This design comes from an exercise in tuning for small area and a short achievable clock period on the open sky130 flow, not from production work.
The RTL was checked by simulation tests, not by an equivalence proof against the original design.
The series may have gaps, and a smaller design here may also do less where the tests do not look.

Fig. 1: run 1, the clock tree on the layout
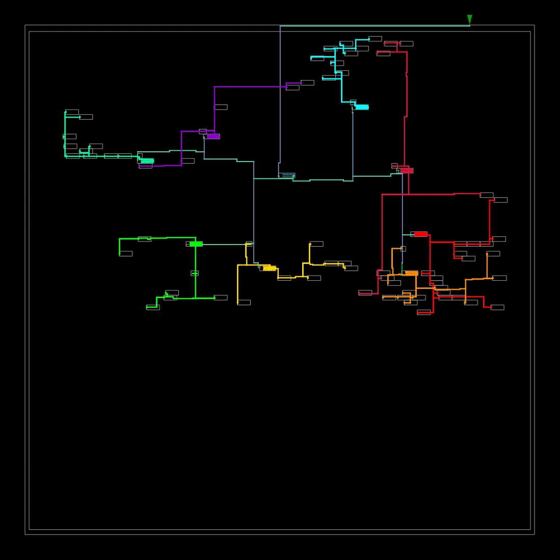
Fig. 2: run 1, met3 routing
Scale bar: 100 µm.
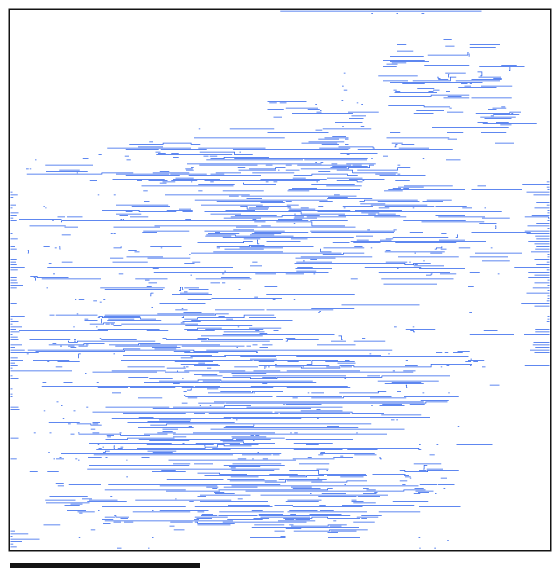
Fig. 3: run 1, cells colored by class
Scale bar: 100 µm.
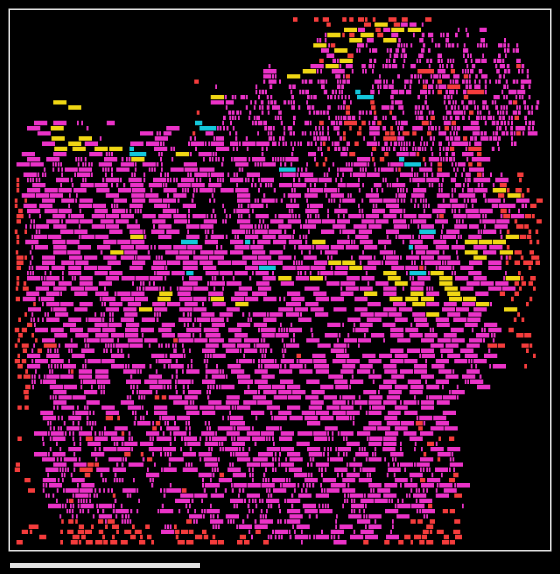
Fig. 4: run 1, gate families picked out
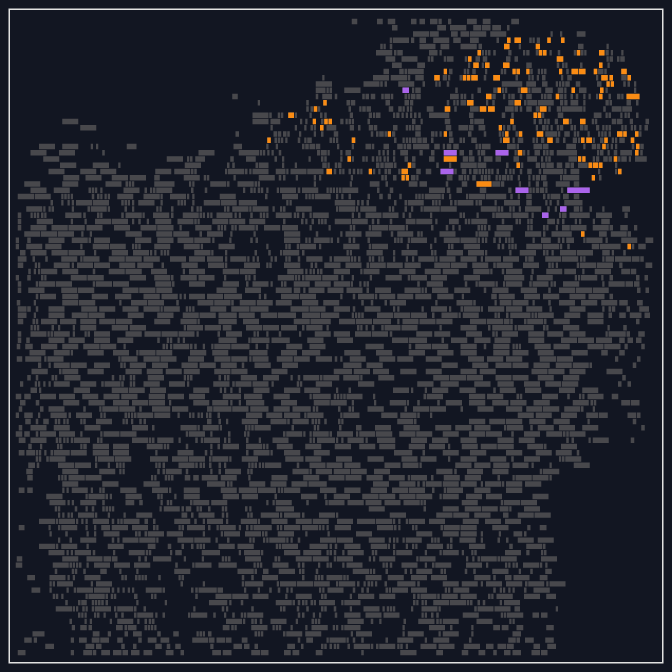
--- flow/design.v: outline only ---
// module mult: 7 lines
// module adder: 11 lines
// module adder22: 7 lines
// module mac1: 32 lines
// module acc_ctrl: 28 lines
// module acc: 26 lines
// module dist_mem_gen_0: 522 lines
// module addrConv: 12 lines
// module dataConv: 12 lines
// module saturationLogic: 17 lines
// module sigmoid: 15 lines
// module act10: 1044 lines
// module mac_acc_sigmoid: 3241 lines
// module fa3: 4 lines
// module ha2n: 4 lines
// module and2m: 3 lines
// module ha2: 4 lines
module mac_acc_sigmoid(
  input clk2,
  input rst2,
  input [127:0] pixelsIn,
  input [127:0] weightsIn,
  input [7:0] b,
  output [7:0] dout);
  // ...
==> flow/run.sh <==
#!/bin/bash
# synth_recipe.tcl (not shown) runs the flow's synth.tcl, then flattens the netlist and writes it again
# the make line also repeats each setting of config.mk as NAME=value (left out here)
make -C /OpenROAD-flow-scripts/flow DESIGN_CONFIG=/design/flow/config.mk WORK_HOME=/design/flow/orfs CLKGATE_MAP_FILE= SYNTH_SCRIPT=/design/flow/synth_recipe.tcl finish
==> flow/config.mk <==
export PLATFORM = sky130hd
export DESIGN_NAME = mac_acc_sigmoid
export DESIGN_NICKNAME = mac_acc_sigmoid
export VERILOG_FILES = /design/flow/design.v
export SDC_FILE = /design/flow/constraint.sdc
export NUM_CORES = 4
export LEC_CHECK = 0
export ABC_AREA = 1
export CAP_MARGIN = 20
export CORE_MARGIN = 2
export CORE_UTILIZATION = 40
export SETUP_SLACK_MARGIN = 4.45
export SLEW_MARGIN = 20
export SYNTH_HIERARCHICAL = 1
export TNS_END_PERCENT = 10
==> flow/constraint.sdc <==
create_clock -name core_clock -period 11.5 [get_ports {clk2}]
set_input_delay 2.3000 -clock core_clock [delete_from_list [all_inputs] [get_ports {clk2}]]
set_output_delay 2.3000 -clock core_clock [all_outputs]
set_load 0.01 [all_outputs]
==> flow_summary.toml, run 1 <==
[run_status]
outcome = "complete, no violations"

[floorplanning]
die-area_mm2 = 0.0805
std_cell_rows = 102
die_h_um = 284
coreArea_mm2 = 0.0775
start_util = 0.404
ios = 274
fp.dieW_um = 284

[worst_setup_path]
cp_max_fo = 8
cp.required_ps = 11760
rr_worst_depth = 19
cp_slowest_cell = "fa_1"
critPathMaxStageDelay_ps = 620
end_kind = "register"
path_cells = "clkdlybuf4s15_1 > nand2_1 > fa_1 > fa_1 > fa_1 > fa_1 > fa_2 > fa_1 > fa_2 > fa_1 > fa_1"
startpoint_type = "primary input"
arrival_ps = 7510
crit_top_cell = "fa_1"
rrSetupSlack_ps = 4860
crit_type = "in -> reg"

[routing]
vias_per_cell = 5.71
firstDrtPassIters = 8
post-route-drc-count = 0
ant_nets = 0
drt-initial-drc-count = 3350
wl_per_cell_um = 30.8

[grt]
grt_start_max_net_pins = 37
antenna_found_initial = 14
grt_pass1_wl_um = 197000
gr-usage-all-layers = 0.350
overflow = 0
first_global_vias = 27100

[timing]
slew_viol_final = 0
fin_tns_setup_ps = 0
tightestPinTransition_ps = 817
hold_viol_final = 0
max_freq_mhz = 138
worst_slack_ps = 4250
finalSetupViolCount = 0
fin_skew_ps = 21.8
rsz0062_at_grt = "true"
period_share = 0.631
min_period_ps = 7250
slew_headroom = 0.454

[final_layout]
fin_nets = 4757
area_delta_synth_final_pct = 11.9
largest_register_ffs = 8
layout_common_cells = "nand2_1 (1253), fa_1 (965), inv_1 (344), buf_2 (72), dfxtp_1 (68)"
fillers = 7668
drive_gt1_frac = 0.129

[cts]
clk_pin_slew_ps = 70
cts_tree = "built"
cts.path.max_buffers = 2
cts_sinks = 69
worstSkewPairLatency_ps = 390
htreeDepth = 3
postCtsHoldBufs = 0

[place]
dp_slack_ps = 3210
gp_congestion = 1.03
placedCellCount = 4420
io_buffers = 273
dpl.hpwl_um = 121000

[logic_synthesis]
synthCells = 3357
syn_area_per_cell_um2 = 9.33
yosys_warnings = 8
netlist_area_mm2 = 0.0313

[job]
maxCapViolCount = 0

[worst_hold_path]
hold_path.class = "reg -> reg"
holdPathStages = 1
Notes on Fig. 1 above:
CTS buffer count: 9
clock root buffer: clkbuf_16

Notes on Fig. 2 above:
nets with wire on the layer: 774
longest straight run: 130 µm
M3 GR Usage: 0.0861
Routed WL: 138000 µm
Via Count: 25700

Notes on Fig. 3 above:
[remaining logic cells] magenta | cells: 3028
[clock drivers and dummy loads] cyan | cells: 16
[registers] yellow | cells: 69
[remaining buffers and delay cells] red | cells: 326

Notes on Fig. 4 above:
[xor and xnor cells] purple | cells: 8 | where: north-east
[aoi and oai cells] orange | cells: 103
fraction of area in multi-input gates: 0.799
Non-Filler Instances: 4493
commonest non-fill, non-tap cell in the layout: nand2_1

## run 1: critical path, delay by kind of cell
family                   cells  cell delay (ps)
adder cells (fa/ha/maj)      9             4490
buffers and inverters        1              560
AND/OR/NAND/NOR              1              140
## run 1: area by class of cell
| cell class | count | area [µm²] | area share |
|---|---|---|---|
| inverters | 362 | 1380 | 0.0394 |
| clock buffers | 9 | 225 | 0.00643 |
| clock inverters | 7 | 63.8 | 0.00182 |
| diodes | 14 | 35.0 | 0.00100 |
| well taps | 1040 | 1300 | 0.0371 |
| multi-input cells | 2665 | 28000 | 0.799 |
| repair inverters | 1 | 7.51 | 0.000214 |
| flip-flops and latches | 69 | 1380 | 0.0395 |
| repair buffers | 326 | 2630 | 0.0752 |
## run 1: routing by layer
layer / routed length (µm) / track usage / vias to the layer above
met5: 0 / 0 / -
met2: 60700 / 0.521 / 2049
met3: 17500 / 0.0861 / 309
met1: 52000 / 0.479 / 13400
li1: - / - / 9895
met4: 8320 / 0.172 / 0
## run 1: stage by stage
stage / util / hold WS [ps] / area, µm²
after floorplan: - / 415 / 31700
after global routing: 0.452 / 490 / 35000
after CTS: 0.448 / 458 / 34700
after detailed placement: 0.444 / 443 / 34400
after global placement: 0.444 / 434 / 34400
final: 0.452 / 456 / 35000
## run 1: what timing repair did
action	4_1_cts	5_1_grt
setup buffers	19	20
gates cloned	1	3
endpoints found under the setup margin	41	29
pin swaps	27	43
resized for setup	921	217
Fig. 5: run 1, port wiring
Scale bar: 100 µm.
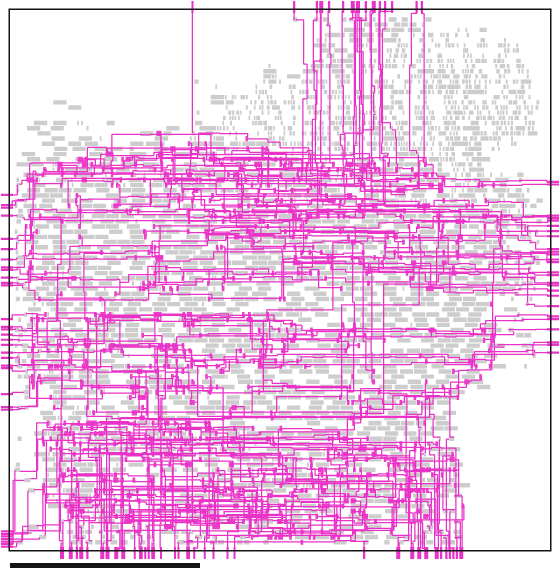

## Run 2: what changed since run 1
--- a/flow/config.mk
+++ b/flow/config.mk
@@ -9,7 +9,7 @@
 export CAP_MARGIN = 20
 export CORE_MARGIN = 2
 export CORE_UTILIZATION = 40
-export SETUP_SLACK_MARGIN = 4.45
+export PLACE_DENSITY = 0.75
+export SETUP_SLACK_MARGIN = 4.3
 export SLEW_MARGIN = 20
 export SYNTH_HIERARCHICAL = 1
-export TNS_END_PERCENT = 10
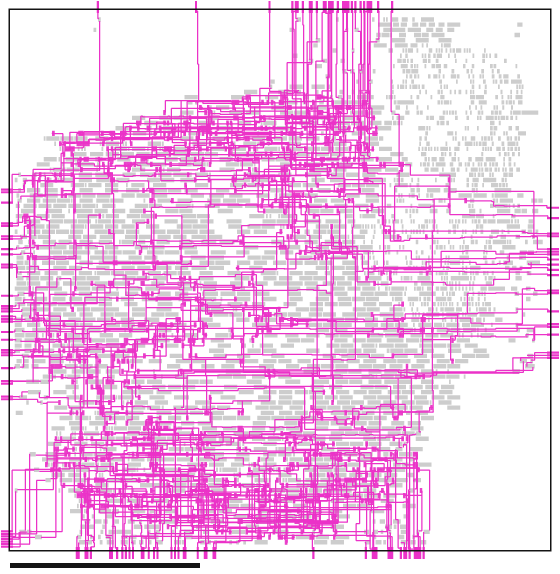
Fig. 6. Port wiring (run 2).
Scale bar: 100 µm.
[pixelsIn] magenta | bits: 128 | direction: input | end cells: 1024 | buffers: 144 | wire: 27.8 mm

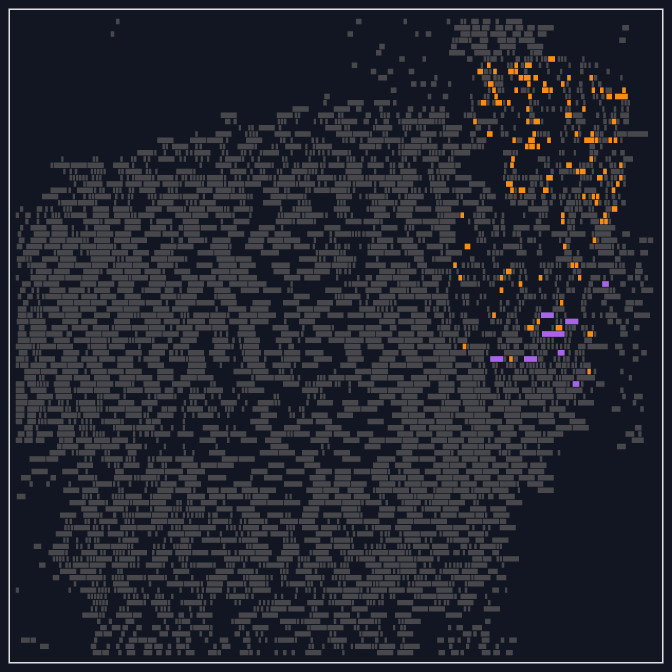
Fig. 7. Gate families picked out (run 2).
[aoi and oai cells] orange | cells: 103 | where: north-east
[xor and xnor cells] purple | cells: 8 | where: east
Non-Filler Instances: 4474
fraction of area in multi-input gates: 0.798

==> flow_summary.toml, run 2 <==
[grt]
antenna_found_initial = 11
overflow = 0
grt_pass1_wl_um = 197000
grt_start_max_net_pins = 38
first_global_vias = 28200
gr-usage-all-layers = 0.352

[floorplanning]
die_h_um = 284
coreArea_mm2 = 0.0775
ios = 274
die-area_mm2 = 0.0805
fp.dieW_um = 284
start_util = 0.404
std_cell_rows = 102

[worst_setup_path]
cp.required_ps = 11760
rrSetupSlack_ps = 5030
end_kind = "register"
arrival_ps = 7460
crit_type = "in -> reg"
cp_max_fo = 8
rr_worst_depth = 20
startpoint_type = "primary input"

[timing]
slew_headroom = 0.297
rsz0062_at_grt = "true"
fin_skew_ps = 17.8
finalSetupViolCount = 0
tightestPinTransition_ps = 1050
fin_tns_setup_ps = 0
hold_viol_final = 0
period_share = 0.626
max_freq_mhz = 139
slew_viol_final = 0
min_period_ps = 7200

[routing]
vias_per_cell = 5.78
post-route-drc-count = 0
drt_wl_total_um = 139000
wl_per_cell_um = 31.1
vias = 25900
drt-initial-drc-count = 3290
firstDrtPassIters = 5
ant_nets = 0

[final_layout]
multi_input_area_mm2 = 0.0281
drive_gt1_frac = 0.142
largest_register_ffs = 8
fin_nets = 4743
seqCellArea_mm2 = 0.00138
final_common_cell = "nand2_1"
area_delta_synth_final_pct = 12.3
layout_common_cells = "nand2_1 (1246), fa_1 (922), inv_1 (342), fa_2 (98)"
final_util = 0.454
fillers = 7537

[cts]
cts-root-buf = "clkbuf_16"
postCtsHoldBufs = 0
worstSkewPairLatency_ps = 390
cts_buffers = 9
htreeDepth = 3
clk_pin_slew_ps = 60
cts.path.max_buffers = 2
cts_sinks = 69
cts_tree = "built"

[logic_synthesis]
yosys_warnings = 8
netlist_area_mm2 = 0.0313
synthCells = 3357
syn_area_per_cell_um2 = 9.33

[place]
gp_congestion = 1.05
dpl.hpwl_um = 120000
io_buffers = 273
placedCellCount = 4420

[job]
maxCapViolCount = 0

[worst_hold_path]
hold_path.class = "reg -> reg"
holdPathStages = 1

[run_status]
outcome = "complete, no violations"
run 2: layer usage:
metal	wire (µm)	part of all wire	GRT usage	vias to the layer above
li1	-	-	-	9865
met1	47300	0.34	0.425	13400
met2	62100	0.45	0.539	2138
met3	17800	0.13	0.110	495
met4	12000	0.086	0.240	6
met5	46	0.00033	0	-
run 2: area by class of cell:
| type | instances | share of cell area |
|---|---|---|
| timing repair inverter | 1 | 0.000213 |
| inverter | 362 | 0.0392 |
| sequential | 69 | 0.0393 |
| antenna | 9 | 0.000640 |
| tap | 1040 | 0.0370 |
| timing repair buffer | 313 | 0.0772 |
| clock buffer | 9 | 0.00640 |
| clock inverter | 7 | 0.00228 |
| multi-input combinational | 2664 | 0.798 |
run 2: metrics by stage:
step                cell area [µm²]  hold slack [ps]  setup WS (ps)
global route                  35200              486           4250
CTS                           34800              454           4230
finish                        35200              449           4300
floorplan                     31600              415           4290
global placement              34400              433           3270
detailed placement            34400              442           3250
run 2: what timing repair did:
| item | 4_1_cts | 5_1_grt |
|---|---|---|
| buffers inserted | 16 | 12 |
| setup endpoints to repair | 37 | 25 |
| pin swaps | 41 | 84 |
| hold endpoints to repair | 0 | 0 |
| resized for setup | 860 | 540 |
| cloned | 1 | 0 |
run 2: critical path: stages:
cell           delay, ps
dlygate4sd2_1        470
nand2_1              110
inv_1                 90
fa_1                 440
fa_1                 660
fa_1                 520
fa_2                 580
fa_2                 430
fa_2                 550
fa_1                 460
fa_2                 390
fa_1                 460
Fig. 8: run 2, met3 routing
Scale bar: 100 µm.
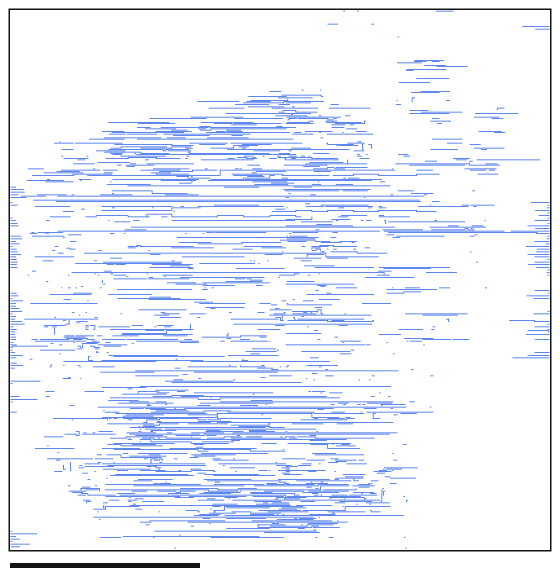

==> run 3: too many edits to list; what changed since run 2 <==
flow/design.v: 5002 -> 4676 lines; modules unchanged: 16
  act10: edited, 1044 -> 718 lines
--- a/flow/config.mk
+++ b/flow/config.mk
@@ -10,5 +10,4 @@
 export CORE_MARGIN = 2
 export CORE_UTILIZATION = 40
-export PLACE_DENSITY = 0.75
 export SETUP_SLACK_MARGIN = 4.3
 export SLEW_MARGIN = 20
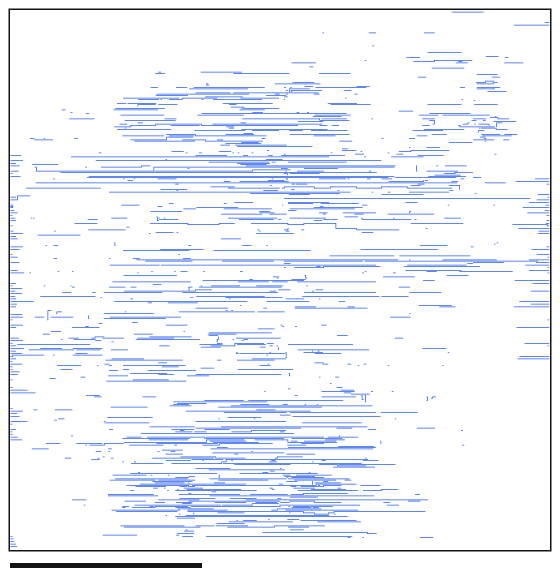
Fig. 9. Met3 routing (run 3).
Scale bar: 100 µm.
share of all routed wire: 10%
main direction: horizontal
nets with wire on the layer: 663
wire length on this layer: 14100 µm
Via Count: 24600
M3 GR Usage: 0.0737
Routed WL: 137000 µm

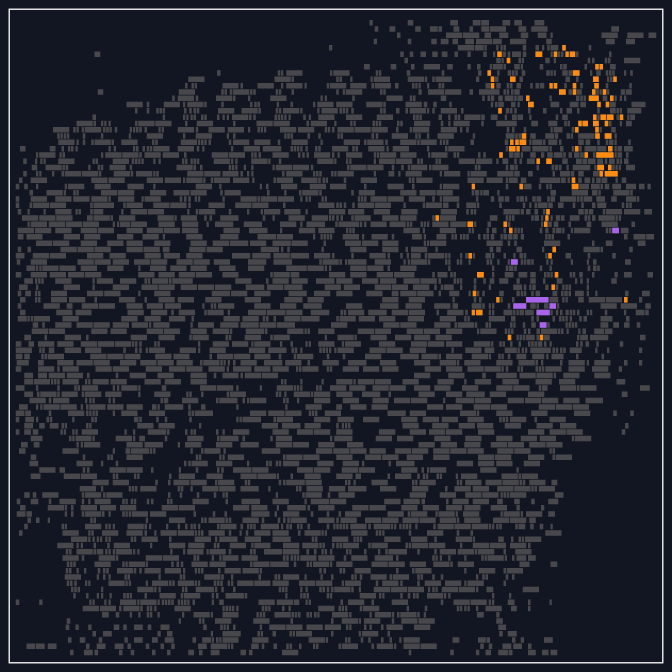
Fig. 10. Gate families picked out (run 3).
[xor and xnor cells] purple | cells: 7 | where: east
[aoi and oai cells] orange | cells: 84 | where: north-east

==> flow_summary.toml, run 3 <==
[run_status]
outcome = "complete, no violations"

[cts]
clk_pin_slew_ps = 80
worstSkewPairLatency_ps = 390
cts-root-buf = "clkbuf_16"
postCtsHoldBufs = 0
htreeDepth = 3
cts_tree = "built"
cts_buffers = 9
cts.path.max_buffers = 2
cts_sinks = 69

[worst_setup_path]
path_depth = 12
cp.required_ps = 11750
rr_worst_depth = 22
cp_max_fo = 8
crit_buf_inv = 1
crit_type = "in -> reg"
path_cells = "buf_12 > nand2_2 > fa_1 > fa_2 > fa_2 > fa_2 > fa_2 > fa_2 > fa_1 > fa_2 > fa_2 > fa_1"
end_kind = "register"
rrSetupSlack_ps = 4640
crit_family = "adder cells"
crit_top_cell = "fa_2"
startpoint_type = "primary input"
cp_slowest_cell = "fa_2"
critPathMaxStageDelay_ps = 670
arrival_ps = 7440

[floorplanning]
fp.dieW_um = 282
die-area_mm2 = 0.0793
std_cell_rows = 101
ios = 274
die_h_um = 282
start_util = 0.405
coreArea_mm2 = 0.0761

[timing]
finalSetupViolCount = 0
max_freq_mhz = 139
slew_viol_final = 0
hold_viol_final = 0
fin_skew_ps = 22.7
tightestPinTransition_ps = 796
rsz0062_at_grt = "true"
fin_tns_setup_ps = 0
min_period_ps = 7180
slew_headroom = 0.464
hold_slack_ps = 451
period_share = 0.625

[routing]
vias_per_cell = 5.60
post-route-drc-count = 0
wl_per_cell_um = 31.2
firstDrtPassIters = 5
drt-initial-drc-count = 2692
ant_nets = 0

[final_layout]
layout_common_cells = "nand2_1 (1204), fa_1 (944), inv_1 (356), fa_2 (76), buf_2 (74)"
drive_gt1_frac = 0.147
final_util = 0.454
final_common_cell = "nand2_1"
fin_nets = 4675
stdcell_count = 4398
largest_register_ffs = 8
area_delta_synth_final_pct = 12.0

[logic_synthesis]
syn_area_per_cell_um2 = 9.41
yosys_warnings = 7
synthCells = 3273
netlist_area_mm2 = 0.0308

[worst_hold_path]
holdPathStages = 1
hold_path.class = "reg -> reg"

[place]
placedCellCount = 4335
dpl.hpwl_um = 119000
io_buffers = 273
gp_congestion = 1.02

[grt]
overflow = 0
grt_start_max_net_pins = 19
grt_pass1_wl_um = 193000
antenna_found_initial = 2
first_global_vias = 26800
gr-usage-all-layers = 0.358

[job]
maxCapViolCount = 0
-- run 3: stage by stage --
step | setup slack [ps] | cell area (µm²)
6_report | 4320 | 34500
3_5_place_dp | 3200 | 34000
5_1_grt | 4160 | 34500
3_3_place_gp | 3210 | 34000
4_1_cts | 4230 | 34500
2_1_floorplan | 4290 | 31100
-- run 3: repair_timing --
action	CTS	global route
setup endpoints to repair	39	25
resized for setup	801	549
cloned	0	1
buffers inserted	18	27
pin swaps	33	71
-- run 3: layer usage --
metal | part of all wire | vias to the layer above | GRT usage
met5 | 0 | - | 0
met1 | 0.36 | 13000 | 0.456
met2 | 0.46 | 1645 | 0.564
li1 | - | 9603 | -
met4 | 0.079 | 0 | 0.217
met3 | 0.10 | 364 | 0.0737
-- run 3: cell type report --
class	count	area, µm²
clock buffer	9	225
inverter	374	1420
fill	7495	41600
timing repair buffer	331	2540
clock inverter	7	57.6
multi-input combinational	2577	27600
antenna	1	2.50
sequential	69	1380
tap	1030	1290
Fig. 11: run 3, cells colored by class
Scale bar: 100 µm.
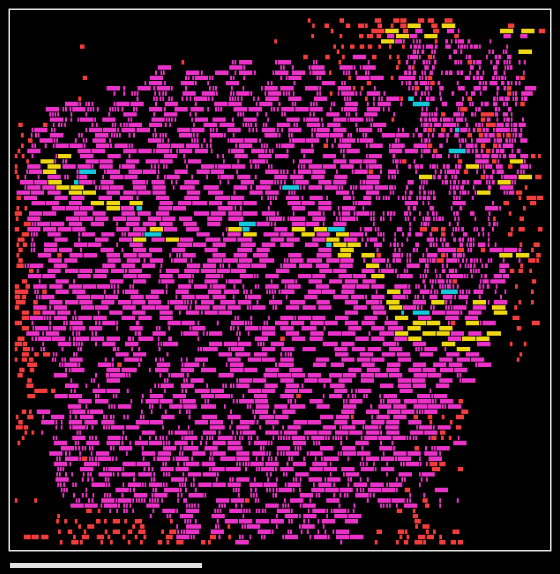

## Run 4: what changed since run 3
--- a/flow/config.mk
+++ b/flow/config.mk
@@ -9,6 +9,6 @@
 export CAP_MARGIN = 20
 export CORE_MARGIN = 2
 export CORE_UTILIZATION = 40
-export SETUP_SLACK_MARGIN = 4.3
+export SETUP_SLACK_MARGIN = 4.15
 export SLEW_MARGIN = 20
 export SYNTH_HIERARCHICAL = 1
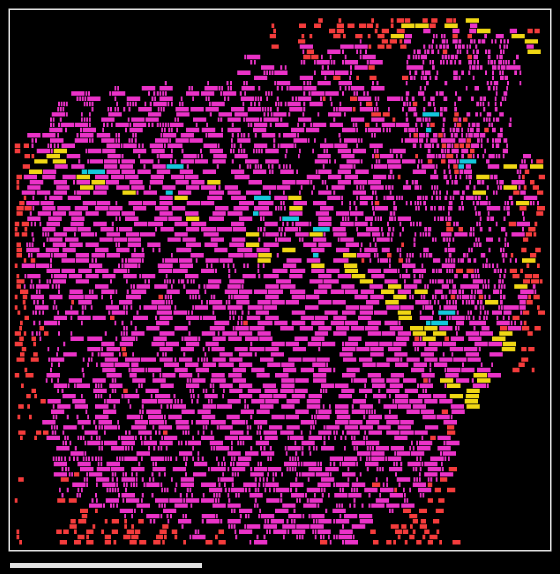
Fig. 12. Cells colored by class (run 4).
Scale bar: 100 µm.
[remaining buffers and delay cells] red | cells: 329
[registers] yellow | cells: 69
[remaining logic cells] magenta | cells: 2951
[clock drivers and dummy loads] cyan | cells: 16

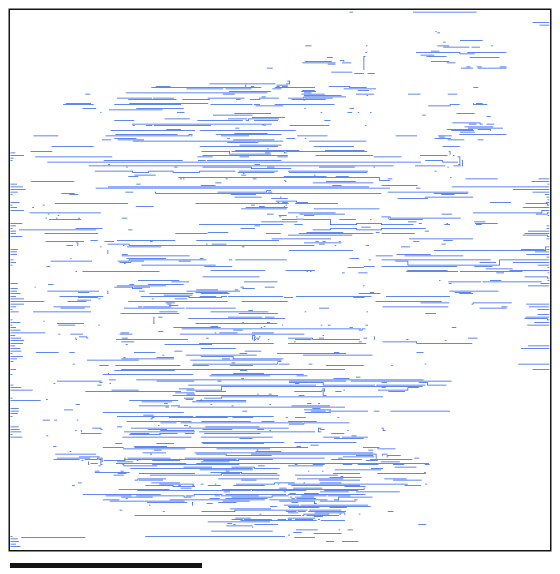
Fig. 13. Met3 routing (run 4).
Scale bar: 100 µm.
nets with wire on the layer: 708
share of all routed wire: 11%

==> flow_summary.toml, run 4 <==
[run_status]
outcome = "complete, no violations"

[logic_synthesis]
netlist_area_mm2 = 0.0308
syn_area_per_cell_um2 = 9.41
yosys_warnings = 7
synthCells = 3273

[floorplanning]
std_cell_rows = 101
die-area_mm2 = 0.0793
coreArea_mm2 = 0.0761
die_h_um = 282
ios = 274
start_util = 0.405
fp.dieW_um = 282

[final_layout]
fillers = 7551
drive_gt1_frac = 0.125
final_area_mm2 = 0.0346
final_common_cell = "nand2_1"
fin_nets = 4673
area_delta_synth_final_pct = 12.4
layout_common_cells = "nand2_1 (1214), fa_1 (944), inv_1 (359), fa_2 (76), dfxtp_1 (69)"
largest_register_ffs = 8

[worst_setup_path]
rr_worst_depth = 19
path_depth = 11
cp_max_fo = 8
crit_type = "in -> reg"
crit_top_cell = "fa_1"
end_kind = "register"
cp_slowest_cell = "fa_1"
path_cells = "dlygate4sd2_1 > nand2_1 > fa_1 > fa_1 > fa_1 > fa_1 > fa_2 > fa_1 > fa_1 > fa_1 > fa_1"
crit_family = "adder cells"
cp.required_ps = 11750
arrival_ps = 7580
rrSetupSlack_ps = 4640
crit_buf_inv = 1
critPathMaxStageDelay_ps = 700
startpoint_type = "primary input"

[place]
dpl.hpwl_um = 121000
gp_congestion = 1.02
io_buffers = 273
dpl-instance-area_mm2 = 0.0340

[grt]
first_global_vias = 27000
gr-usage-all-layers = 0.363
grt_start_max_net_pins = 19
grt_pass1_wl_um = 197000
antenna_found_initial = 6
overflow = 0

[timing]
rsz0062_at_grt = "true"
finalSetupViolCount = 0
fin_skew_ps = 27.7
hold_viol_final = 0
tightestPinTransition_ps = 793
period_share = 0.638
slew_viol_final = 0
slew_headroom = 0.471
max_freq_mhz = 136
min_period_ps = 7340
fin_tns_setup_ps = 0

[job]
maxCapViolCount = 0

[routing]
drt_wl_total_um = 139000
wl_per_cell_um = 31.7
firstDrtPassIters = 8
ant_nets = 0
post-route-drc-count = 0
vias_per_cell = 5.64
drt-initial-drc-count = 2781
vias = 24800

[cts]
cts.path.max_buffers = 2
cts_buffers = 9
clk_pin_slew_ps = 90
htreeDepth = 3
postCtsHoldBufs = 0
cts_sinks = 69
worstSkewPairLatency_ps = 390
cts_tree = "built"
cts-root-buf = "clkbuf_16"

[worst_hold_path]
hold_path.class = "reg -> reg"
holdPathStages = 1
==> run 4: cell types whose count changed in the layout (fill, tap and decap cells not counted), moves of 18 or more <==
cell / delta
buf_2: -50
buf_4: -18
clkbuf_4: -24
clkdlybuf4s15_2: +33
dlygate4sd2_1: +27
dlymetal6s2s_1: +18
==> run 4: cell type report <==
| type | count | area (µm²) | area share |
|---|---|---|---|
| diodes | 1 | 2.50 | 0.0000722 |
| clock buffers | 9 | 225 | 0.00650 |
| clock inverters | 7 | 62.6 | 0.00181 |
| inverters | 374 | 1410 | 0.0408 |
| multi-input cells | 2577 | 27500 | 0.794 |
| flip-flops and latches | 69 | 1380 | 0.0399 |
| well taps | 1030 | 1290 | 0.0372 |
| repair buffers | 329 | 2770 | 0.0801 |
==> run 4: stage by stage <==
stage               instances  utilization  worst slack (ps)  hold WS (ps)
finish                   4396        0.455              4160           456
global route             4395        0.455              3970           488
CTS                      4376        0.456              4030           461
detailed placement       4338        0.446              3100           440
global placement         4338        0.446              3120           435
floorplan                3289            -              4170           415
==> run 4: per-layer routing <==
layer	up-vias	wire length, µm	track usage
li1	9598	-	-
met1	13100	50900	0.470
met2	1741	62900	0.569
met3	333	15100	0.0753
met4	10	10300	0.205
met5	-	63	0
==> run 4: what timing repair did <==
item / CTS / global route
pin swaps: 23 / 40
setup endpoints to repair: 35 / 25
gates resized for setup: 564 / 326
buffers inserted: 22 / 19
cloned: 0 / 0
endpoints found under the hold margin: 0 / 0
Fig. 14: run 4, the clock tree on the layout
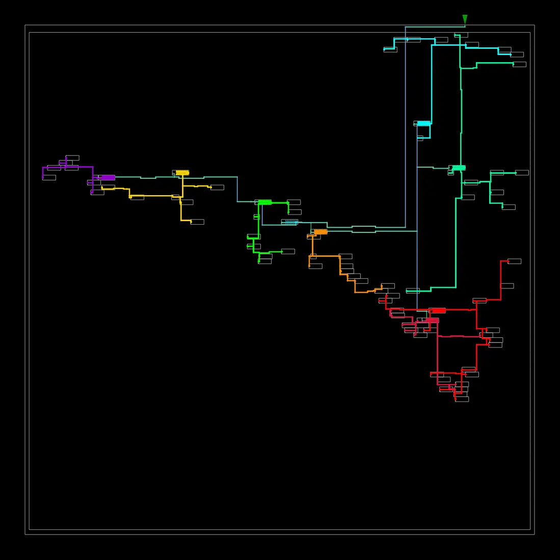

## Run 5: what changed since run 4
--- a/flow/config.mk
+++ b/flow/config.mk
@@ -9,6 +9,7 @@
 export CAP_MARGIN = 20
 export CORE_MARGIN = 2
 export CORE_UTILIZATION = 40
-export SETUP_SLACK_MARGIN = 4.15
+export GPL_ROUTABILITY_DRIVEN = 0
+export SETUP_SLACK_MARGIN = 4.3
 export SLEW_MARGIN = 20
 export SYNTH_HIERARCHICAL = 1
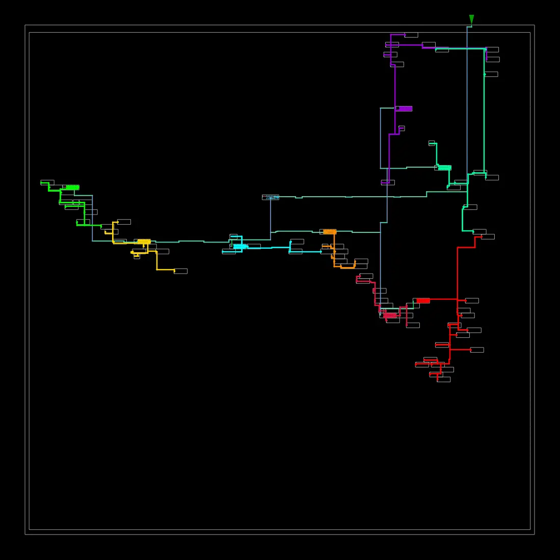
Fig. 15. The clock tree on the layout (run 5).
Clock Sinks: 69
H-tree depth: 3
Seq cells: 69

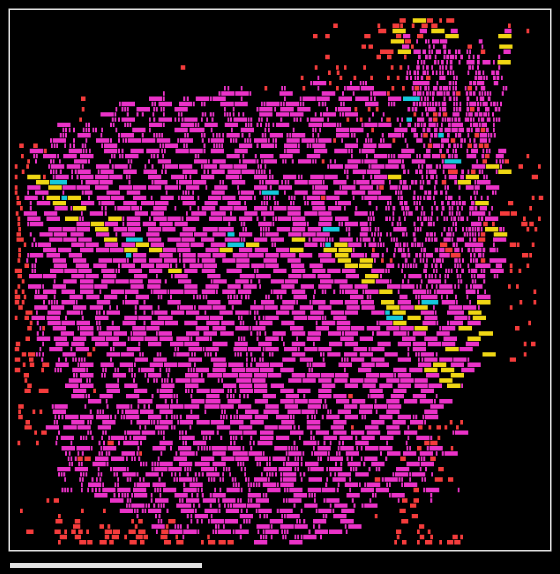
Fig. 16. Cells colored by class (run 5).
Scale bar: 100 µm.
[clock drivers and dummy loads] cyan | cells: 16
[remaining logic cells] magenta | cells: 2951
[registers] yellow | cells: 69
[remaining buffers and delay cells] red | cells: 311
Post-Layout Inst Area: 0.0340 mm²
total core area: 0.0761 mm²

==> flow_summary.toml, run 5 <==
[routing]
drt-initial-drc-count = 2782
post-route-drc-count = 0
vias_per_cell = 5.61
ant_nets = 0
wl_per_cell_um = 29.8
firstDrtPassIters = 6
vias = 24600
drt_wl_total_um = 131000

[cts]
worstSkewPairLatency_ps = 390
clk_pin_slew_ps = 80
cts-root-buf = "clkbuf_16"
cts_buffers = 9
cts_tree = "built"
cts.path.max_buffers = 2

[timing]
period_share = 0.626
min_period_ps = 7200
max_freq_mhz = 139
fin_tns_setup_ps = 0
hold_viol_final = 0
slew_headroom = 0.432
tightestPinTransition_ps = 843
slew_viol_final = 0
fin_skew_ps = 20.2
finalSetupViolCount = 0
rsz0062_at_grt = "true"

[place]
dpl-instance-area_mm2 = 0.0339
placedCellCount = 4330
io_buffers = 273
dpl.hpwl_um = 114000

[worst_setup_path]
crit_family = "adder cells"
arrival_ps = 7450
cp.required_ps = 11750
cp_slowest_cell = "fa_1"
rrSetupSlack_ps = 4520
cp_max_fo = 8
crit_top_cell = "fa_1"
path_depth = 12
critPathMaxStageDelay_ps = 610
path_cells = "buf_2 > nand2_1 > fa_1 > fa_1 > fa_1 > fa_1 > fa_2 > fa_2 > fa_1 > fa_1 > fa_2 > fa_1"
crit_buf_inv = 1
rr_worst_depth = 23
startpoint_type = "primary input"
crit_type = "in -> reg"
end_kind = "register"

[worst_hold_path]
hold_path.class = "reg -> reg"
holdPathStages = 1

[logic_synthesis]
yosys_warnings = 7
netlist_area_mm2 = 0.0308
synthCells = 3273
syn_area_per_cell_um2 = 9.41

[floorplanning]
std_cell_rows = 101
start_util = 0.405
die-area_mm2 = 0.0793
die_h_um = 282
fp.dieW_um = 282
ios = 274

[final_layout]
layout_common_cells = "nand2_1 (1222), fa_1 (983), inv_1 (359), buf_2 (97), dfxtp_1 (68)"
stdcell_count = 4382
area_delta_synth_final_pct = 10.5
final_common_cell = "nand2_1"
fillers = 7579
fin_nets = 4655
largest_register_ffs = 8
drive_gt1_frac = 0.122

[grt]
overflow = 0
first_global_vias = 27100
grt_pass1_wl_um = 188000
antenna_found_initial = 9
gr-usage-all-layers = 0.342
grt_start_max_net_pins = 19

[run_status]
outcome = "complete, no violations"

[job]
maxCapViolCount = 0
-- run 5: cell type report --
| type | instances | area (µm²) | area share |
|---|---|---|---|
| inverter | 374 | 1420 | 0.0416 |
| clock buffer | 9 | 225 | 0.00662 |
| sequential | 69 | 1380 | 0.0406 |
| antenna | 5 | 12.5 | 0.000368 |
| clock inverter | 7 | 62.6 | 0.00184 |
| tap | 1030 | 1290 | 0.0379 |
| multi-input combinational | 2577 | 27400 | 0.805 |
| timing repair buffer | 311 | 2250 | 0.0661 |
-- run 5: metal layers --
metal	GRT usage	vias to the layer above	wire length, µm
met4	0.236	6	11300
met3	0.0986	436	15400
li1	-	9568	-
met5	0	-	37
met1	0.416	12700	44900
met2	0.529	1824	59000
-- run 5: stage by stage --
stage          setup WS, ps  hold WS, ps  utilization
2_1_floorplan          4290          415            -
3_3_place_gp           3340          432        0.446
3_5_place_dp           3310          442        0.446
4_1_cts                4290          458        0.450
5_1_grt                4210          493        0.447
6_report               4300          454        0.447
-- run 5: what timing repair did --
action	CTS	global route
pin swaps	10	23
setup endpoints to repair	38	25
resized for setup	817	378
buffers inserted	14	16
gates cloned	0	1
hold buffers	0	0
Fig. 17: run 5, port wiring
Scale bar: 100 µm.
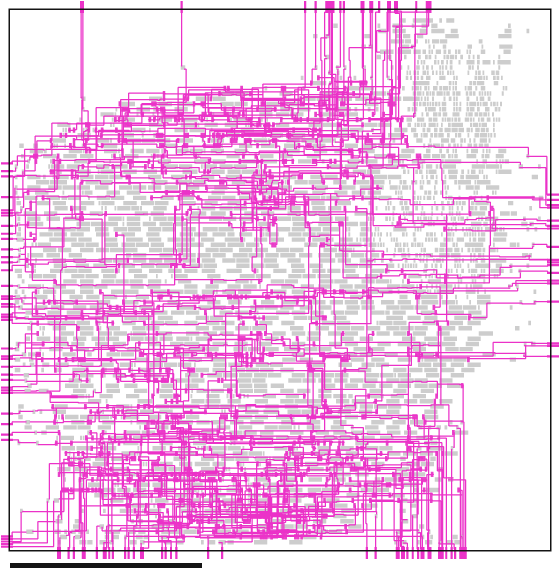

## Run 6: what changed since run 5
--- a/flow/design.v
+++ b/flow/design.v
@@ -699,11 +699,16 @@
     saturationLogic u4 (datasigned, sign, ovf, data);
 endmodule
 `timescale 1ns / 1ps
-module act10(s, dout);
+module act10m(s, f, q, dout);
   input [21:0] s;
   wire [21:0] s;
+  input f;
+  wire f;
+  input [7:0] q;
+  wire [7:0] q;
   output [7:0] dout;
   wire [7:0] dout;
+  wire [7:0] fo;
   wire _000_;
   wire _001_;
   wire _002_;
@@ -1146,7 +1151,7 @@
   assign _013_ = 4'h1 >> { s[17], s[14] };
   assign _014_ = 4'h8 >> { _013_, _012_ };
   assign _015_ = 4'h8 >> { _014_, _011_ };
-  assign dout[6] = 4'h1 >> { _015_, _008_ };
+  assign fo[6] = 4'h1 >> { _015_, _008_ };
   assign _016_ = 4'h1 >> { _304_, _290_ };
   assign _017_ = 4'h2 >> { _016_, _293_ };
   assign _018_ = 4'h2 >> s[13:12];
@@ -1167,7 +1172,7 @@
   assign _033_ = 4'h2 >> { _032_, s[13] };
   assign _034_ = 4'h8 >> { _033_, _007_ };
   assign _035_ = 4'h4 >> { _034_, _327_ };
-  assign dout[5] = 4'he >> { _035_, _021_ };
+  assign fo[5] = 4'he >> { _035_, _021_ };
   assign _036_ = 4'h1 >> { _166_, s[10] };
   assign _037_ = 4'h2 >> { _036_, s[11] };
   assign _038_ = 4'h4 >> { _037_, _029_ };
@@ -1217,7 +1222,7 @@
   assign _082_ = 4'h1 >> { _081_, _080_ };
   assign _083_ = 4'h1 >> { _015_, _007_ };
   assign _084_ = 4'h1 >> { _083_, _082_ };
-  assign dout[4] = 4'h4 >> { _084_, _079_ };
+  assign fo[4] = 4'h4 >> { _084_, _079_ };
   assign _085_ = 4'h2 >> { _060_, _007_ };
   assign _086_ = 4'h4 >> { s[10], s[12] };
   assign _087_ = 4'h4 >> { _086_, _292_ };
@@ -1232,8 +1237,8 @@
   assign _096_ = 4'h4 >> { _095_, _093_ };
   assign _097_ = 4'h2 >> { _096_, _015_ };
   assign _098_ = 4'h4 >> { _097_, _092_ };
-  assign dout[3] = 4'he >> { _098_, _085_ };
-  assign _099_ = 4'h8 >> { dout[3], _022_ };
+  assign fo[3] = 4'he >> { _098_, _085_ };
+  assign _099_ = 4'h8 >> { fo[3], _022_ };
   assign _100_ = 4'h2 >> { _099_, _015_ };
   assign _101_ = 4'h2 >> { _338_, s[9] };
   assign _102_ = 4'h2 >> { _101_, _346_ };
@@ -1256,7 +1261,7 @@
   assign _119_ = 4'h4 >> { _118_, _114_ };
   assign _120_ = 4'h2 >> { _119_, _007_ };
   assign _121_ = 4'h4 >> { _120_, _074_ };
-  assign dout[2] = 4'he >> { _121_, _111_ };
+  assign fo[2] = 4'he >> { _121_, _111_ };
   assign _122_ = 4'h4 >> { _069_, _017_ };
   assign _123_ = 4'h8 >> { _304_, s[11] };
   assign _124_ = 4'h1 >> { _308_, _298_ };
@@ -1309,7 +1314,7 @@
   assign _173_ = 4'h1 >> { _172_, _324_ };
   assign _174_ = 4'h4 >> { _173_, _158_ };
   assign _175_ = 4'h2 >> { _174_, _007_ };
-  assign dout[1] = 4'he >> { _175_, _148_ };
+  assign fo[1] = 4'he >> { _175_, _148_ };
   assign _177_ = 4'h8 >> { _242_, s[8] };
   assign _178_ = 4'h1 >> { _177_, _029_ };
   assign _179_ = 4'h8 >> { _067_, _297_ };
@@ -1411,11 +1416,12 @@
   assign _284_ = 4'h4 >> { _283_, _256_ };
   assign _285_ = 4'h4 >> { _284_, _248_ };
   assign _287_ = 4'h2 >> { _285_, _015_ };
-  assign dout[0] = 4'he >> { _287_, _243_ };
-  assign dout[7] = 4'h2 >> { _008_, s[21] };
+  assign fo[0] = 4'he >> { _287_, _243_ };
+  assign fo[7] = 4'h2 >> { _008_, s[21] };
   assign r[7] = r[6];
   assign sign = s[21];
   assign y = s[21:5];
+  assign dout = f ? fo : q;
 endmodule
 `timescale 1ns / 1ps
 module mac_acc_sigmoid(
@@ -4653,11 +4659,9 @@
   wire os21, oc21;
   fa3 u_os21(.a(acc0_21), .b(acc1_21), .c(acc2_21), .s(os21), .co(oc21));
   assign sum = {~os21, ~os20, ~os19, ~os18, ~os17, ~os16, ~os15, ~os14, ~os13, ~os12, ~os11, ~os10, ~os9, ~os8, ~os7, ~os6, ~os5, ~os4, ~os3, ~os2, ~os1, ~os0} + {~oc20, ~oc19, ~oc18, ~oc17, ~oc16, ~oc15, ~oc14, ~oc13, ~oc12, ~oc11, ~oc10, ~oc9, ~oc8, ~oc7, ~oc6, ~oc5, ~oc4, ~oc3, ~oc2, ~oc1, ~oc0, ~1'b1};
-  wire [7:0] fout;
-  act10 sig(sum, fout);
+  act10m sig(.s(sum), .f(f), .q(dreg), .dout(dout));
   always @(posedge clk2)
-    if (f) dreg <= fout;
-  assign dout = f ? fout : dreg;
+    dreg <= dout;       
 endmodule
 module fa3(input a, input b, input c, output s, output co);
   assign s = a ^ b ^ c;
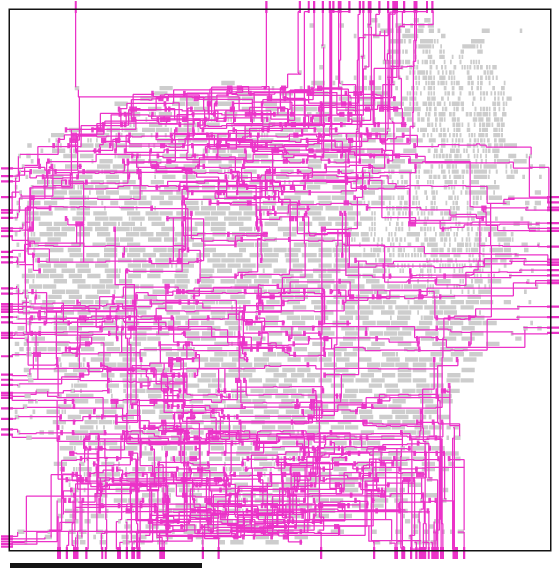
Fig. 18. Port wiring (run 6).
Scale bar: 100 µm.
[pixelsIn] magenta | bits: 128 | direction: input | end cells: 1024 | buffers: 133 | wire: 27.4 mm

==> flow_summary.toml, run 6 <==
[timing]
rsz0062_at_grt = "true"
min_period_ps = 7230
hold_viol_final = 0
fin_skew_ps = 16.3
fin_tns_setup_ps = 0
slew_headroom = 0.441
period_share = 0.629
max_freq_mhz = 138
finalSetupViolCount = 0
slew_viol_final = 0
tightestPinTransition_ps = 829

[floorplanning]
std_cell_rows = 101
die-area_mm2 = 0.0792
start_util = 0.405
coreArea_mm2 = 0.0761
fp.dieW_um = 281
die_h_um = 281

[worst_setup_path]
startpoint_type = "primary input"
cp_max_fo = 8
rr_worst_depth = 22
arrival_ps = 7480
crit_type = "in -> reg"
end_kind = "register"
cp.required_ps = 11750
rrSetupSlack_ps = 4590

[place]
io_buffers = 273
placedCellCount = 4347
dpl.hpwl_um = 115000

[cts]
cts_tree = "built"
cts.path.max_buffers = 2
cts_sinks = 69
cts_buffers = 9
htreeDepth = 3

[routing]
wl_per_cell_um = 29.6
ant_nets = 0
vias_per_cell = 5.63
post-route-drc-count = 0
firstDrtPassIters = 6
drt_wl_total_um = 130000
vias = 24700

[logic_synthesis]
yosys_warnings = 7
netlist_area_mm2 = 0.0308
synthCells = 3287
syn_area_per_cell_um2 = 9.37

[grt]
grt_start_max_net_pins = 18
gr-usage-all-layers = 0.339
grt_pass1_wl_um = 185000
antenna_found_initial = 7

[final_layout]
fin_nets = 4667
drive_gt1_frac = 0.117
area_delta_synth_final_pct = 10.4
fillers = 7565
layout_common_cells = "nand2_1 (1242), fa_1 (964), inv_1 (358), buf_2 (97), dfxtp_1 (68)"
largest_register_ffs = 8
stdcell_count = 4396

[run_status]
outcome = "complete, no violations"

[job]
maxCapViolCount = 0
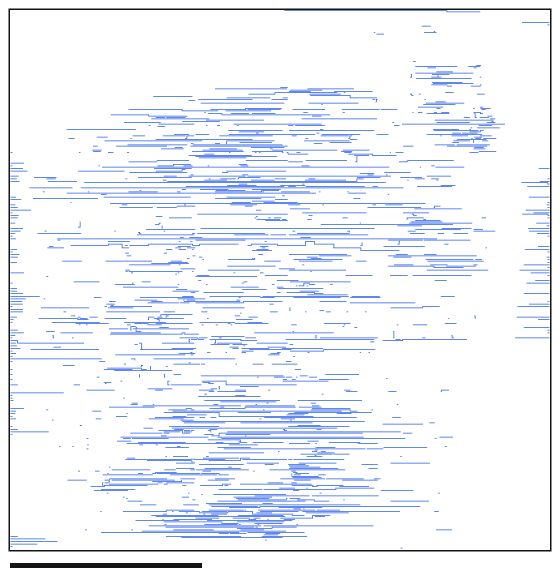
Fig. 19. Met3 routing (run 6).
Scale bar: 100 µm.
nets with wire on the layer: 738
longest straight run: 198 µm
main direction: horizontal

run 6: cell types whose count changed in the layout (fill, tap and decap cells not counted), moves of 5 or more:
| cell | delta |
|---|---|
| nor2_1 | +5 |
| fa_1 | -19 |
| dlygate4sd2_1 | +10 |
| mux2_2 | -8 |
| nand2_1 | +20 |
| fa_2 | +19 |
| clkbuf_2 | -9 |
run 6: cell type report:
class | instances | area [µm²] | area share
inverters | 374 | 1400 | 0.0413
well taps | 1030 | 1290 | 0.0379
multi-input cells | 2592 | 27300 | 0.805
clock inverters | 7 | 62.6 | 0.00184
diodes | 7 | 17.5 | 0.000515
clock buffers | 9 | 225 | 0.00663
repair buffers | 308 | 2260 | 0.0665
flip-flops and latches | 69 | 1380 | 0.0407
run 6: worst max-delay path, cell delays in order:
cell             delay (ps)
clkdlybuf4s15_1         490
nand2_1                 160
fa_1                    460
fa_1                    580
fa_1                    560
fa_1                    620
fa_2                    470
fa_1                    590
fa_1                    440
fa_2                    360
fa_1                    440
run 6: per-layer routing:
| metal | track usage | wire length, µm | share of wire |
|---|---|---|---|
| met1 | 0.430 | 45700 | 0.35 |
| met2 | 0.529 | 58700 | 0.45 |
| met3 | 0.0675 | 14600 | 0.11 |
| met4 | 0.226 | 10900 | 0.084 |
| met5 | 0 | 0 | 0 |
run 6: what timing repair did:
| item | in CTS | in global routing |
|---|---|---|
| setup endpoints to repair | 37 | 25 |
| setup buffers | 4 | 22 |
| hold buffers | 0 | 0 |
| pin swaps | 3 | 38 |
| resized for setup | 751 | 403 |
run 6: metrics by stage:
step | worst slack, ps | area, µm² | hold slack [ps] | utilization
finish | 4270 | 34000 | 461 | 0.447
global route | 4130 | 34000 | 485 | 0.447
CTS | 4300 | 34200 | 453 | 0.449
detailed placement | 3250 | 33900 | 441 | 0.446
global placement | 3300 | 33900 | 434 | 0.446
floorplan | 4290 | 31100 | 415 | -
Fig. 20: run 6, gate families picked out
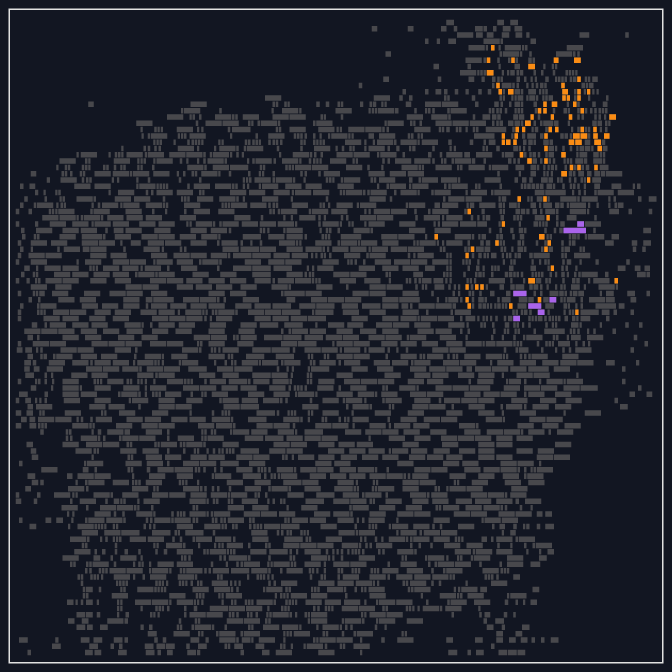

## Run 7: what changed since run 6
--- a/flow/config.mk
+++ b/flow/config.mk
@@ -10,6 +10,6 @@
 export CORE_MARGIN = 2
 export CORE_UTILIZATION = 40
 export GPL_ROUTABILITY_DRIVEN = 0
-export SETUP_SLACK_MARGIN = 4.3
+export SETUP_SLACK_MARGIN = 4.45
 export SLEW_MARGIN = 20
 export SYNTH_HIERARCHICAL = 1
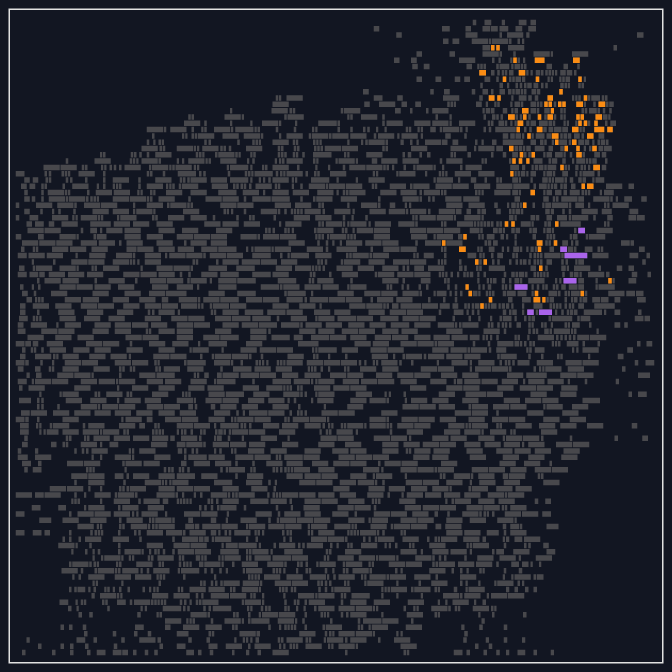
Fig. 21. Gate families picked out (run 7).
[aoi and oai cells] orange | cells: 82 | where: north-east
[xor and xnor cells] purple | cells: 7 | where: east
fraction of area in multi-input gates: 0.799
Non-Filler Instances: 4412

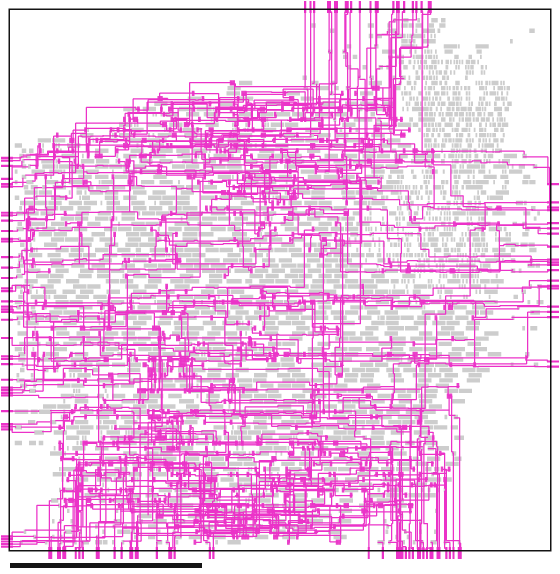
Fig. 22. Port wiring (run 7).
Scale bar: 100 µm.
[pixelsIn] magenta | bits: 128 | direction: input | end cells: 1024 | buffers: 134 | wire: 27.1 mm
I/O Buffers: 273
# IOs: 274

==> flow_summary.toml, run 7 <==
[timing]
max_freq_mhz = 142
finalSetupViolCount = 0
min_period_ps = 7050
rsz0062_at_grt = "true"
hold_slack_ps = 453
hold_viol_final = 0
period_share = 0.613
worst_slack_ps = 4450
fin_tns_setup_ps = 0
fin_skew_ps = 18.4
tightestPinTransition_ps = 783
slew_headroom = 0.472
slew_viol_final = 0

[place]
dpl.hpwl_um = 115000
dp_slack_ps = 3300

[worst_setup_path]
crit_type = "in -> reg"
end_kind = "register"
arrival_ps = 7380
cp.required_ps = 11830
rrSetupSlack_ps = 4550
startpoint_type = "primary input"
cp_max_fo = 8
rr_worst_depth = 23

[floorplanning]
die-area_mm2 = 0.0792
coreArea_mm2 = 0.0761
std_cell_rows = 101
die_h_um = 281
start_util = 0.405
fp.dieW_um = 281

[final_layout]
fillers = 7536
layout_common_cells = "nand2_1 (1217), fa_1 (948), inv_1 (354), fa_2 (72), buf_2 (72)"
final_common_cell = "nand2_1"
area_delta_synth_final_pct = 12.0
fin_nets = 4684
largest_register_ffs = 8
drive_gt1_frac = 0.153

[grt]
antenna_found_initial = 5
first_global_vias = 26700
overflow = 0
gr-usage-all-layers = 0.340
grt_pass1_wl_um = 186000
grt_start_max_net_pins = 18

[worst_hold_path]
holdPathStages = 1
hold_path.class = "reg -> reg"

[cts]
worstSkewPairLatency_ps = 400
postCtsHoldBufs = 0
clk_pin_slew_ps = 80
cts_tree = "built"
cts_sinks = 69
cts_buffers = 9
cts-root-buf = "clkbuf_16"
htreeDepth = 3
cts.path.max_buffers = 2

[routing]
vias_per_cell = 5.65
ant_nets = 0
vias = 24900
wl_per_cell_um = 29.6
drt_wl_total_um = 130000
firstDrtPassIters = 6
post-route-drc-count = 0
drt-initial-drc-count = 2830

[logic_synthesis]
yosys_warnings = 7
netlist_area_mm2 = 0.0308
syn_area_per_cell_um2 = 9.37
synthCells = 3287

[job]
maxCapViolCount = 0

[run_status]
outcome = "complete, no violations"
## run 7: layer usage
metal,vias up,track usage,wire (µm)
met1,12900,0.427,45200
met4,0,0.232,11500
met2,1901,0.523,58500
li1,9637,-,-
met5,-,0,0
met3,430,0.0806,15300
## run 7: final cells by class
| class | count | area (µm²) | area share |
|---|---|---|---|
| Sequential cell | 69 | 1380 | 0.0401 |
| Timing Repair Buffer | 325 | 2560 | 0.0742 |
| Clock buffer | 9 | 225 | 0.00653 |
| Inverter | 374 | 1410 | 0.0408 |
| Multi-Input combinational cell | 2592 | 27600 | 0.799 |
| Antenna cell | 6 | 15.0 | 0.000435 |
| Tap cell | 1030 | 1290 | 0.0374 |
| Clock inverter | 7 | 62.6 | 0.00181 |
## run 7: worst max-delay path, cell delays in order
cell     delay [ps]
buf_4           150
nand2_1          80
fa_1            460
fa_2            620
fa_2            480
fa_1            560
fa_2            470
fa_2            370
fa_1            550
fa_1            450
fa_2            360
fa_2            520
## run 7: what timing repair did
item                       in CTS  in global routing
gates cloned                    0                  1
setup endpoints to repair      40                 27
setup buffers                   7                 37
pin swaps                      15                 61
resized for setup             959                603
## run 7: through the flow
step / cells / area, µm² / util
after global routing: 4411 / 34500 / 0.453
after floorplan: 3303 / 31200 / -
after CTS: 4368 / 34100 / 0.448
after global placement: 4345 / 33900 / 0.446
after detailed placement: 4345 / 33900 / 0.446
final: 4412 / 34500 / 0.454
Fig. 23: run 7, the clock tree on the layout
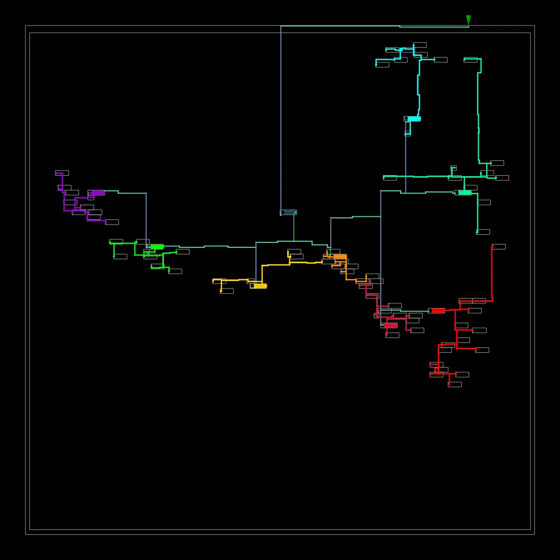

## Run 8: what changed since run 7
--- a/flow/config.mk
+++ b/flow/config.mk
@@ -10,6 +10,6 @@
 export CORE_MARGIN = 2
 export CORE_UTILIZATION = 40
 export GPL_ROUTABILITY_DRIVEN = 0
-export SETUP_SLACK_MARGIN = 4.45
+export SETUP_SLACK_MARGIN = 4.6
 export SLEW_MARGIN = 20
 export SYNTH_HIERARCHICAL = 1
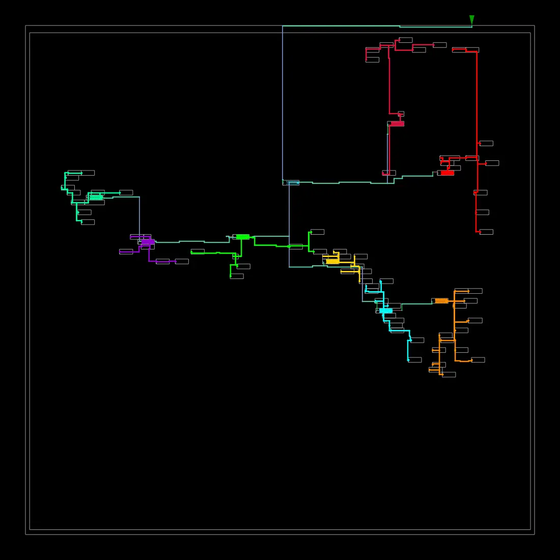
Fig. 24. The clock tree on the layout (run 8).

==> flow_summary.toml, run 8 <==
[timing]
hold_viol_final = 0
fin_skew_ps = 11.3
slew_headroom = 0.544
slew_viol_final = 0
max_freq_mhz = 142
period_share = 0.613
min_period_ps = 7050
rsz0062_at_grt = "true"
tightestPinTransition_ps = 665
finalSetupViolCount = 0
fin_tns_setup_ps = 0

[cts]
worstSkewPairLatency_ps = 390
cts-root-buf = "clkbuf_16"
postCtsHoldBufs = 0
cts.path.max_buffers = 2
cts_buffers = 9
cts_tree = "built"
cts_sinks = 69
clk_pin_slew_ps = 70
htreeDepth = 3

[worst_setup_path]
crit_type = "in -> reg"
end_kind = "register"
cp_max_fo = 8
startpoint_type = "primary input"
rrSetupSlack_ps = 4980
cp.required_ps = 11820
rr_worst_depth = 22

[place]
io_buffers = 273
placedCellCount = 4345
dpl.hpwl_um = 114000

[final_layout]
final_common_cell = "nand2_1"
multi_input_area_mm2 = 0.0279
largest_register_ffs = 8
fillers = 7361
drive_gt1_frac = 0.195
layout_common_cells = "nand2_1 (1203), fa_1 (835), inv_1 (351), fa_2 (185), buf_4 (114)"
area_delta_synth_final_pct = 14.9
stdcell_count = 4424
fin_nets = 4698

[routing]
vias_per_cell = 5.65
drt-initial-drc-count = 3022
vias = 25000
drt_wl_total_um = 131000
ant_nets = 0
wl_per_cell_um = 29.7
firstDrtPassIters = 6

[grt]
gr-usage-all-layers = 0.343
first_global_vias = 27100
use_met1 = 0.435
antenna_found_initial = 5
top_usage_layer = "met2"
grt_start_max_net_pins = 18
grt_use_met2 = 0.535
grt_pass1_wl_um = 188000
grt_use_met3 = 0.0774
overflow = 0

[logic_synthesis]
yosys_warnings = 7
netlist_area_mm2 = 0.0308
syn_area_per_cell_um2 = 9.37
synthCells = 3287

[worst_hold_path]
hold_path.class = "reg -> reg"
holdPathStages = 2

[job]
maxCapViolCount = 0

[floorplanning]
die_h_um = 281
std_cell_rows = 101
fp.dieW_um = 281
die-area_mm2 = 0.0792
ios = 274
start_util = 0.405

[run_status]
outcome = "complete, no violations"
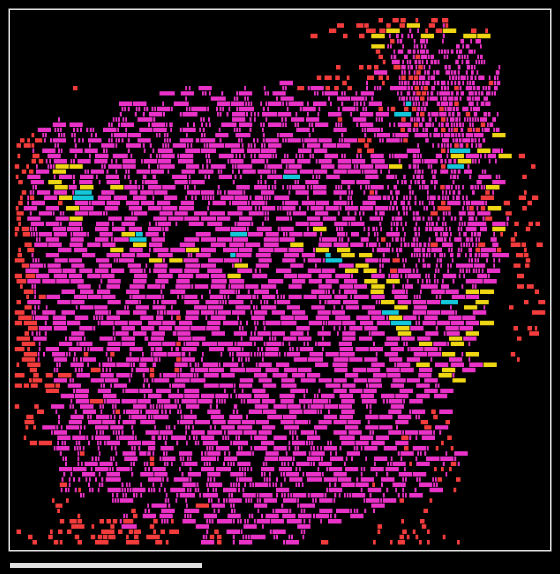
Fig. 25. Cells colored by class (run 8).
Scale bar: 100 µm.
[remaining buffers and delay cells] red | cells: 339
[clock drivers and dummy loads] cyan | cells: 16
[registers] yellow | cells: 69
[remaining logic cells] magenta | cells: 2966

[run 8: per-layer routing]
metal	routed length, µm	share of wire
met5	14	0.00011
met4	10800	0.082
met3	15500	0.12
met2	59400	0.45
met1	45600	0.35
[run 8: final cells by class]
| type | count | area share |
|---|---|---|
| Multi-Input combinational cell | 2592 | 0.790 |
| Timing Repair Buffer | 339 | 0.0846 |
| Inverter | 374 | 0.0398 |
| Sequential cell | 69 | 0.0391 |
| Tap cell | 1030 | 0.0364 |
| Clock buffer | 9 | 0.00637 |
| Clock inverter | 7 | 0.00361 |
| Antenna cell | 4 | 0.000283 |
[run 8: worst max-delay path: stages]
cell and delay [ps]:
buf_6 120, nand2_1 100, fa_1 500, fa_2 600, fa_2 470, fa_2 560, fa_2 440, fa_2 360
fa_1 540, fa_1 460, fa_2 370, fa_2 540
[run 8: stage by stage]
stage / area, µm² / hold WS, ps / util / setup slack [ps]
3_3_place_gp: 34000 / 431 / 0.446 / 3270
6_report: 35400 / 451 / 0.465 / 4450
2_1_floorplan: 31400 / 415 / - / 4320
3_5_place_dp: 34000 / 441 / 0.446 / 3230
5_1_grt: 35400 / 468 / 0.465 / 4410
4_1_cts: 34700 / 458 / 0.456 / 4470
[run 8: what timing repair did]
item	in CTS	in global routing
gates cloned	0	1
pin swaps	63	106
endpoints found under the setup margin	41	27
gates resized for setup	1503	383
buffers inserted	27	31
Fig. 26: run 8, met3 routing
Scale bar: 100 µm.
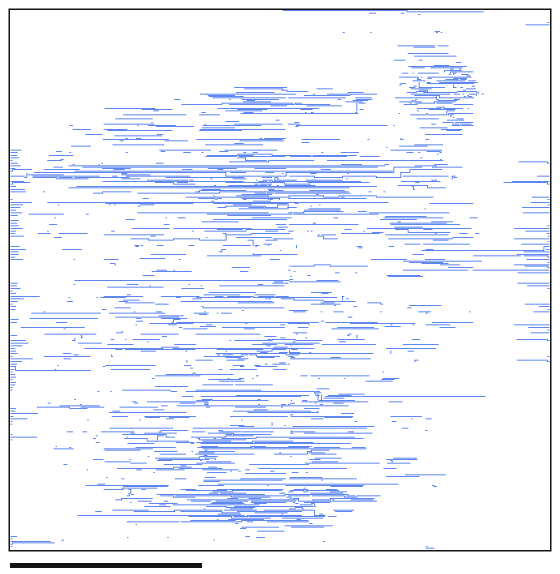

## Run 9: what changed since run 8
--- a/flow/config.mk
+++ b/flow/config.mk
@@ -8,8 +8,8 @@
 export ABC_AREA = 1
 export CAP_MARGIN = 20
 export CORE_MARGIN = 2
-export CORE_UTILIZATION = 40
+export CORE_UTILIZATION = 35
 export GPL_ROUTABILITY_DRIVEN = 0
-export SETUP_SLACK_MARGIN = 4.6
+export SETUP_SLACK_MARGIN = 4.45
 export SLEW_MARGIN = 20
 export SYNTH_HIERARCHICAL = 1
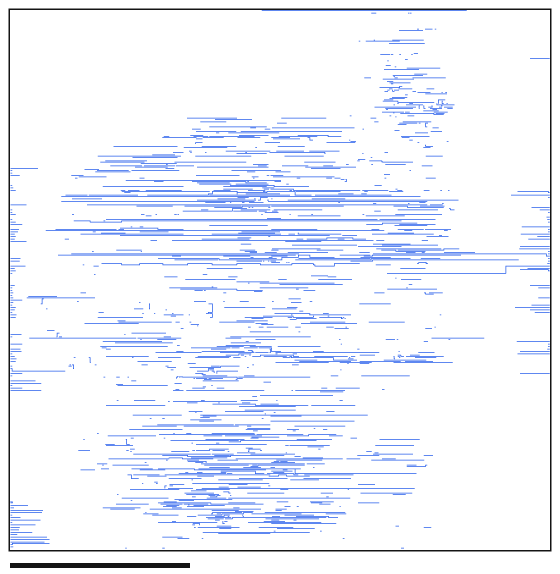
Fig. 27. Met3 routing (run 9).
Scale bar: 100 µm.
main direction: horizontal
share of all routed wire: 11%
wire length on this layer: 14300 µm
nets with wire on the layer: 698
Routed WL: 132000 µm
Via Count: 24600
M3 GR Usage: 0.0657

==> flow_summary.toml, run 9 <==
[cts]
cts.path.max_buffers = 2
cts_buffers = 9
worstSkewPairLatency_ps = 400
htreeDepth = 3
clk_pin_slew_ps = 80
cts_sinks = 69

[grt]
first_global_vias = 27000
overflow = 0
top_usage_layer = "met2"
antenna_found_initial = 13
grt_start_max_net_pins = 18
grt_use_met2 = 0.473
gr-usage-all-layers = 0.299
grt_pass1_wl_um = 188000

[timing]
finalSetupViolCount = 0
slew_headroom = 0.381
slew_viol_final = 0
tightestPinTransition_ps = 919
rsz0062_at_grt = "true"
min_period_ps = 7070
period_share = 0.615
fin_skew_ps = 21.4
hold_viol_final = 0

[routing]
vias_per_cell = 5.42
firstDrtPassIters = 6
drt-initial-drc-count = 2706
ant_nets = 0

[final_layout]
final_common_cell = "nand2_1"
largest_register_ffs = 8
fin_nets = 4670
drive_gt1_frac = 0.147
layout_common_cells = "nand2_1 (1223), fa_1 (941), inv_1 (356), fa_2 (79), buf_4 (74)"

[job]
maxCapViolCount = 0

[floorplanning]
die_h_um = 301
start_util = 0.354
die-area_mm2 = 0.0904
ios = 274

[worst_setup_path]
rr_worst_depth = 22
startpoint_type = "primary input"
cp.required_ps = 11760
path_cells = "clkdlybuf4s18_2 > nand2_1 > inv_1 > fa_1 > fa_1 > fa_1 > fa_2 > fa_2 > fa_2 > fa_1 > fa_2 > fa_1"
rrSetupSlack_ps = 4610
crit_top_cell = "fa_1"
end_kind = "register"
cp_max_fo = 8

[logic_synthesis]
synthCells = 3287
yosys_warnings = 7

[worst_hold_path]
holdPathStages = 1
hold_path.class = "reg -> reg"

[place]
dpl.hpwl_um = 116000
io_buffers = 273

[run_status]
outcome = "complete, no violations"
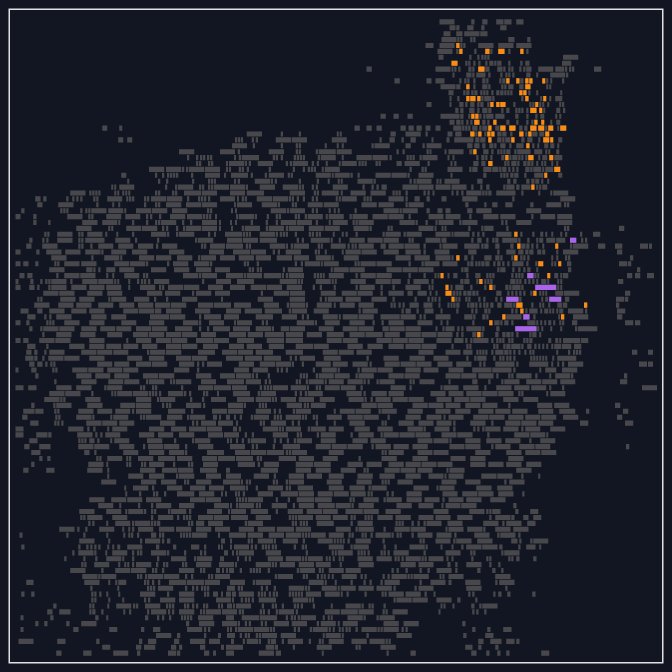
Fig. 28. Gate families picked out (run 9).
[xor and xnor cells] purple | cells: 7 | where: east
[aoi and oai cells] orange | cells: 82 | where: north-east
Non-Filler Instances: 4530
fraction of area in multi-input gates: 0.796

-- run 9: repair_timing --
| item | CTS | global route |
|---|---|---|
| pin swaps | 38 | 63 |
| gates resized for setup | 1102 | 479 |
| hold buffers | 0 | 0 |
| setup endpoints to repair | 40 | 25 |
| gates cloned | 0 | 1 |
| buffers inserted | 11 | 20 |
-- run 9: critical path, delay by kind of cell --
family	cells	cell delay, ps
buffers and inverters	2	390
adder cells (fa/ha/maj)	9	4490
AND/OR/NAND/NOR	1	120
-- run 9: layout make-up --
cell class | count | area, µm²
clock buffers | 9 | 225
flip-flops and latches | 69 | 1380
inverters | 374 | 1410
clock inverters | 7 | 62.6
multi-input cells | 2592 | 27500
diodes | 13 | 32.5
well taps | 1155 | 1450
fillers | 8796 | 52400
repair buffers | 311 | 2520
-- run 9: metrics by stage --
stage	hold slack [ps]	cell area, µm²	util	setup slack, ps
after floorplan	415	31200	-	4320
after global placement	430	34100	0.391	3240
after detailed placement	444	34100	0.391	3200
after CTS	461	34200	0.393	4390
after global routing	479	34600	0.398	4360
final	456	34600	0.398	4430
-- run 9: layer usage --
metal  share of wire  routed length, µm
met5               0                  0
met3            0.11              14300
met1            0.35              46400
met4           0.083              11000
met2            0.46              60700
Fig. 29: run 9, port wiring
Scale bar: 100 µm.
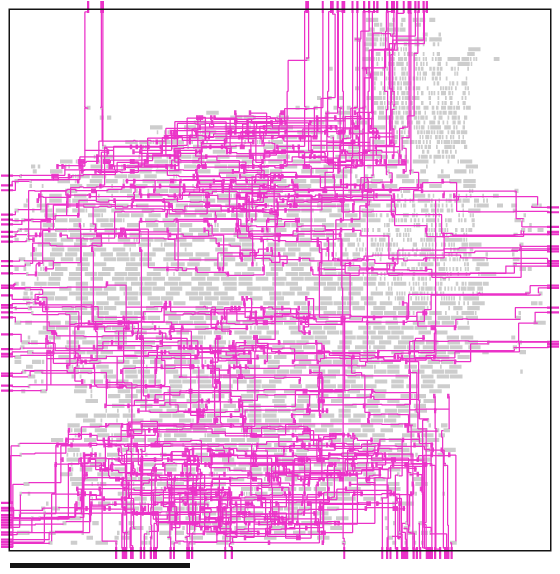

## Run 10: what changed since run 9
--- a/flow/config.mk
+++ b/flow/config.mk
@@ -8,7 +8,7 @@
 export ABC_AREA = 1
 export CAP_MARGIN = 20
 export CORE_MARGIN = 2
-export CORE_UTILIZATION = 35
+export CORE_UTILIZATION = 47
 export GPL_ROUTABILITY_DRIVEN = 0
 export SETUP_SLACK_MARGIN = 4.45
 export SLEW_MARGIN = 20
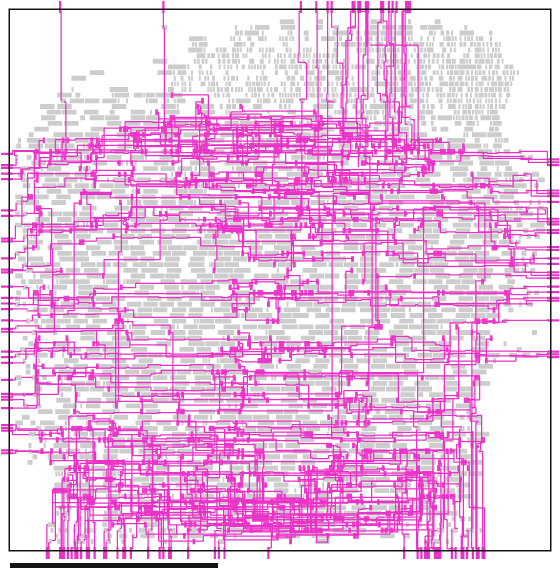
Fig. 30. Port wiring (run 10).
Scale bar: 100 µm.
[pixelsIn] magenta | bits: 128 | direction: input | end cells: 1024 | buffers: 133 | wire: 26.5 mm

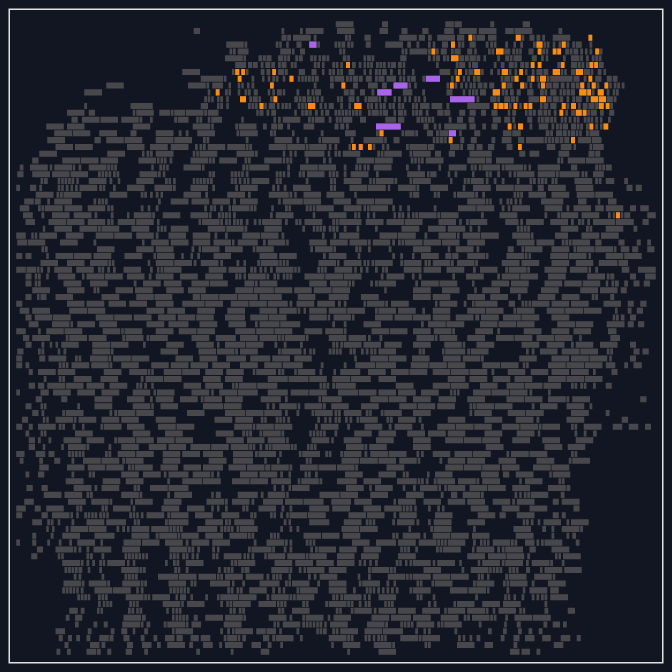
Fig. 31. Gate families picked out (run 10).
[xor and xnor cells] purple | cells: 7 | where: north
[aoi and oai cells] orange | cells: 82
Non-Filler Instances: 4235
fraction of area in multi-input gates: 0.806

==> flow_summary.toml, run 10 <==
[run_status]
outcome = "complete, no violations"

[place]
dpl.hpwl_um = 112000
io_buffers = 273
dp_slack_ps = 3230
dpl-instance-area_mm2 = 0.0337

[worst_setup_path]
rrSetupSlack_ps = 4640
cp.required_ps = 11770
cp_max_fo = 8
rr_worst_depth = 22
startpoint_type = "primary input"
end_kind = "register"

[grt]
first_global_vias = 27400
grt_use_met2 = 0.596
antenna_found_initial = 7
grt_use_met3 = 0.109
overflow = 0
gr-usage-all-layers = 0.394
top_usage_layer = "met2"
grt_pass1_wl_um = 185000

[routing]
vias_per_cell = 5.98
drt-initial-drc-count = 3546
drt_wl_total_um = 128000

[timing]
slew_headroom = 0.513
period_share = 0.617
rsz0062_at_grt = "true"
tightestPinTransition_ps = 722
hold_slack_ps = 456
worst_slack_ps = 4400
slew_viol_final = 0
min_period_ps = 7100

[cts]
cts_buffers = 9
clk_pin_slew_ps = 80
worstSkewPairLatency_ps = 400
htreeDepth = 3

[logic_synthesis]
synthCells = 3287
yosys_warnings = 7

[final_layout]
fin_nets = 4677
drive_gt1_frac = 0.142
fillers = 5911
largest_register_ffs = 8
final_area_mm2 = 0.0341
layout_common_cells = "nand2_1 (1234), fa_1 (946), inv_1 (358), buf_4 (118), fa_2 (74)"

[job]
maxCapViolCount = 0

[floorplanning]
fp.dieW_um = 260
die-area_mm2 = 0.0676
start_util = 0.477

[worst_hold_path]
hold_path.class = "reg -> reg"
holdPathStages = 1
==> run 10: cell type report <==
cell class	instances	area (µm²)	share of cell area
clock inverter	7	57.6	0.00169
antenna	11	27.5	0.000807
clock buffer	9	225	0.00661
tap	855	1070	0.0314
timing repair buffer	318	2450	0.0717
inverter	374	1410	0.0413
multi-input combinational	2592	27500	0.806
sequential	69	1380	0.0406
==> run 10: worst max-delay path, cell delays in order <==
cell and delay, ps:
buf_4 160, nand2_1 100, fa_1 500, fa_2 640
fa_2 460, fa_2 570, fa_2 450, fa_2 360
fa_2 600, fa_2 450, fa_2 350, fa_1 430
==> run 10: per-layer routing <==
layer  up-vias  wire length, µm
li1       9623                -
met1     13000            44200
met2      2161            56800
met3       503            16300
met4         8            10900
met5         -               73
==> run 10: timing repair <==
action	in CTS	in global routing
setup buffers	19	18
setup endpoints to repair	41	27
pin swaps	41	29
cloned	1	0
resized for setup	1153	243
Fig. 32: run 10, the clock tree on the layout
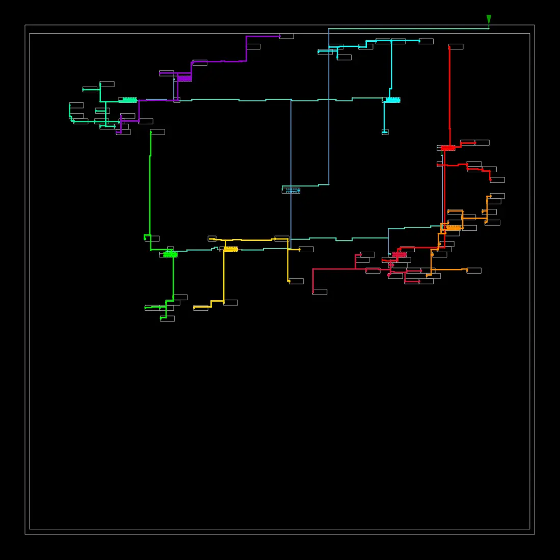

==> run 11: too many edits to list; what changed since run 10 <==
flow/design.v: 4680 -> 4834 lines; modules unchanged: 16
  mac_acc_sigmoid: edited, 3239 -> 3393 lines
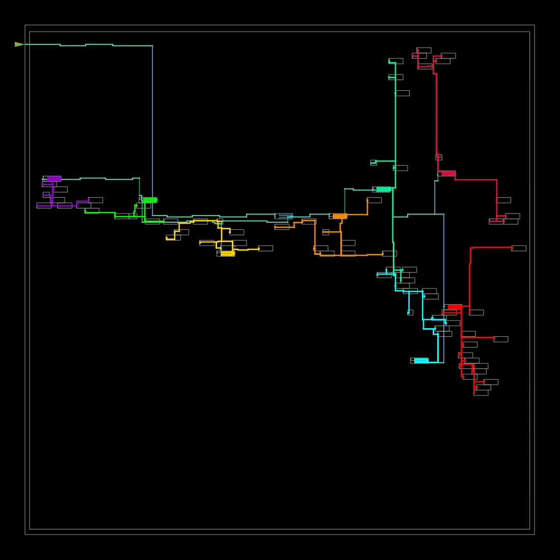
Fig. 33. The clock tree on the layout (run 11).

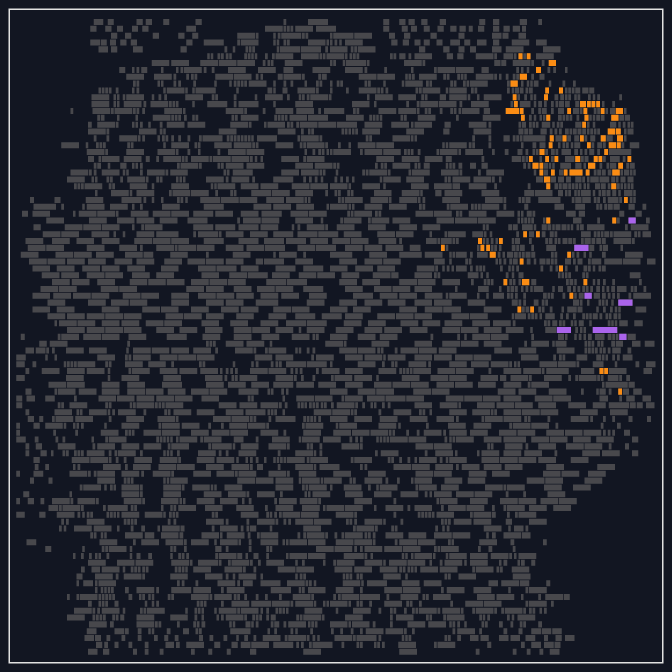
Fig. 34. Gate families picked out (run 11).
[aoi and oai cells] orange | cells: 82 | where: north-east
[xor and xnor cells] purple | cells: 7 | where: east
Non-Filler Instances: 4146
fraction of area in multi-input gates: 0.818

==> flow_summary.toml, run 11 <==
[worst_setup_path]
cp_slowest_cell = "fa_2"
path_cells = "buf_6 > nand2_2 > fa_1 > inv_1 > fa_2 > fa_2 > fa_2 > fa_2 > fa_2 > fa_2 > fa_2 > fa_2 > fa_1"
end_kind = "register"
cp.required_ps = 11760
rr_worst_depth = 22
startpoint_type = "primary input"
cp_max_fo = 8
rrSetupSlack_ps = 4670
crit_family = "adder cells"
crit_buf_inv = 2

[timing]
worst_slack_ps = 4350
min_period_ps = 7150
slew_headroom = 0.432
hold_slack_ps = 446
period_share = 0.622
rsz0062_at_grt = "true"
slew_viol_final = 0
fin_tns_setup_ps = 0
tightestPinTransition_ps = 843

[logic_synthesis]
yosys_warnings = 7
synthCells = 3225

[grt]
grt_pass1_wl_um = 178000
gr-usage-all-layers = 0.379
overflow = 0
antenna_found_initial = 5

[floorplanning]
die-area_mm2 = 0.0671
fp.dieW_um = 259
start_util = 0.475

[final_layout]
layout_common_cells = "nand2_1 (1228), fa_1 (944), inv_1 (282), buf_2 (87)"
fillers = 5908
seqCellArea_mm2 = 0.00138
largest_register_ffs = 8
fin_nets = 4593
multi_input_area_mm2 = 0.0275
drive_gt1_frac = 0.146

[routing]
vias_per_cell = 5.92
drt_wl_total_um = 122000
ant_nets = 0
drt-initial-drc-count = 3117

[cts]
htreeDepth = 3
cts_tree = "built"
cts_buffers = 9
clk_pin_slew_ps = 70

[job]
maxCapViolCount = 0

[run_status]
outcome = "complete, no violations"

[worst_hold_path]
holdPathStages = 1
hold_path.class = "reg -> reg"

[place]
dpl.hpwl_um = 108000
[run 11: stage by stage]
step,cell area (µm²),cells
2_1_floorplan,31200,3241
3_3_place_gp,33500,4104
3_5_place_dp,33500,4104
4_1_cts,33600,4127
5_1_grt,33700,4145
6_report,33700,4146
[run 11: layout make-up]
type,instances,share of cell area
inverter,306,0.0343
antenna,6,0.000446
clock inverter,7,0.00186
sequential,69,0.0410
timing repair buffer,296,0.0662
clock buffer,9,0.00669
multi-input combinational,2598,0.818
tap,855,0.0318
[run 11: layer usage]
metal	global-route usage	wire [µm]	share of wire
met5	0	0	0
met3	0.0684	12200	0.10
met2	0.608	57200	0.47
met1	0.466	41100	0.34
met4	0.268	11800	0.096
[run 11: what timing repair did]
| item | 4_1_cts | 5_1_grt |
|---|---|---|
| gates resized for setup | 1137 | 400 |
| endpoints found under the setup margin | 40 | 23 |
| pin swaps | 10 | 32 |
| buffers inserted | 7 | 13 |
Fig. 35: run 11, met3 routing
Scale bar: 100 µm.
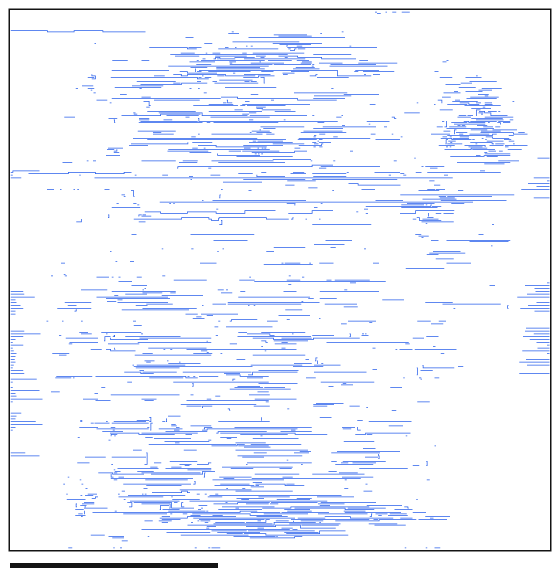

## Run 12: what changed since run 11
--- a/flow/config.mk
+++ b/flow/config.mk
@@ -8,7 +8,7 @@
 export ABC_AREA = 1
 export CAP_MARGIN = 20
 export CORE_MARGIN = 2
-export CORE_UTILIZATION = 47
+export CORE_UTILIZATION = 40
 export GPL_ROUTABILITY_DRIVEN = 0
 export SETUP_SLACK_MARGIN = 4.45
 export SLEW_MARGIN = 20
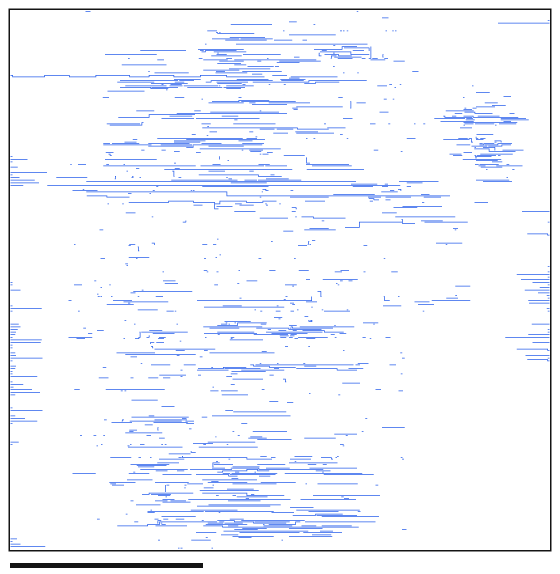
Fig. 36. Met3 routing (run 12).
Scale bar: 100 µm.
longest straight run: 183 µm
share of all routed wire: 7.4%
main direction: horizontal
wire length on this layer: 9100 µm

==> flow_summary.toml, run 12 <==
[timing]
max_freq_mhz = 141
slew_viol_final = 0
rsz0062_at_grt = "true"
min_period_ps = 7100
slew_headroom = 0.472
fin_skew_ps = 20.0
worst_slack_ps = 4400
finalSetupViolCount = 0
fin_tns_setup_ps = 0
tightestPinTransition_ps = 784
hold_viol_final = 0
period_share = 0.618

[worst_setup_path]
startpoint_type = "primary input"
rr_worst_depth = 22
crit_type = "in -> reg"
arrival_ps = 7350
rrSetupSlack_ps = 4820
end_kind = "register"
cp.required_ps = 11750
cp_max_fo = 8

[grt]
grt_start_max_net_pins = 18
antenna_found_initial = 7
overflow = 0
first_global_vias = 26000
gr-usage-all-layers = 0.322
grt_pass1_wl_um = 176000

[routing]
vias = 23900
ant_nets = 0
post-route-drc-count = 0
vias_per_cell = 5.58
firstDrtPassIters = 5
drt_wl_total_um = 122000
wl_per_cell_um = 28.6
drt-initial-drc-count = 2382

[cts]
cts_buffers = 9
cts_sinks = 69
cts-root-buf = "clkbuf_16"
worstSkewPairLatency_ps = 380
cts.path.max_buffers = 2
postCtsHoldBufs = 0
clk_pin_slew_ps = 60
htreeDepth = 3
cts_tree = "built"

[final_layout]
area_delta_synth_final_pct = 11.9
largest_register_ffs = 8
final_util = 0.451
fin_nets = 4607
final_common_cell = "nand2_1"
drive_gt1_frac = 0.152
multi_input_area_mm2 = 0.0275
layout_common_cells = "nand2_1 (1223), fa_1 (943), inv_1 (281), buf_2 (84), buf_4 (81)"
fillers = 7444
seqCellArea_mm2 = 0.00138

[worst_hold_path]
hold_path.class = "reg -> reg"
holdPathStages = 2

[floorplanning]
ios = 274
std_cell_rows = 101
fp.dieW_um = 281
die-area_mm2 = 0.0787
coreArea_mm2 = 0.0758
start_util = 0.403
die_h_um = 281

[place]
dp_slack_ps = 3270
io_buffers = 273
dpl.hpwl_um = 110000

[logic_synthesis]
netlist_area_mm2 = 0.0306
syn_area_per_cell_um2 = 9.48
yosys_warnings = 7
synthCells = 3225

[job]
maxCapViolCount = 0

[run_status]
outcome = "complete, no violations"
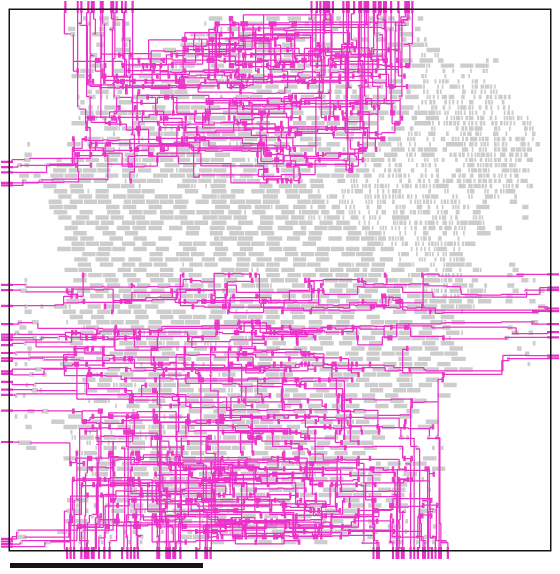
Fig. 37. Port wiring (run 12).
Scale bar: 100 µm.
[pixelsIn] magenta | bits: 128 | direction: input | end cells: 1024 | buffers: 130 | wire: 22.9 mm

-- run 12: per-layer routing --
layer  GRT usage  wire, µm
met2       0.526     58500
met4       0.256     12400
met1       0.386     42300
met5           0         0
met3      0.0397      9100
-- run 12: cell type report --
cell class / instances / area share
sequential: 69 / 0.0404
antenna: 7 / 0.000512
clock buffer: 9 / 0.00658
inverter: 306 / 0.0338
multi-input combinational: 2598 / 0.804
timing repair buffer: 310 / 0.0767
clock inverter: 7 / 0.00183
tap: 978 / 0.0357
-- run 12: what timing repair did --
item,4_1_cts,5_1_grt
gates resized for setup,1208,440
setup buffers,7,26
gates cloned,0,1
endpoints found under the setup margin,40,24
pin swaps,15,54
endpoints found under the hold margin,0,0
-- run 12: stage by stage --
step	cells	hold slack (ps)	area [µm²]
after detailed placement	4227	439	33700
after global routing	4284	466	34200
after global placement	4227	435	33700
final	4284	446	34200
after floorplan	3241	415	31200
after CTS	4250	456	33900
-- run 12: worst max-delay path, cell delays in order --
cell     delay (ps)
buf_6           120
nand2_1          80
fa_1            520
inv_1            70
fa_2            660
fa_2            490
fa_2            550
fa_2            440
fa_2            360
fa_2            550
fa_2            440
fa_2            350
fa_1            420
Fig. 38: run 12, gate families picked out
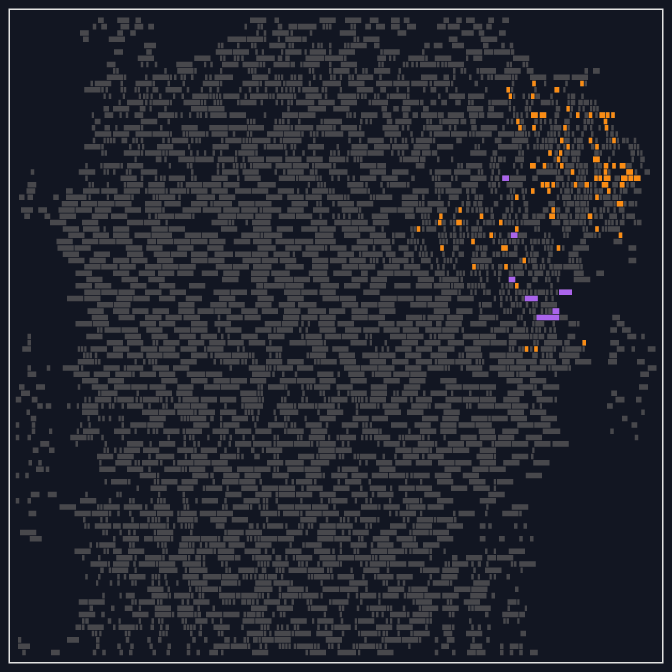

## Run 13: what changed since run 12
--- a/flow/config.mk
+++ b/flow/config.mk
@@ -8,8 +8,8 @@
 export ABC_AREA = 1
 export CAP_MARGIN = 20
 export CORE_MARGIN = 2
-export CORE_UTILIZATION = 40
+export CORE_UTILIZATION = 47
 export GPL_ROUTABILITY_DRIVEN = 0
-export SETUP_SLACK_MARGIN = 4.45
+export SETUP_SLACK_MARGIN = 4.3
 export SLEW_MARGIN = 20
 export SYNTH_HIERARCHICAL = 1
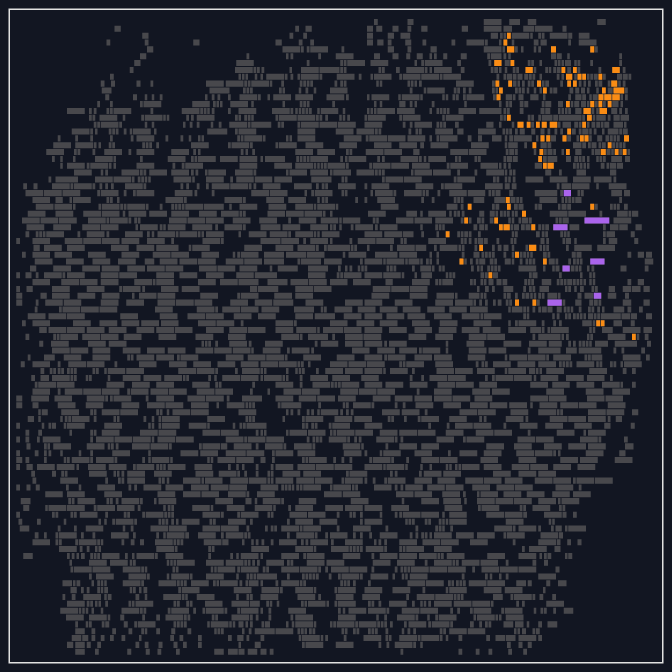
Fig. 39. Gate families picked out (run 13).
[aoi and oai cells] orange | cells: 82 | where: north-east
[xor and xnor cells] purple | cells: 7 | where: east

==> flow_summary.toml, run 13 <==
[timing]
hold_viol_final = 0
finalSetupViolCount = 0
max_freq_mhz = 139
fin_skew_ps = 25.2
slew_viol_final = 0
period_share = 0.624
fin_tns_setup_ps = 0
rsz0062_at_grt = "true"
tightestPinTransition_ps = 837
min_period_ps = 7170
slew_headroom = 0.436
hold_slack_ps = 456

[worst_setup_path]
startpoint_type = "primary input"
rr_worst_depth = 22
crit_buf_inv = 1
rrSetupSlack_ps = 4550
cp_max_fo = 8
critPathMaxStageDelay_ps = 590
crit_type = "in -> reg"
path_cells = "clkdlybuf4s15_1 > nand2_1 > fa_1 > fa_1 > fa_1 > fa_1 > fa_1 > fa_1 > fa_1 > fa_1 > fa_1"
arrival_ps = 7430
path_depth = 11
cp.required_ps = 11760
crit_family = "adder cells"
end_kind = "register"
crit_top_cell = "fa_1"
cp_slowest_cell = "fa_1"

[worst_hold_path]
hold_path.class = "reg -> reg"
holdPathStages = 1

[floorplanning]
ios = 274
die-area_mm2 = 0.0671
coreArea_mm2 = 0.0643
start_util = 0.475
std_cell_rows = 93
fp.dieW_um = 259
die_h_um = 259

[cts]
htreeDepth = 3
cts.path.max_buffers = 2
postCtsHoldBufs = 0
cts_buffers = 9
clk_pin_slew_ps = 70
cts_tree = "built"
cts-root-buf = "clkbuf_16"
cts_sinks = 69
worstSkewPairLatency_ps = 390

[final_layout]
final_common_cell = "nand2_1"
drive_gt1_frac = 0.125
stdcell_count = 4139
largest_register_ffs = 8
fillers = 5922
area_delta_synth_final_pct = 8.60
fin_nets = 4589
layout_common_cells = "nand2_1 (1239), fa_1 (988), inv_1 (285), clkbuf_2 (95), dfxtp_1 (69)"

[routing]
post-route-drc-count = 0
drt_wl_total_um = 121000
ant_nets = 0
vias_per_cell = 5.88
vias = 24300
firstDrtPassIters = 9
wl_per_cell_um = 29.3
drt-initial-drc-count = 2646

[grt]
first_global_vias = 26800
grt_pass1_wl_um = 178000
overflow = 0
antenna_found_initial = 3
gr-usage-all-layers = 0.377
grt_start_max_net_pins = 18

[place]
dpl.hpwl_um = 109000
io_buffers = 273
placedCellCount = 4104

[logic_synthesis]
netlist_area_mm2 = 0.0306
syn_area_per_cell_um2 = 9.48
synthCells = 3225
yosys_warnings = 7

[job]
maxCapViolCount = 0

[run_status]
outcome = "complete, no violations"
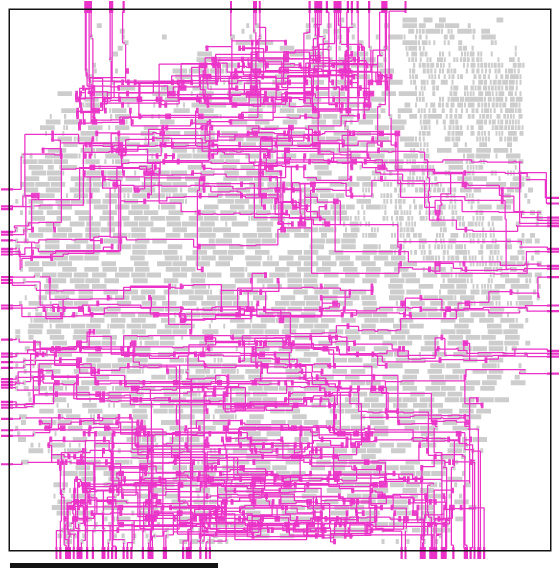
Fig. 40. Port wiring (run 13).
Scale bar: 100 µm.
[pixelsIn] magenta | bits: 128 | direction: input | end cells: 1024 | buffers: 128 | wire: 23.7 mm

## run 13: changes by cell type in the layout (fill, tap and decap cells not counted), sizes merged
cell,before,now
buf,235,110
diode,7,3
clkdlybuf4s15,20,8
clkdlybuf4s50,9,10
dlygate4sd2,5,2
clkbuf,42,164
dlymetal6s2s,0,5
clkdlybuf4s18,8,2
## run 13: per-stage QoR
| stage | cell area [µm²] | util | worst slack [ps] |
|---|---|---|---|
| after floorplan | 30900 | - | 4260 |
| after detailed placement | 33500 | 0.520 | 3250 |
| after global routing | 33200 | 0.516 | 4210 |
| after global placement | 33500 | 0.520 | 3320 |
| after CTS | 33700 | 0.524 | 4230 |
| final | 33200 | 0.516 | 4330 |
## run 13: layout make-up
class,count,area (µm²),area share
clock buffer,9,225,0.00678
timing repair buffer,292,1970,0.0593
sequential,69,1380,0.0416
inverter,306,1150,0.0347
multi-input combinational,2598,27300,0.823
antenna,3,7.51,0.000226
clock inverter,7,62.6,0.00188
tap,855,1070,0.0322
## run 13: routing by layer
layer | part of all wire | track usage | vias to the layer above | wire (µm)
met5 | 0 | 0 | - | 0
met4 | 0.093 | 0.262 | 0 | 11300
met3 | 0.11 | 0.0847 | 401 | 13300
met2 | 0.45 | 0.590 | 1892 | 55100
met1 | 0.34 | 0.469 | 12600 | 41600
li1 | - | - | 9447 | -
## run 13: what timing repair did
item,CTS,global route
setup endpoints to repair,38,25
resized for setup,715,559
pin swaps,2,15
buffers inserted,5,11
Fig. 41: run 13, the clock tree on the layout
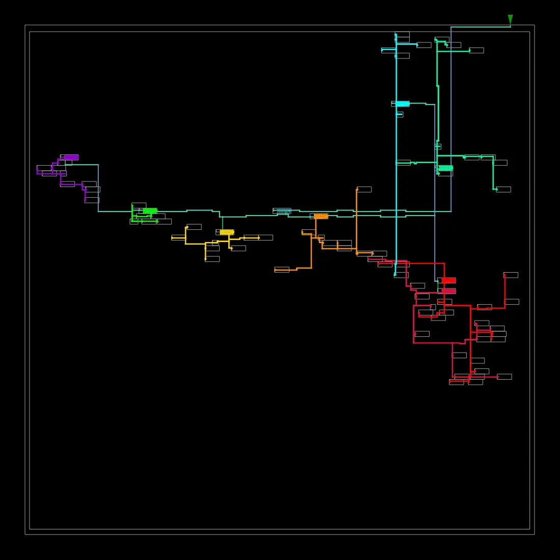

## Run 14: what changed since run 13
--- a/flow/config.mk
+++ b/flow/config.mk
@@ -8,7 +8,7 @@
 export ABC_AREA = 1
 export CAP_MARGIN = 20
 export CORE_MARGIN = 2
-export CORE_UTILIZATION = 47
+export CORE_UTILIZATION = 52
 export GPL_ROUTABILITY_DRIVEN = 0
 export SETUP_SLACK_MARGIN = 4.3
 export SLEW_MARGIN = 20
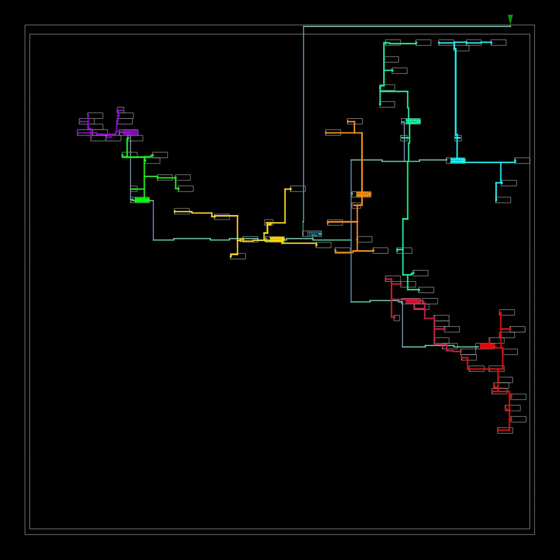
Fig. 42. The clock tree on the layout (run 14).

==> flow_summary.toml, run 14 <==
[routing]
post-route-drc-count = 0
drt-initial-drc-count = 2703
drt_wl_total_um = 122000
vias_per_cell = 6.00
wl_per_cell_um = 30.1
firstDrtPassIters = 8
vias = 24300
ant_nets = 0

[final_layout]
layout_common_cells = "nand2_1 (1240), fa_1 (991), inv_1 (286), buf_2 (99), clkbuf_2 (79)"
final_common_cell = "nand2_1"
seqCellArea_mm2 = 0.00138
area_delta_synth_final_pct = 7.86
fillers = 5344
fin_nets = 4586
largest_register_ffs = 8
drive_gt1_frac = 0.120
multi_input_area_mm2 = 0.0273

[worst_setup_path]
rrSetupSlack_ps = 4700
rr_worst_depth = 22
end_kind = "register"
cp.required_ps = 11770
arrival_ps = 7470
cp_max_fo = 8
crit_type = "in -> reg"
startpoint_type = "primary input"

[timing]
hold_viol_final = 0
worst_slack_ps = 4300
max_freq_mhz = 139
fin_skew_ps = 16.0
slew_viol_final = 0
min_period_ps = 7200
slew_headroom = 0.510
rsz0062_at_grt = "true"
tightestPinTransition_ps = 727
finalSetupViolCount = 0
period_share = 0.626
fin_tns_setup_ps = 0

[worst_hold_path]
holdPathStages = 1
hold_path.class = "reg -> reg"

[grt]
grt_start_max_net_pins = 18
grt_pass1_wl_um = 178000
antenna_found_initial = 3
gr-usage-all-layers = 0.423
overflow = 0
first_global_vias = 27000

[logic_synthesis]
syn_area_per_cell_um2 = 9.48
synthCells = 3225
yosys_warnings = 7
netlist_area_mm2 = 0.0306

[run_status]
outcome = "complete, no violations"

[floorplanning]
die_h_um = 247
die-area_mm2 = 0.0608
ios = 274
std_cell_rows = 88
coreArea_mm2 = 0.0579
start_util = 0.528
fp.dieW_um = 247

[cts]
cts-root-buf = "clkbuf_16"
cts_tree = "built"
cts_buffers = 9
cts_sinks = 69
cts.path.max_buffers = 2
worstSkewPairLatency_ps = 390
clk_pin_slew_ps = 70
htreeDepth = 3

[place]
dpl.hpwl_um = 109000
io_buffers = 273
dp_slack_ps = 3270

[job]
maxCapViolCount = 0
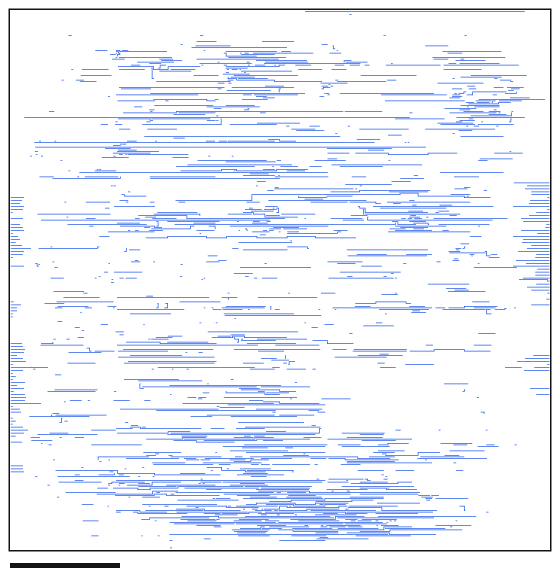
Fig. 43. Met3 routing (run 14).
Scale bar: 50 µm.
main direction: horizontal
wire length on this layer: 14600 µm
nets with wire on the layer: 699
share of all routed wire: 12%

[run 14: cell type report]
type / instances / area share
Antenna cell: 2 / 0.000152
Clock inverter: 7 / 0.00197
Inverter: 306 / 0.0349
Clock buffer: 9 / 0.00683
Tap cell: 765 / 0.0290
Sequential cell: 69 / 0.0419
Timing Repair Buffer: 289 / 0.0565
Multi-Input combinational cell: 2598 / 0.829
[run 14: repair_timing]
item | CTS | global route
gates resized for setup | 723 | 466
gates cloned | 0 | 1
setup endpoints to repair | 36 | 25
hold buffers | 0 | 0
setup buffers | 8 | 4
pin swaps | 4 | 14
[run 14: through the flow]
stage | util | hold WS [ps] | cells | instance area, µm²
finish | 0.570 | 447 | 4045 | 33000
global route | 0.570 | 484 | 4045 | 33000
CTS | 0.583 | 451 | 4038 | 33800
detailed placement | 0.576 | 440 | 4014 | 33400
global placement | 0.576 | 427 | 4014 | 33400
floorplan | - | 415 | 3241 | 30900
[run 14: per-layer routing]
layer	share of wire	GRT usage	vias up
met3	0.12	0.100	445
met1	0.34	0.532	12500
met2	0.45	0.650	1903
met4	0.093	0.293	2
li1	-	-	9437
met5	0.000090	0.00408	-
[run 14: critical path: stages]
cell     delay (ps)
buf_4           180
nand2_2          80
fa_2            560
inv_1            60
fa_2            670
fa_2            470
fa_2            550
fa_2            440
fa_2            370
fa_2            560
fa_2            440
fa_2            350
fa_1            430

==> layout pictures side by side <==
Cells colored by class.
picture 1
Scale bar: 100 µm.
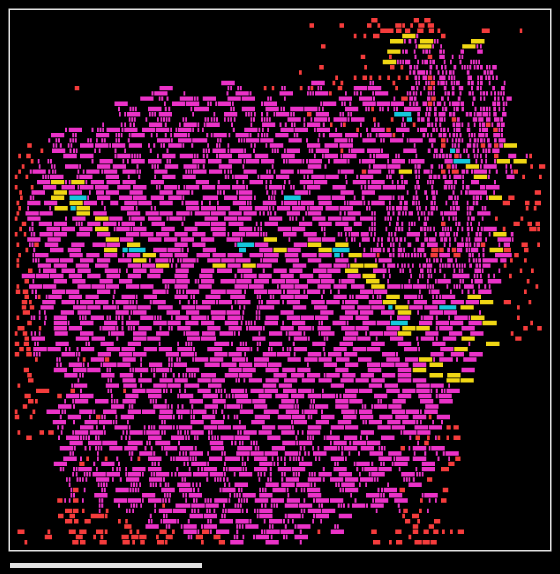
picture 2
Scale bar: 100 µm.
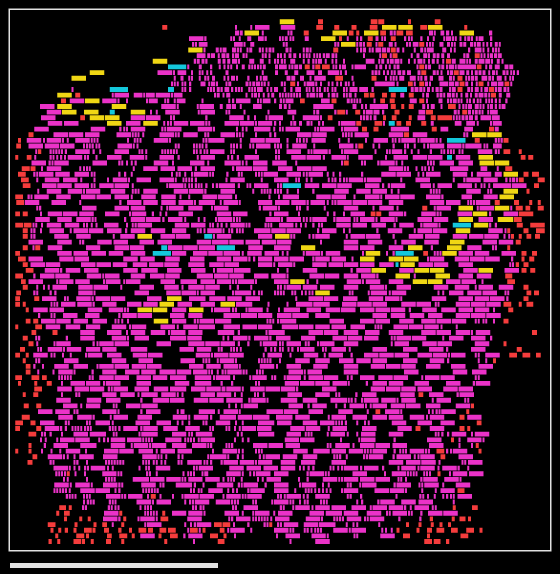
picture 3
Scale bar: 50 µm.
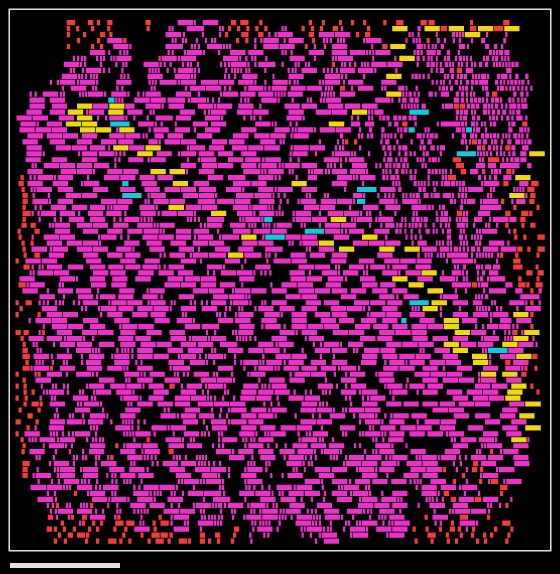
picture 4
Scale bar: 100 µm.
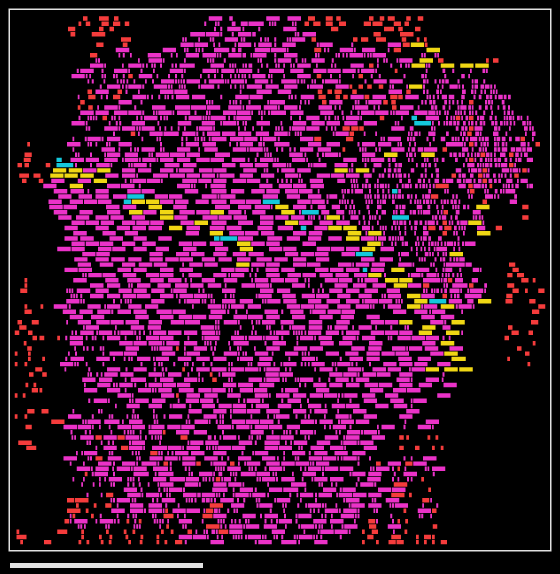
picture 2 -> run 10
picture 4 -> run 12
picture 3 -> run 14
picture 1 -> run 6


==> screenshots <==
Cells colored by class.
Scale bar: 100 µm.
shot_01.png
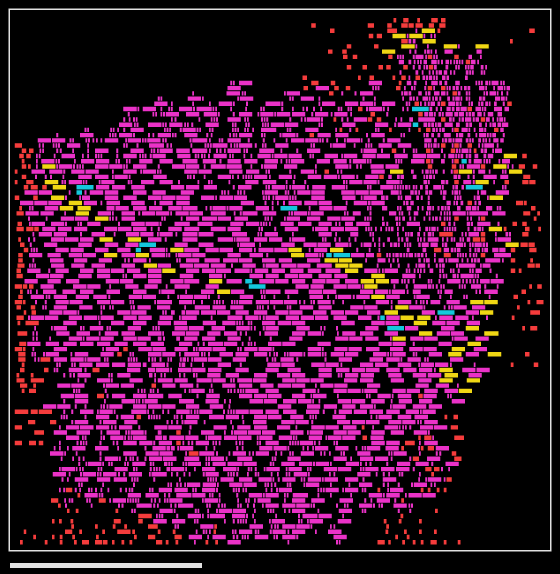
shot_02.png
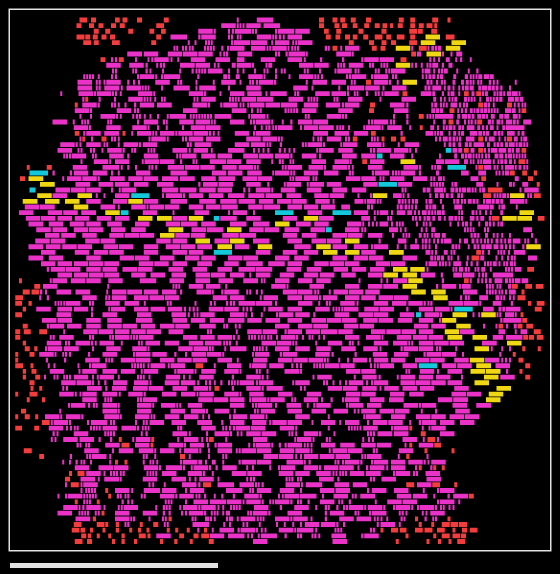
shot_01.png is run 7.
shot_02.png is run 11.

==> static timing again, ports no longer ideal <==
The results above use ideal ports. As a check the final layouts listed here were re-extracted and re-timed, cells and wires unchanged. Step 1, drivers: a clkbuf_16 drives clk2 and a buf_2 each remaining input, both assumed. Step 2 moves the port delays by t, midway between the first and last clock arrival at a register: inputs arrive t later, outputs are due t later. That takes back most of the time a late clock gives input paths. a / b / c = ideal ports / drivers / drivers and shift; a / b = the first two.
run	t, ns	slack for setup (ns)	worst hold slack (ns)	worst slew at a driven data input, ns	cell pins on the clock port's net
run 1	0.432	4.247 / 4.255 / 3.823	0.456 / 0.456 / 0.456	0.10	1
run 2	0.448	4.297 / 4.329 / 3.881	0.449 / 0.449 / 0.449	0.11	1
run 3	0.440	4.317 / 4.296 / 3.856	0.451 / 0.451 / 0.451	0.10	1
run 4	0.439	4.163 / 4.198 / 3.759	0.456 / 0.456 / 0.456	0.11	1
run 5	0.445	4.301 / 4.304 / 3.859	0.454 / 0.454 / 0.454	0.11	1
run 6	0.434	4.268 / 4.295 / 3.860	0.461 / 0.461 / 0.461	0.10	1
run 7	0.446	4.447 / 4.417 / 3.971	0.453 / 0.453 / 0.453	0.10	1
run 8	0.432	4.449 / 4.411 / 3.979	0.451 / 0.451 / 0.451	0.11	1
run 9	0.444	4.433 / 4.396 / 3.952	0.456 / 0.456 / 0.456	0.15	1
run 10	0.443	4.402 / 4.415 / 3.973	0.456 / 0.456 / 0.456	0.10	1
run 11	0.439	4.349 / 4.367 / 3.928	0.446 / 0.446 / 0.446	0.11	1
run 12	0.432	4.398 / 4.372 / 3.940	0.446 / 0.446 / 0.446	0.13	1
run 13	0.436	4.329 / 4.358 / 3.922	0.456 / 0.456 / 0.456	0.11	1
run 14	0.434	4.300 / 4.321 / 3.887	0.447 / 0.447 / 0.447	0.09	1
After both steps every run listed still meets setup and hold. The setup slack of run 9, which loses most, moves by -0.037 ns with the drivers and by -0.481 ns with both steps.
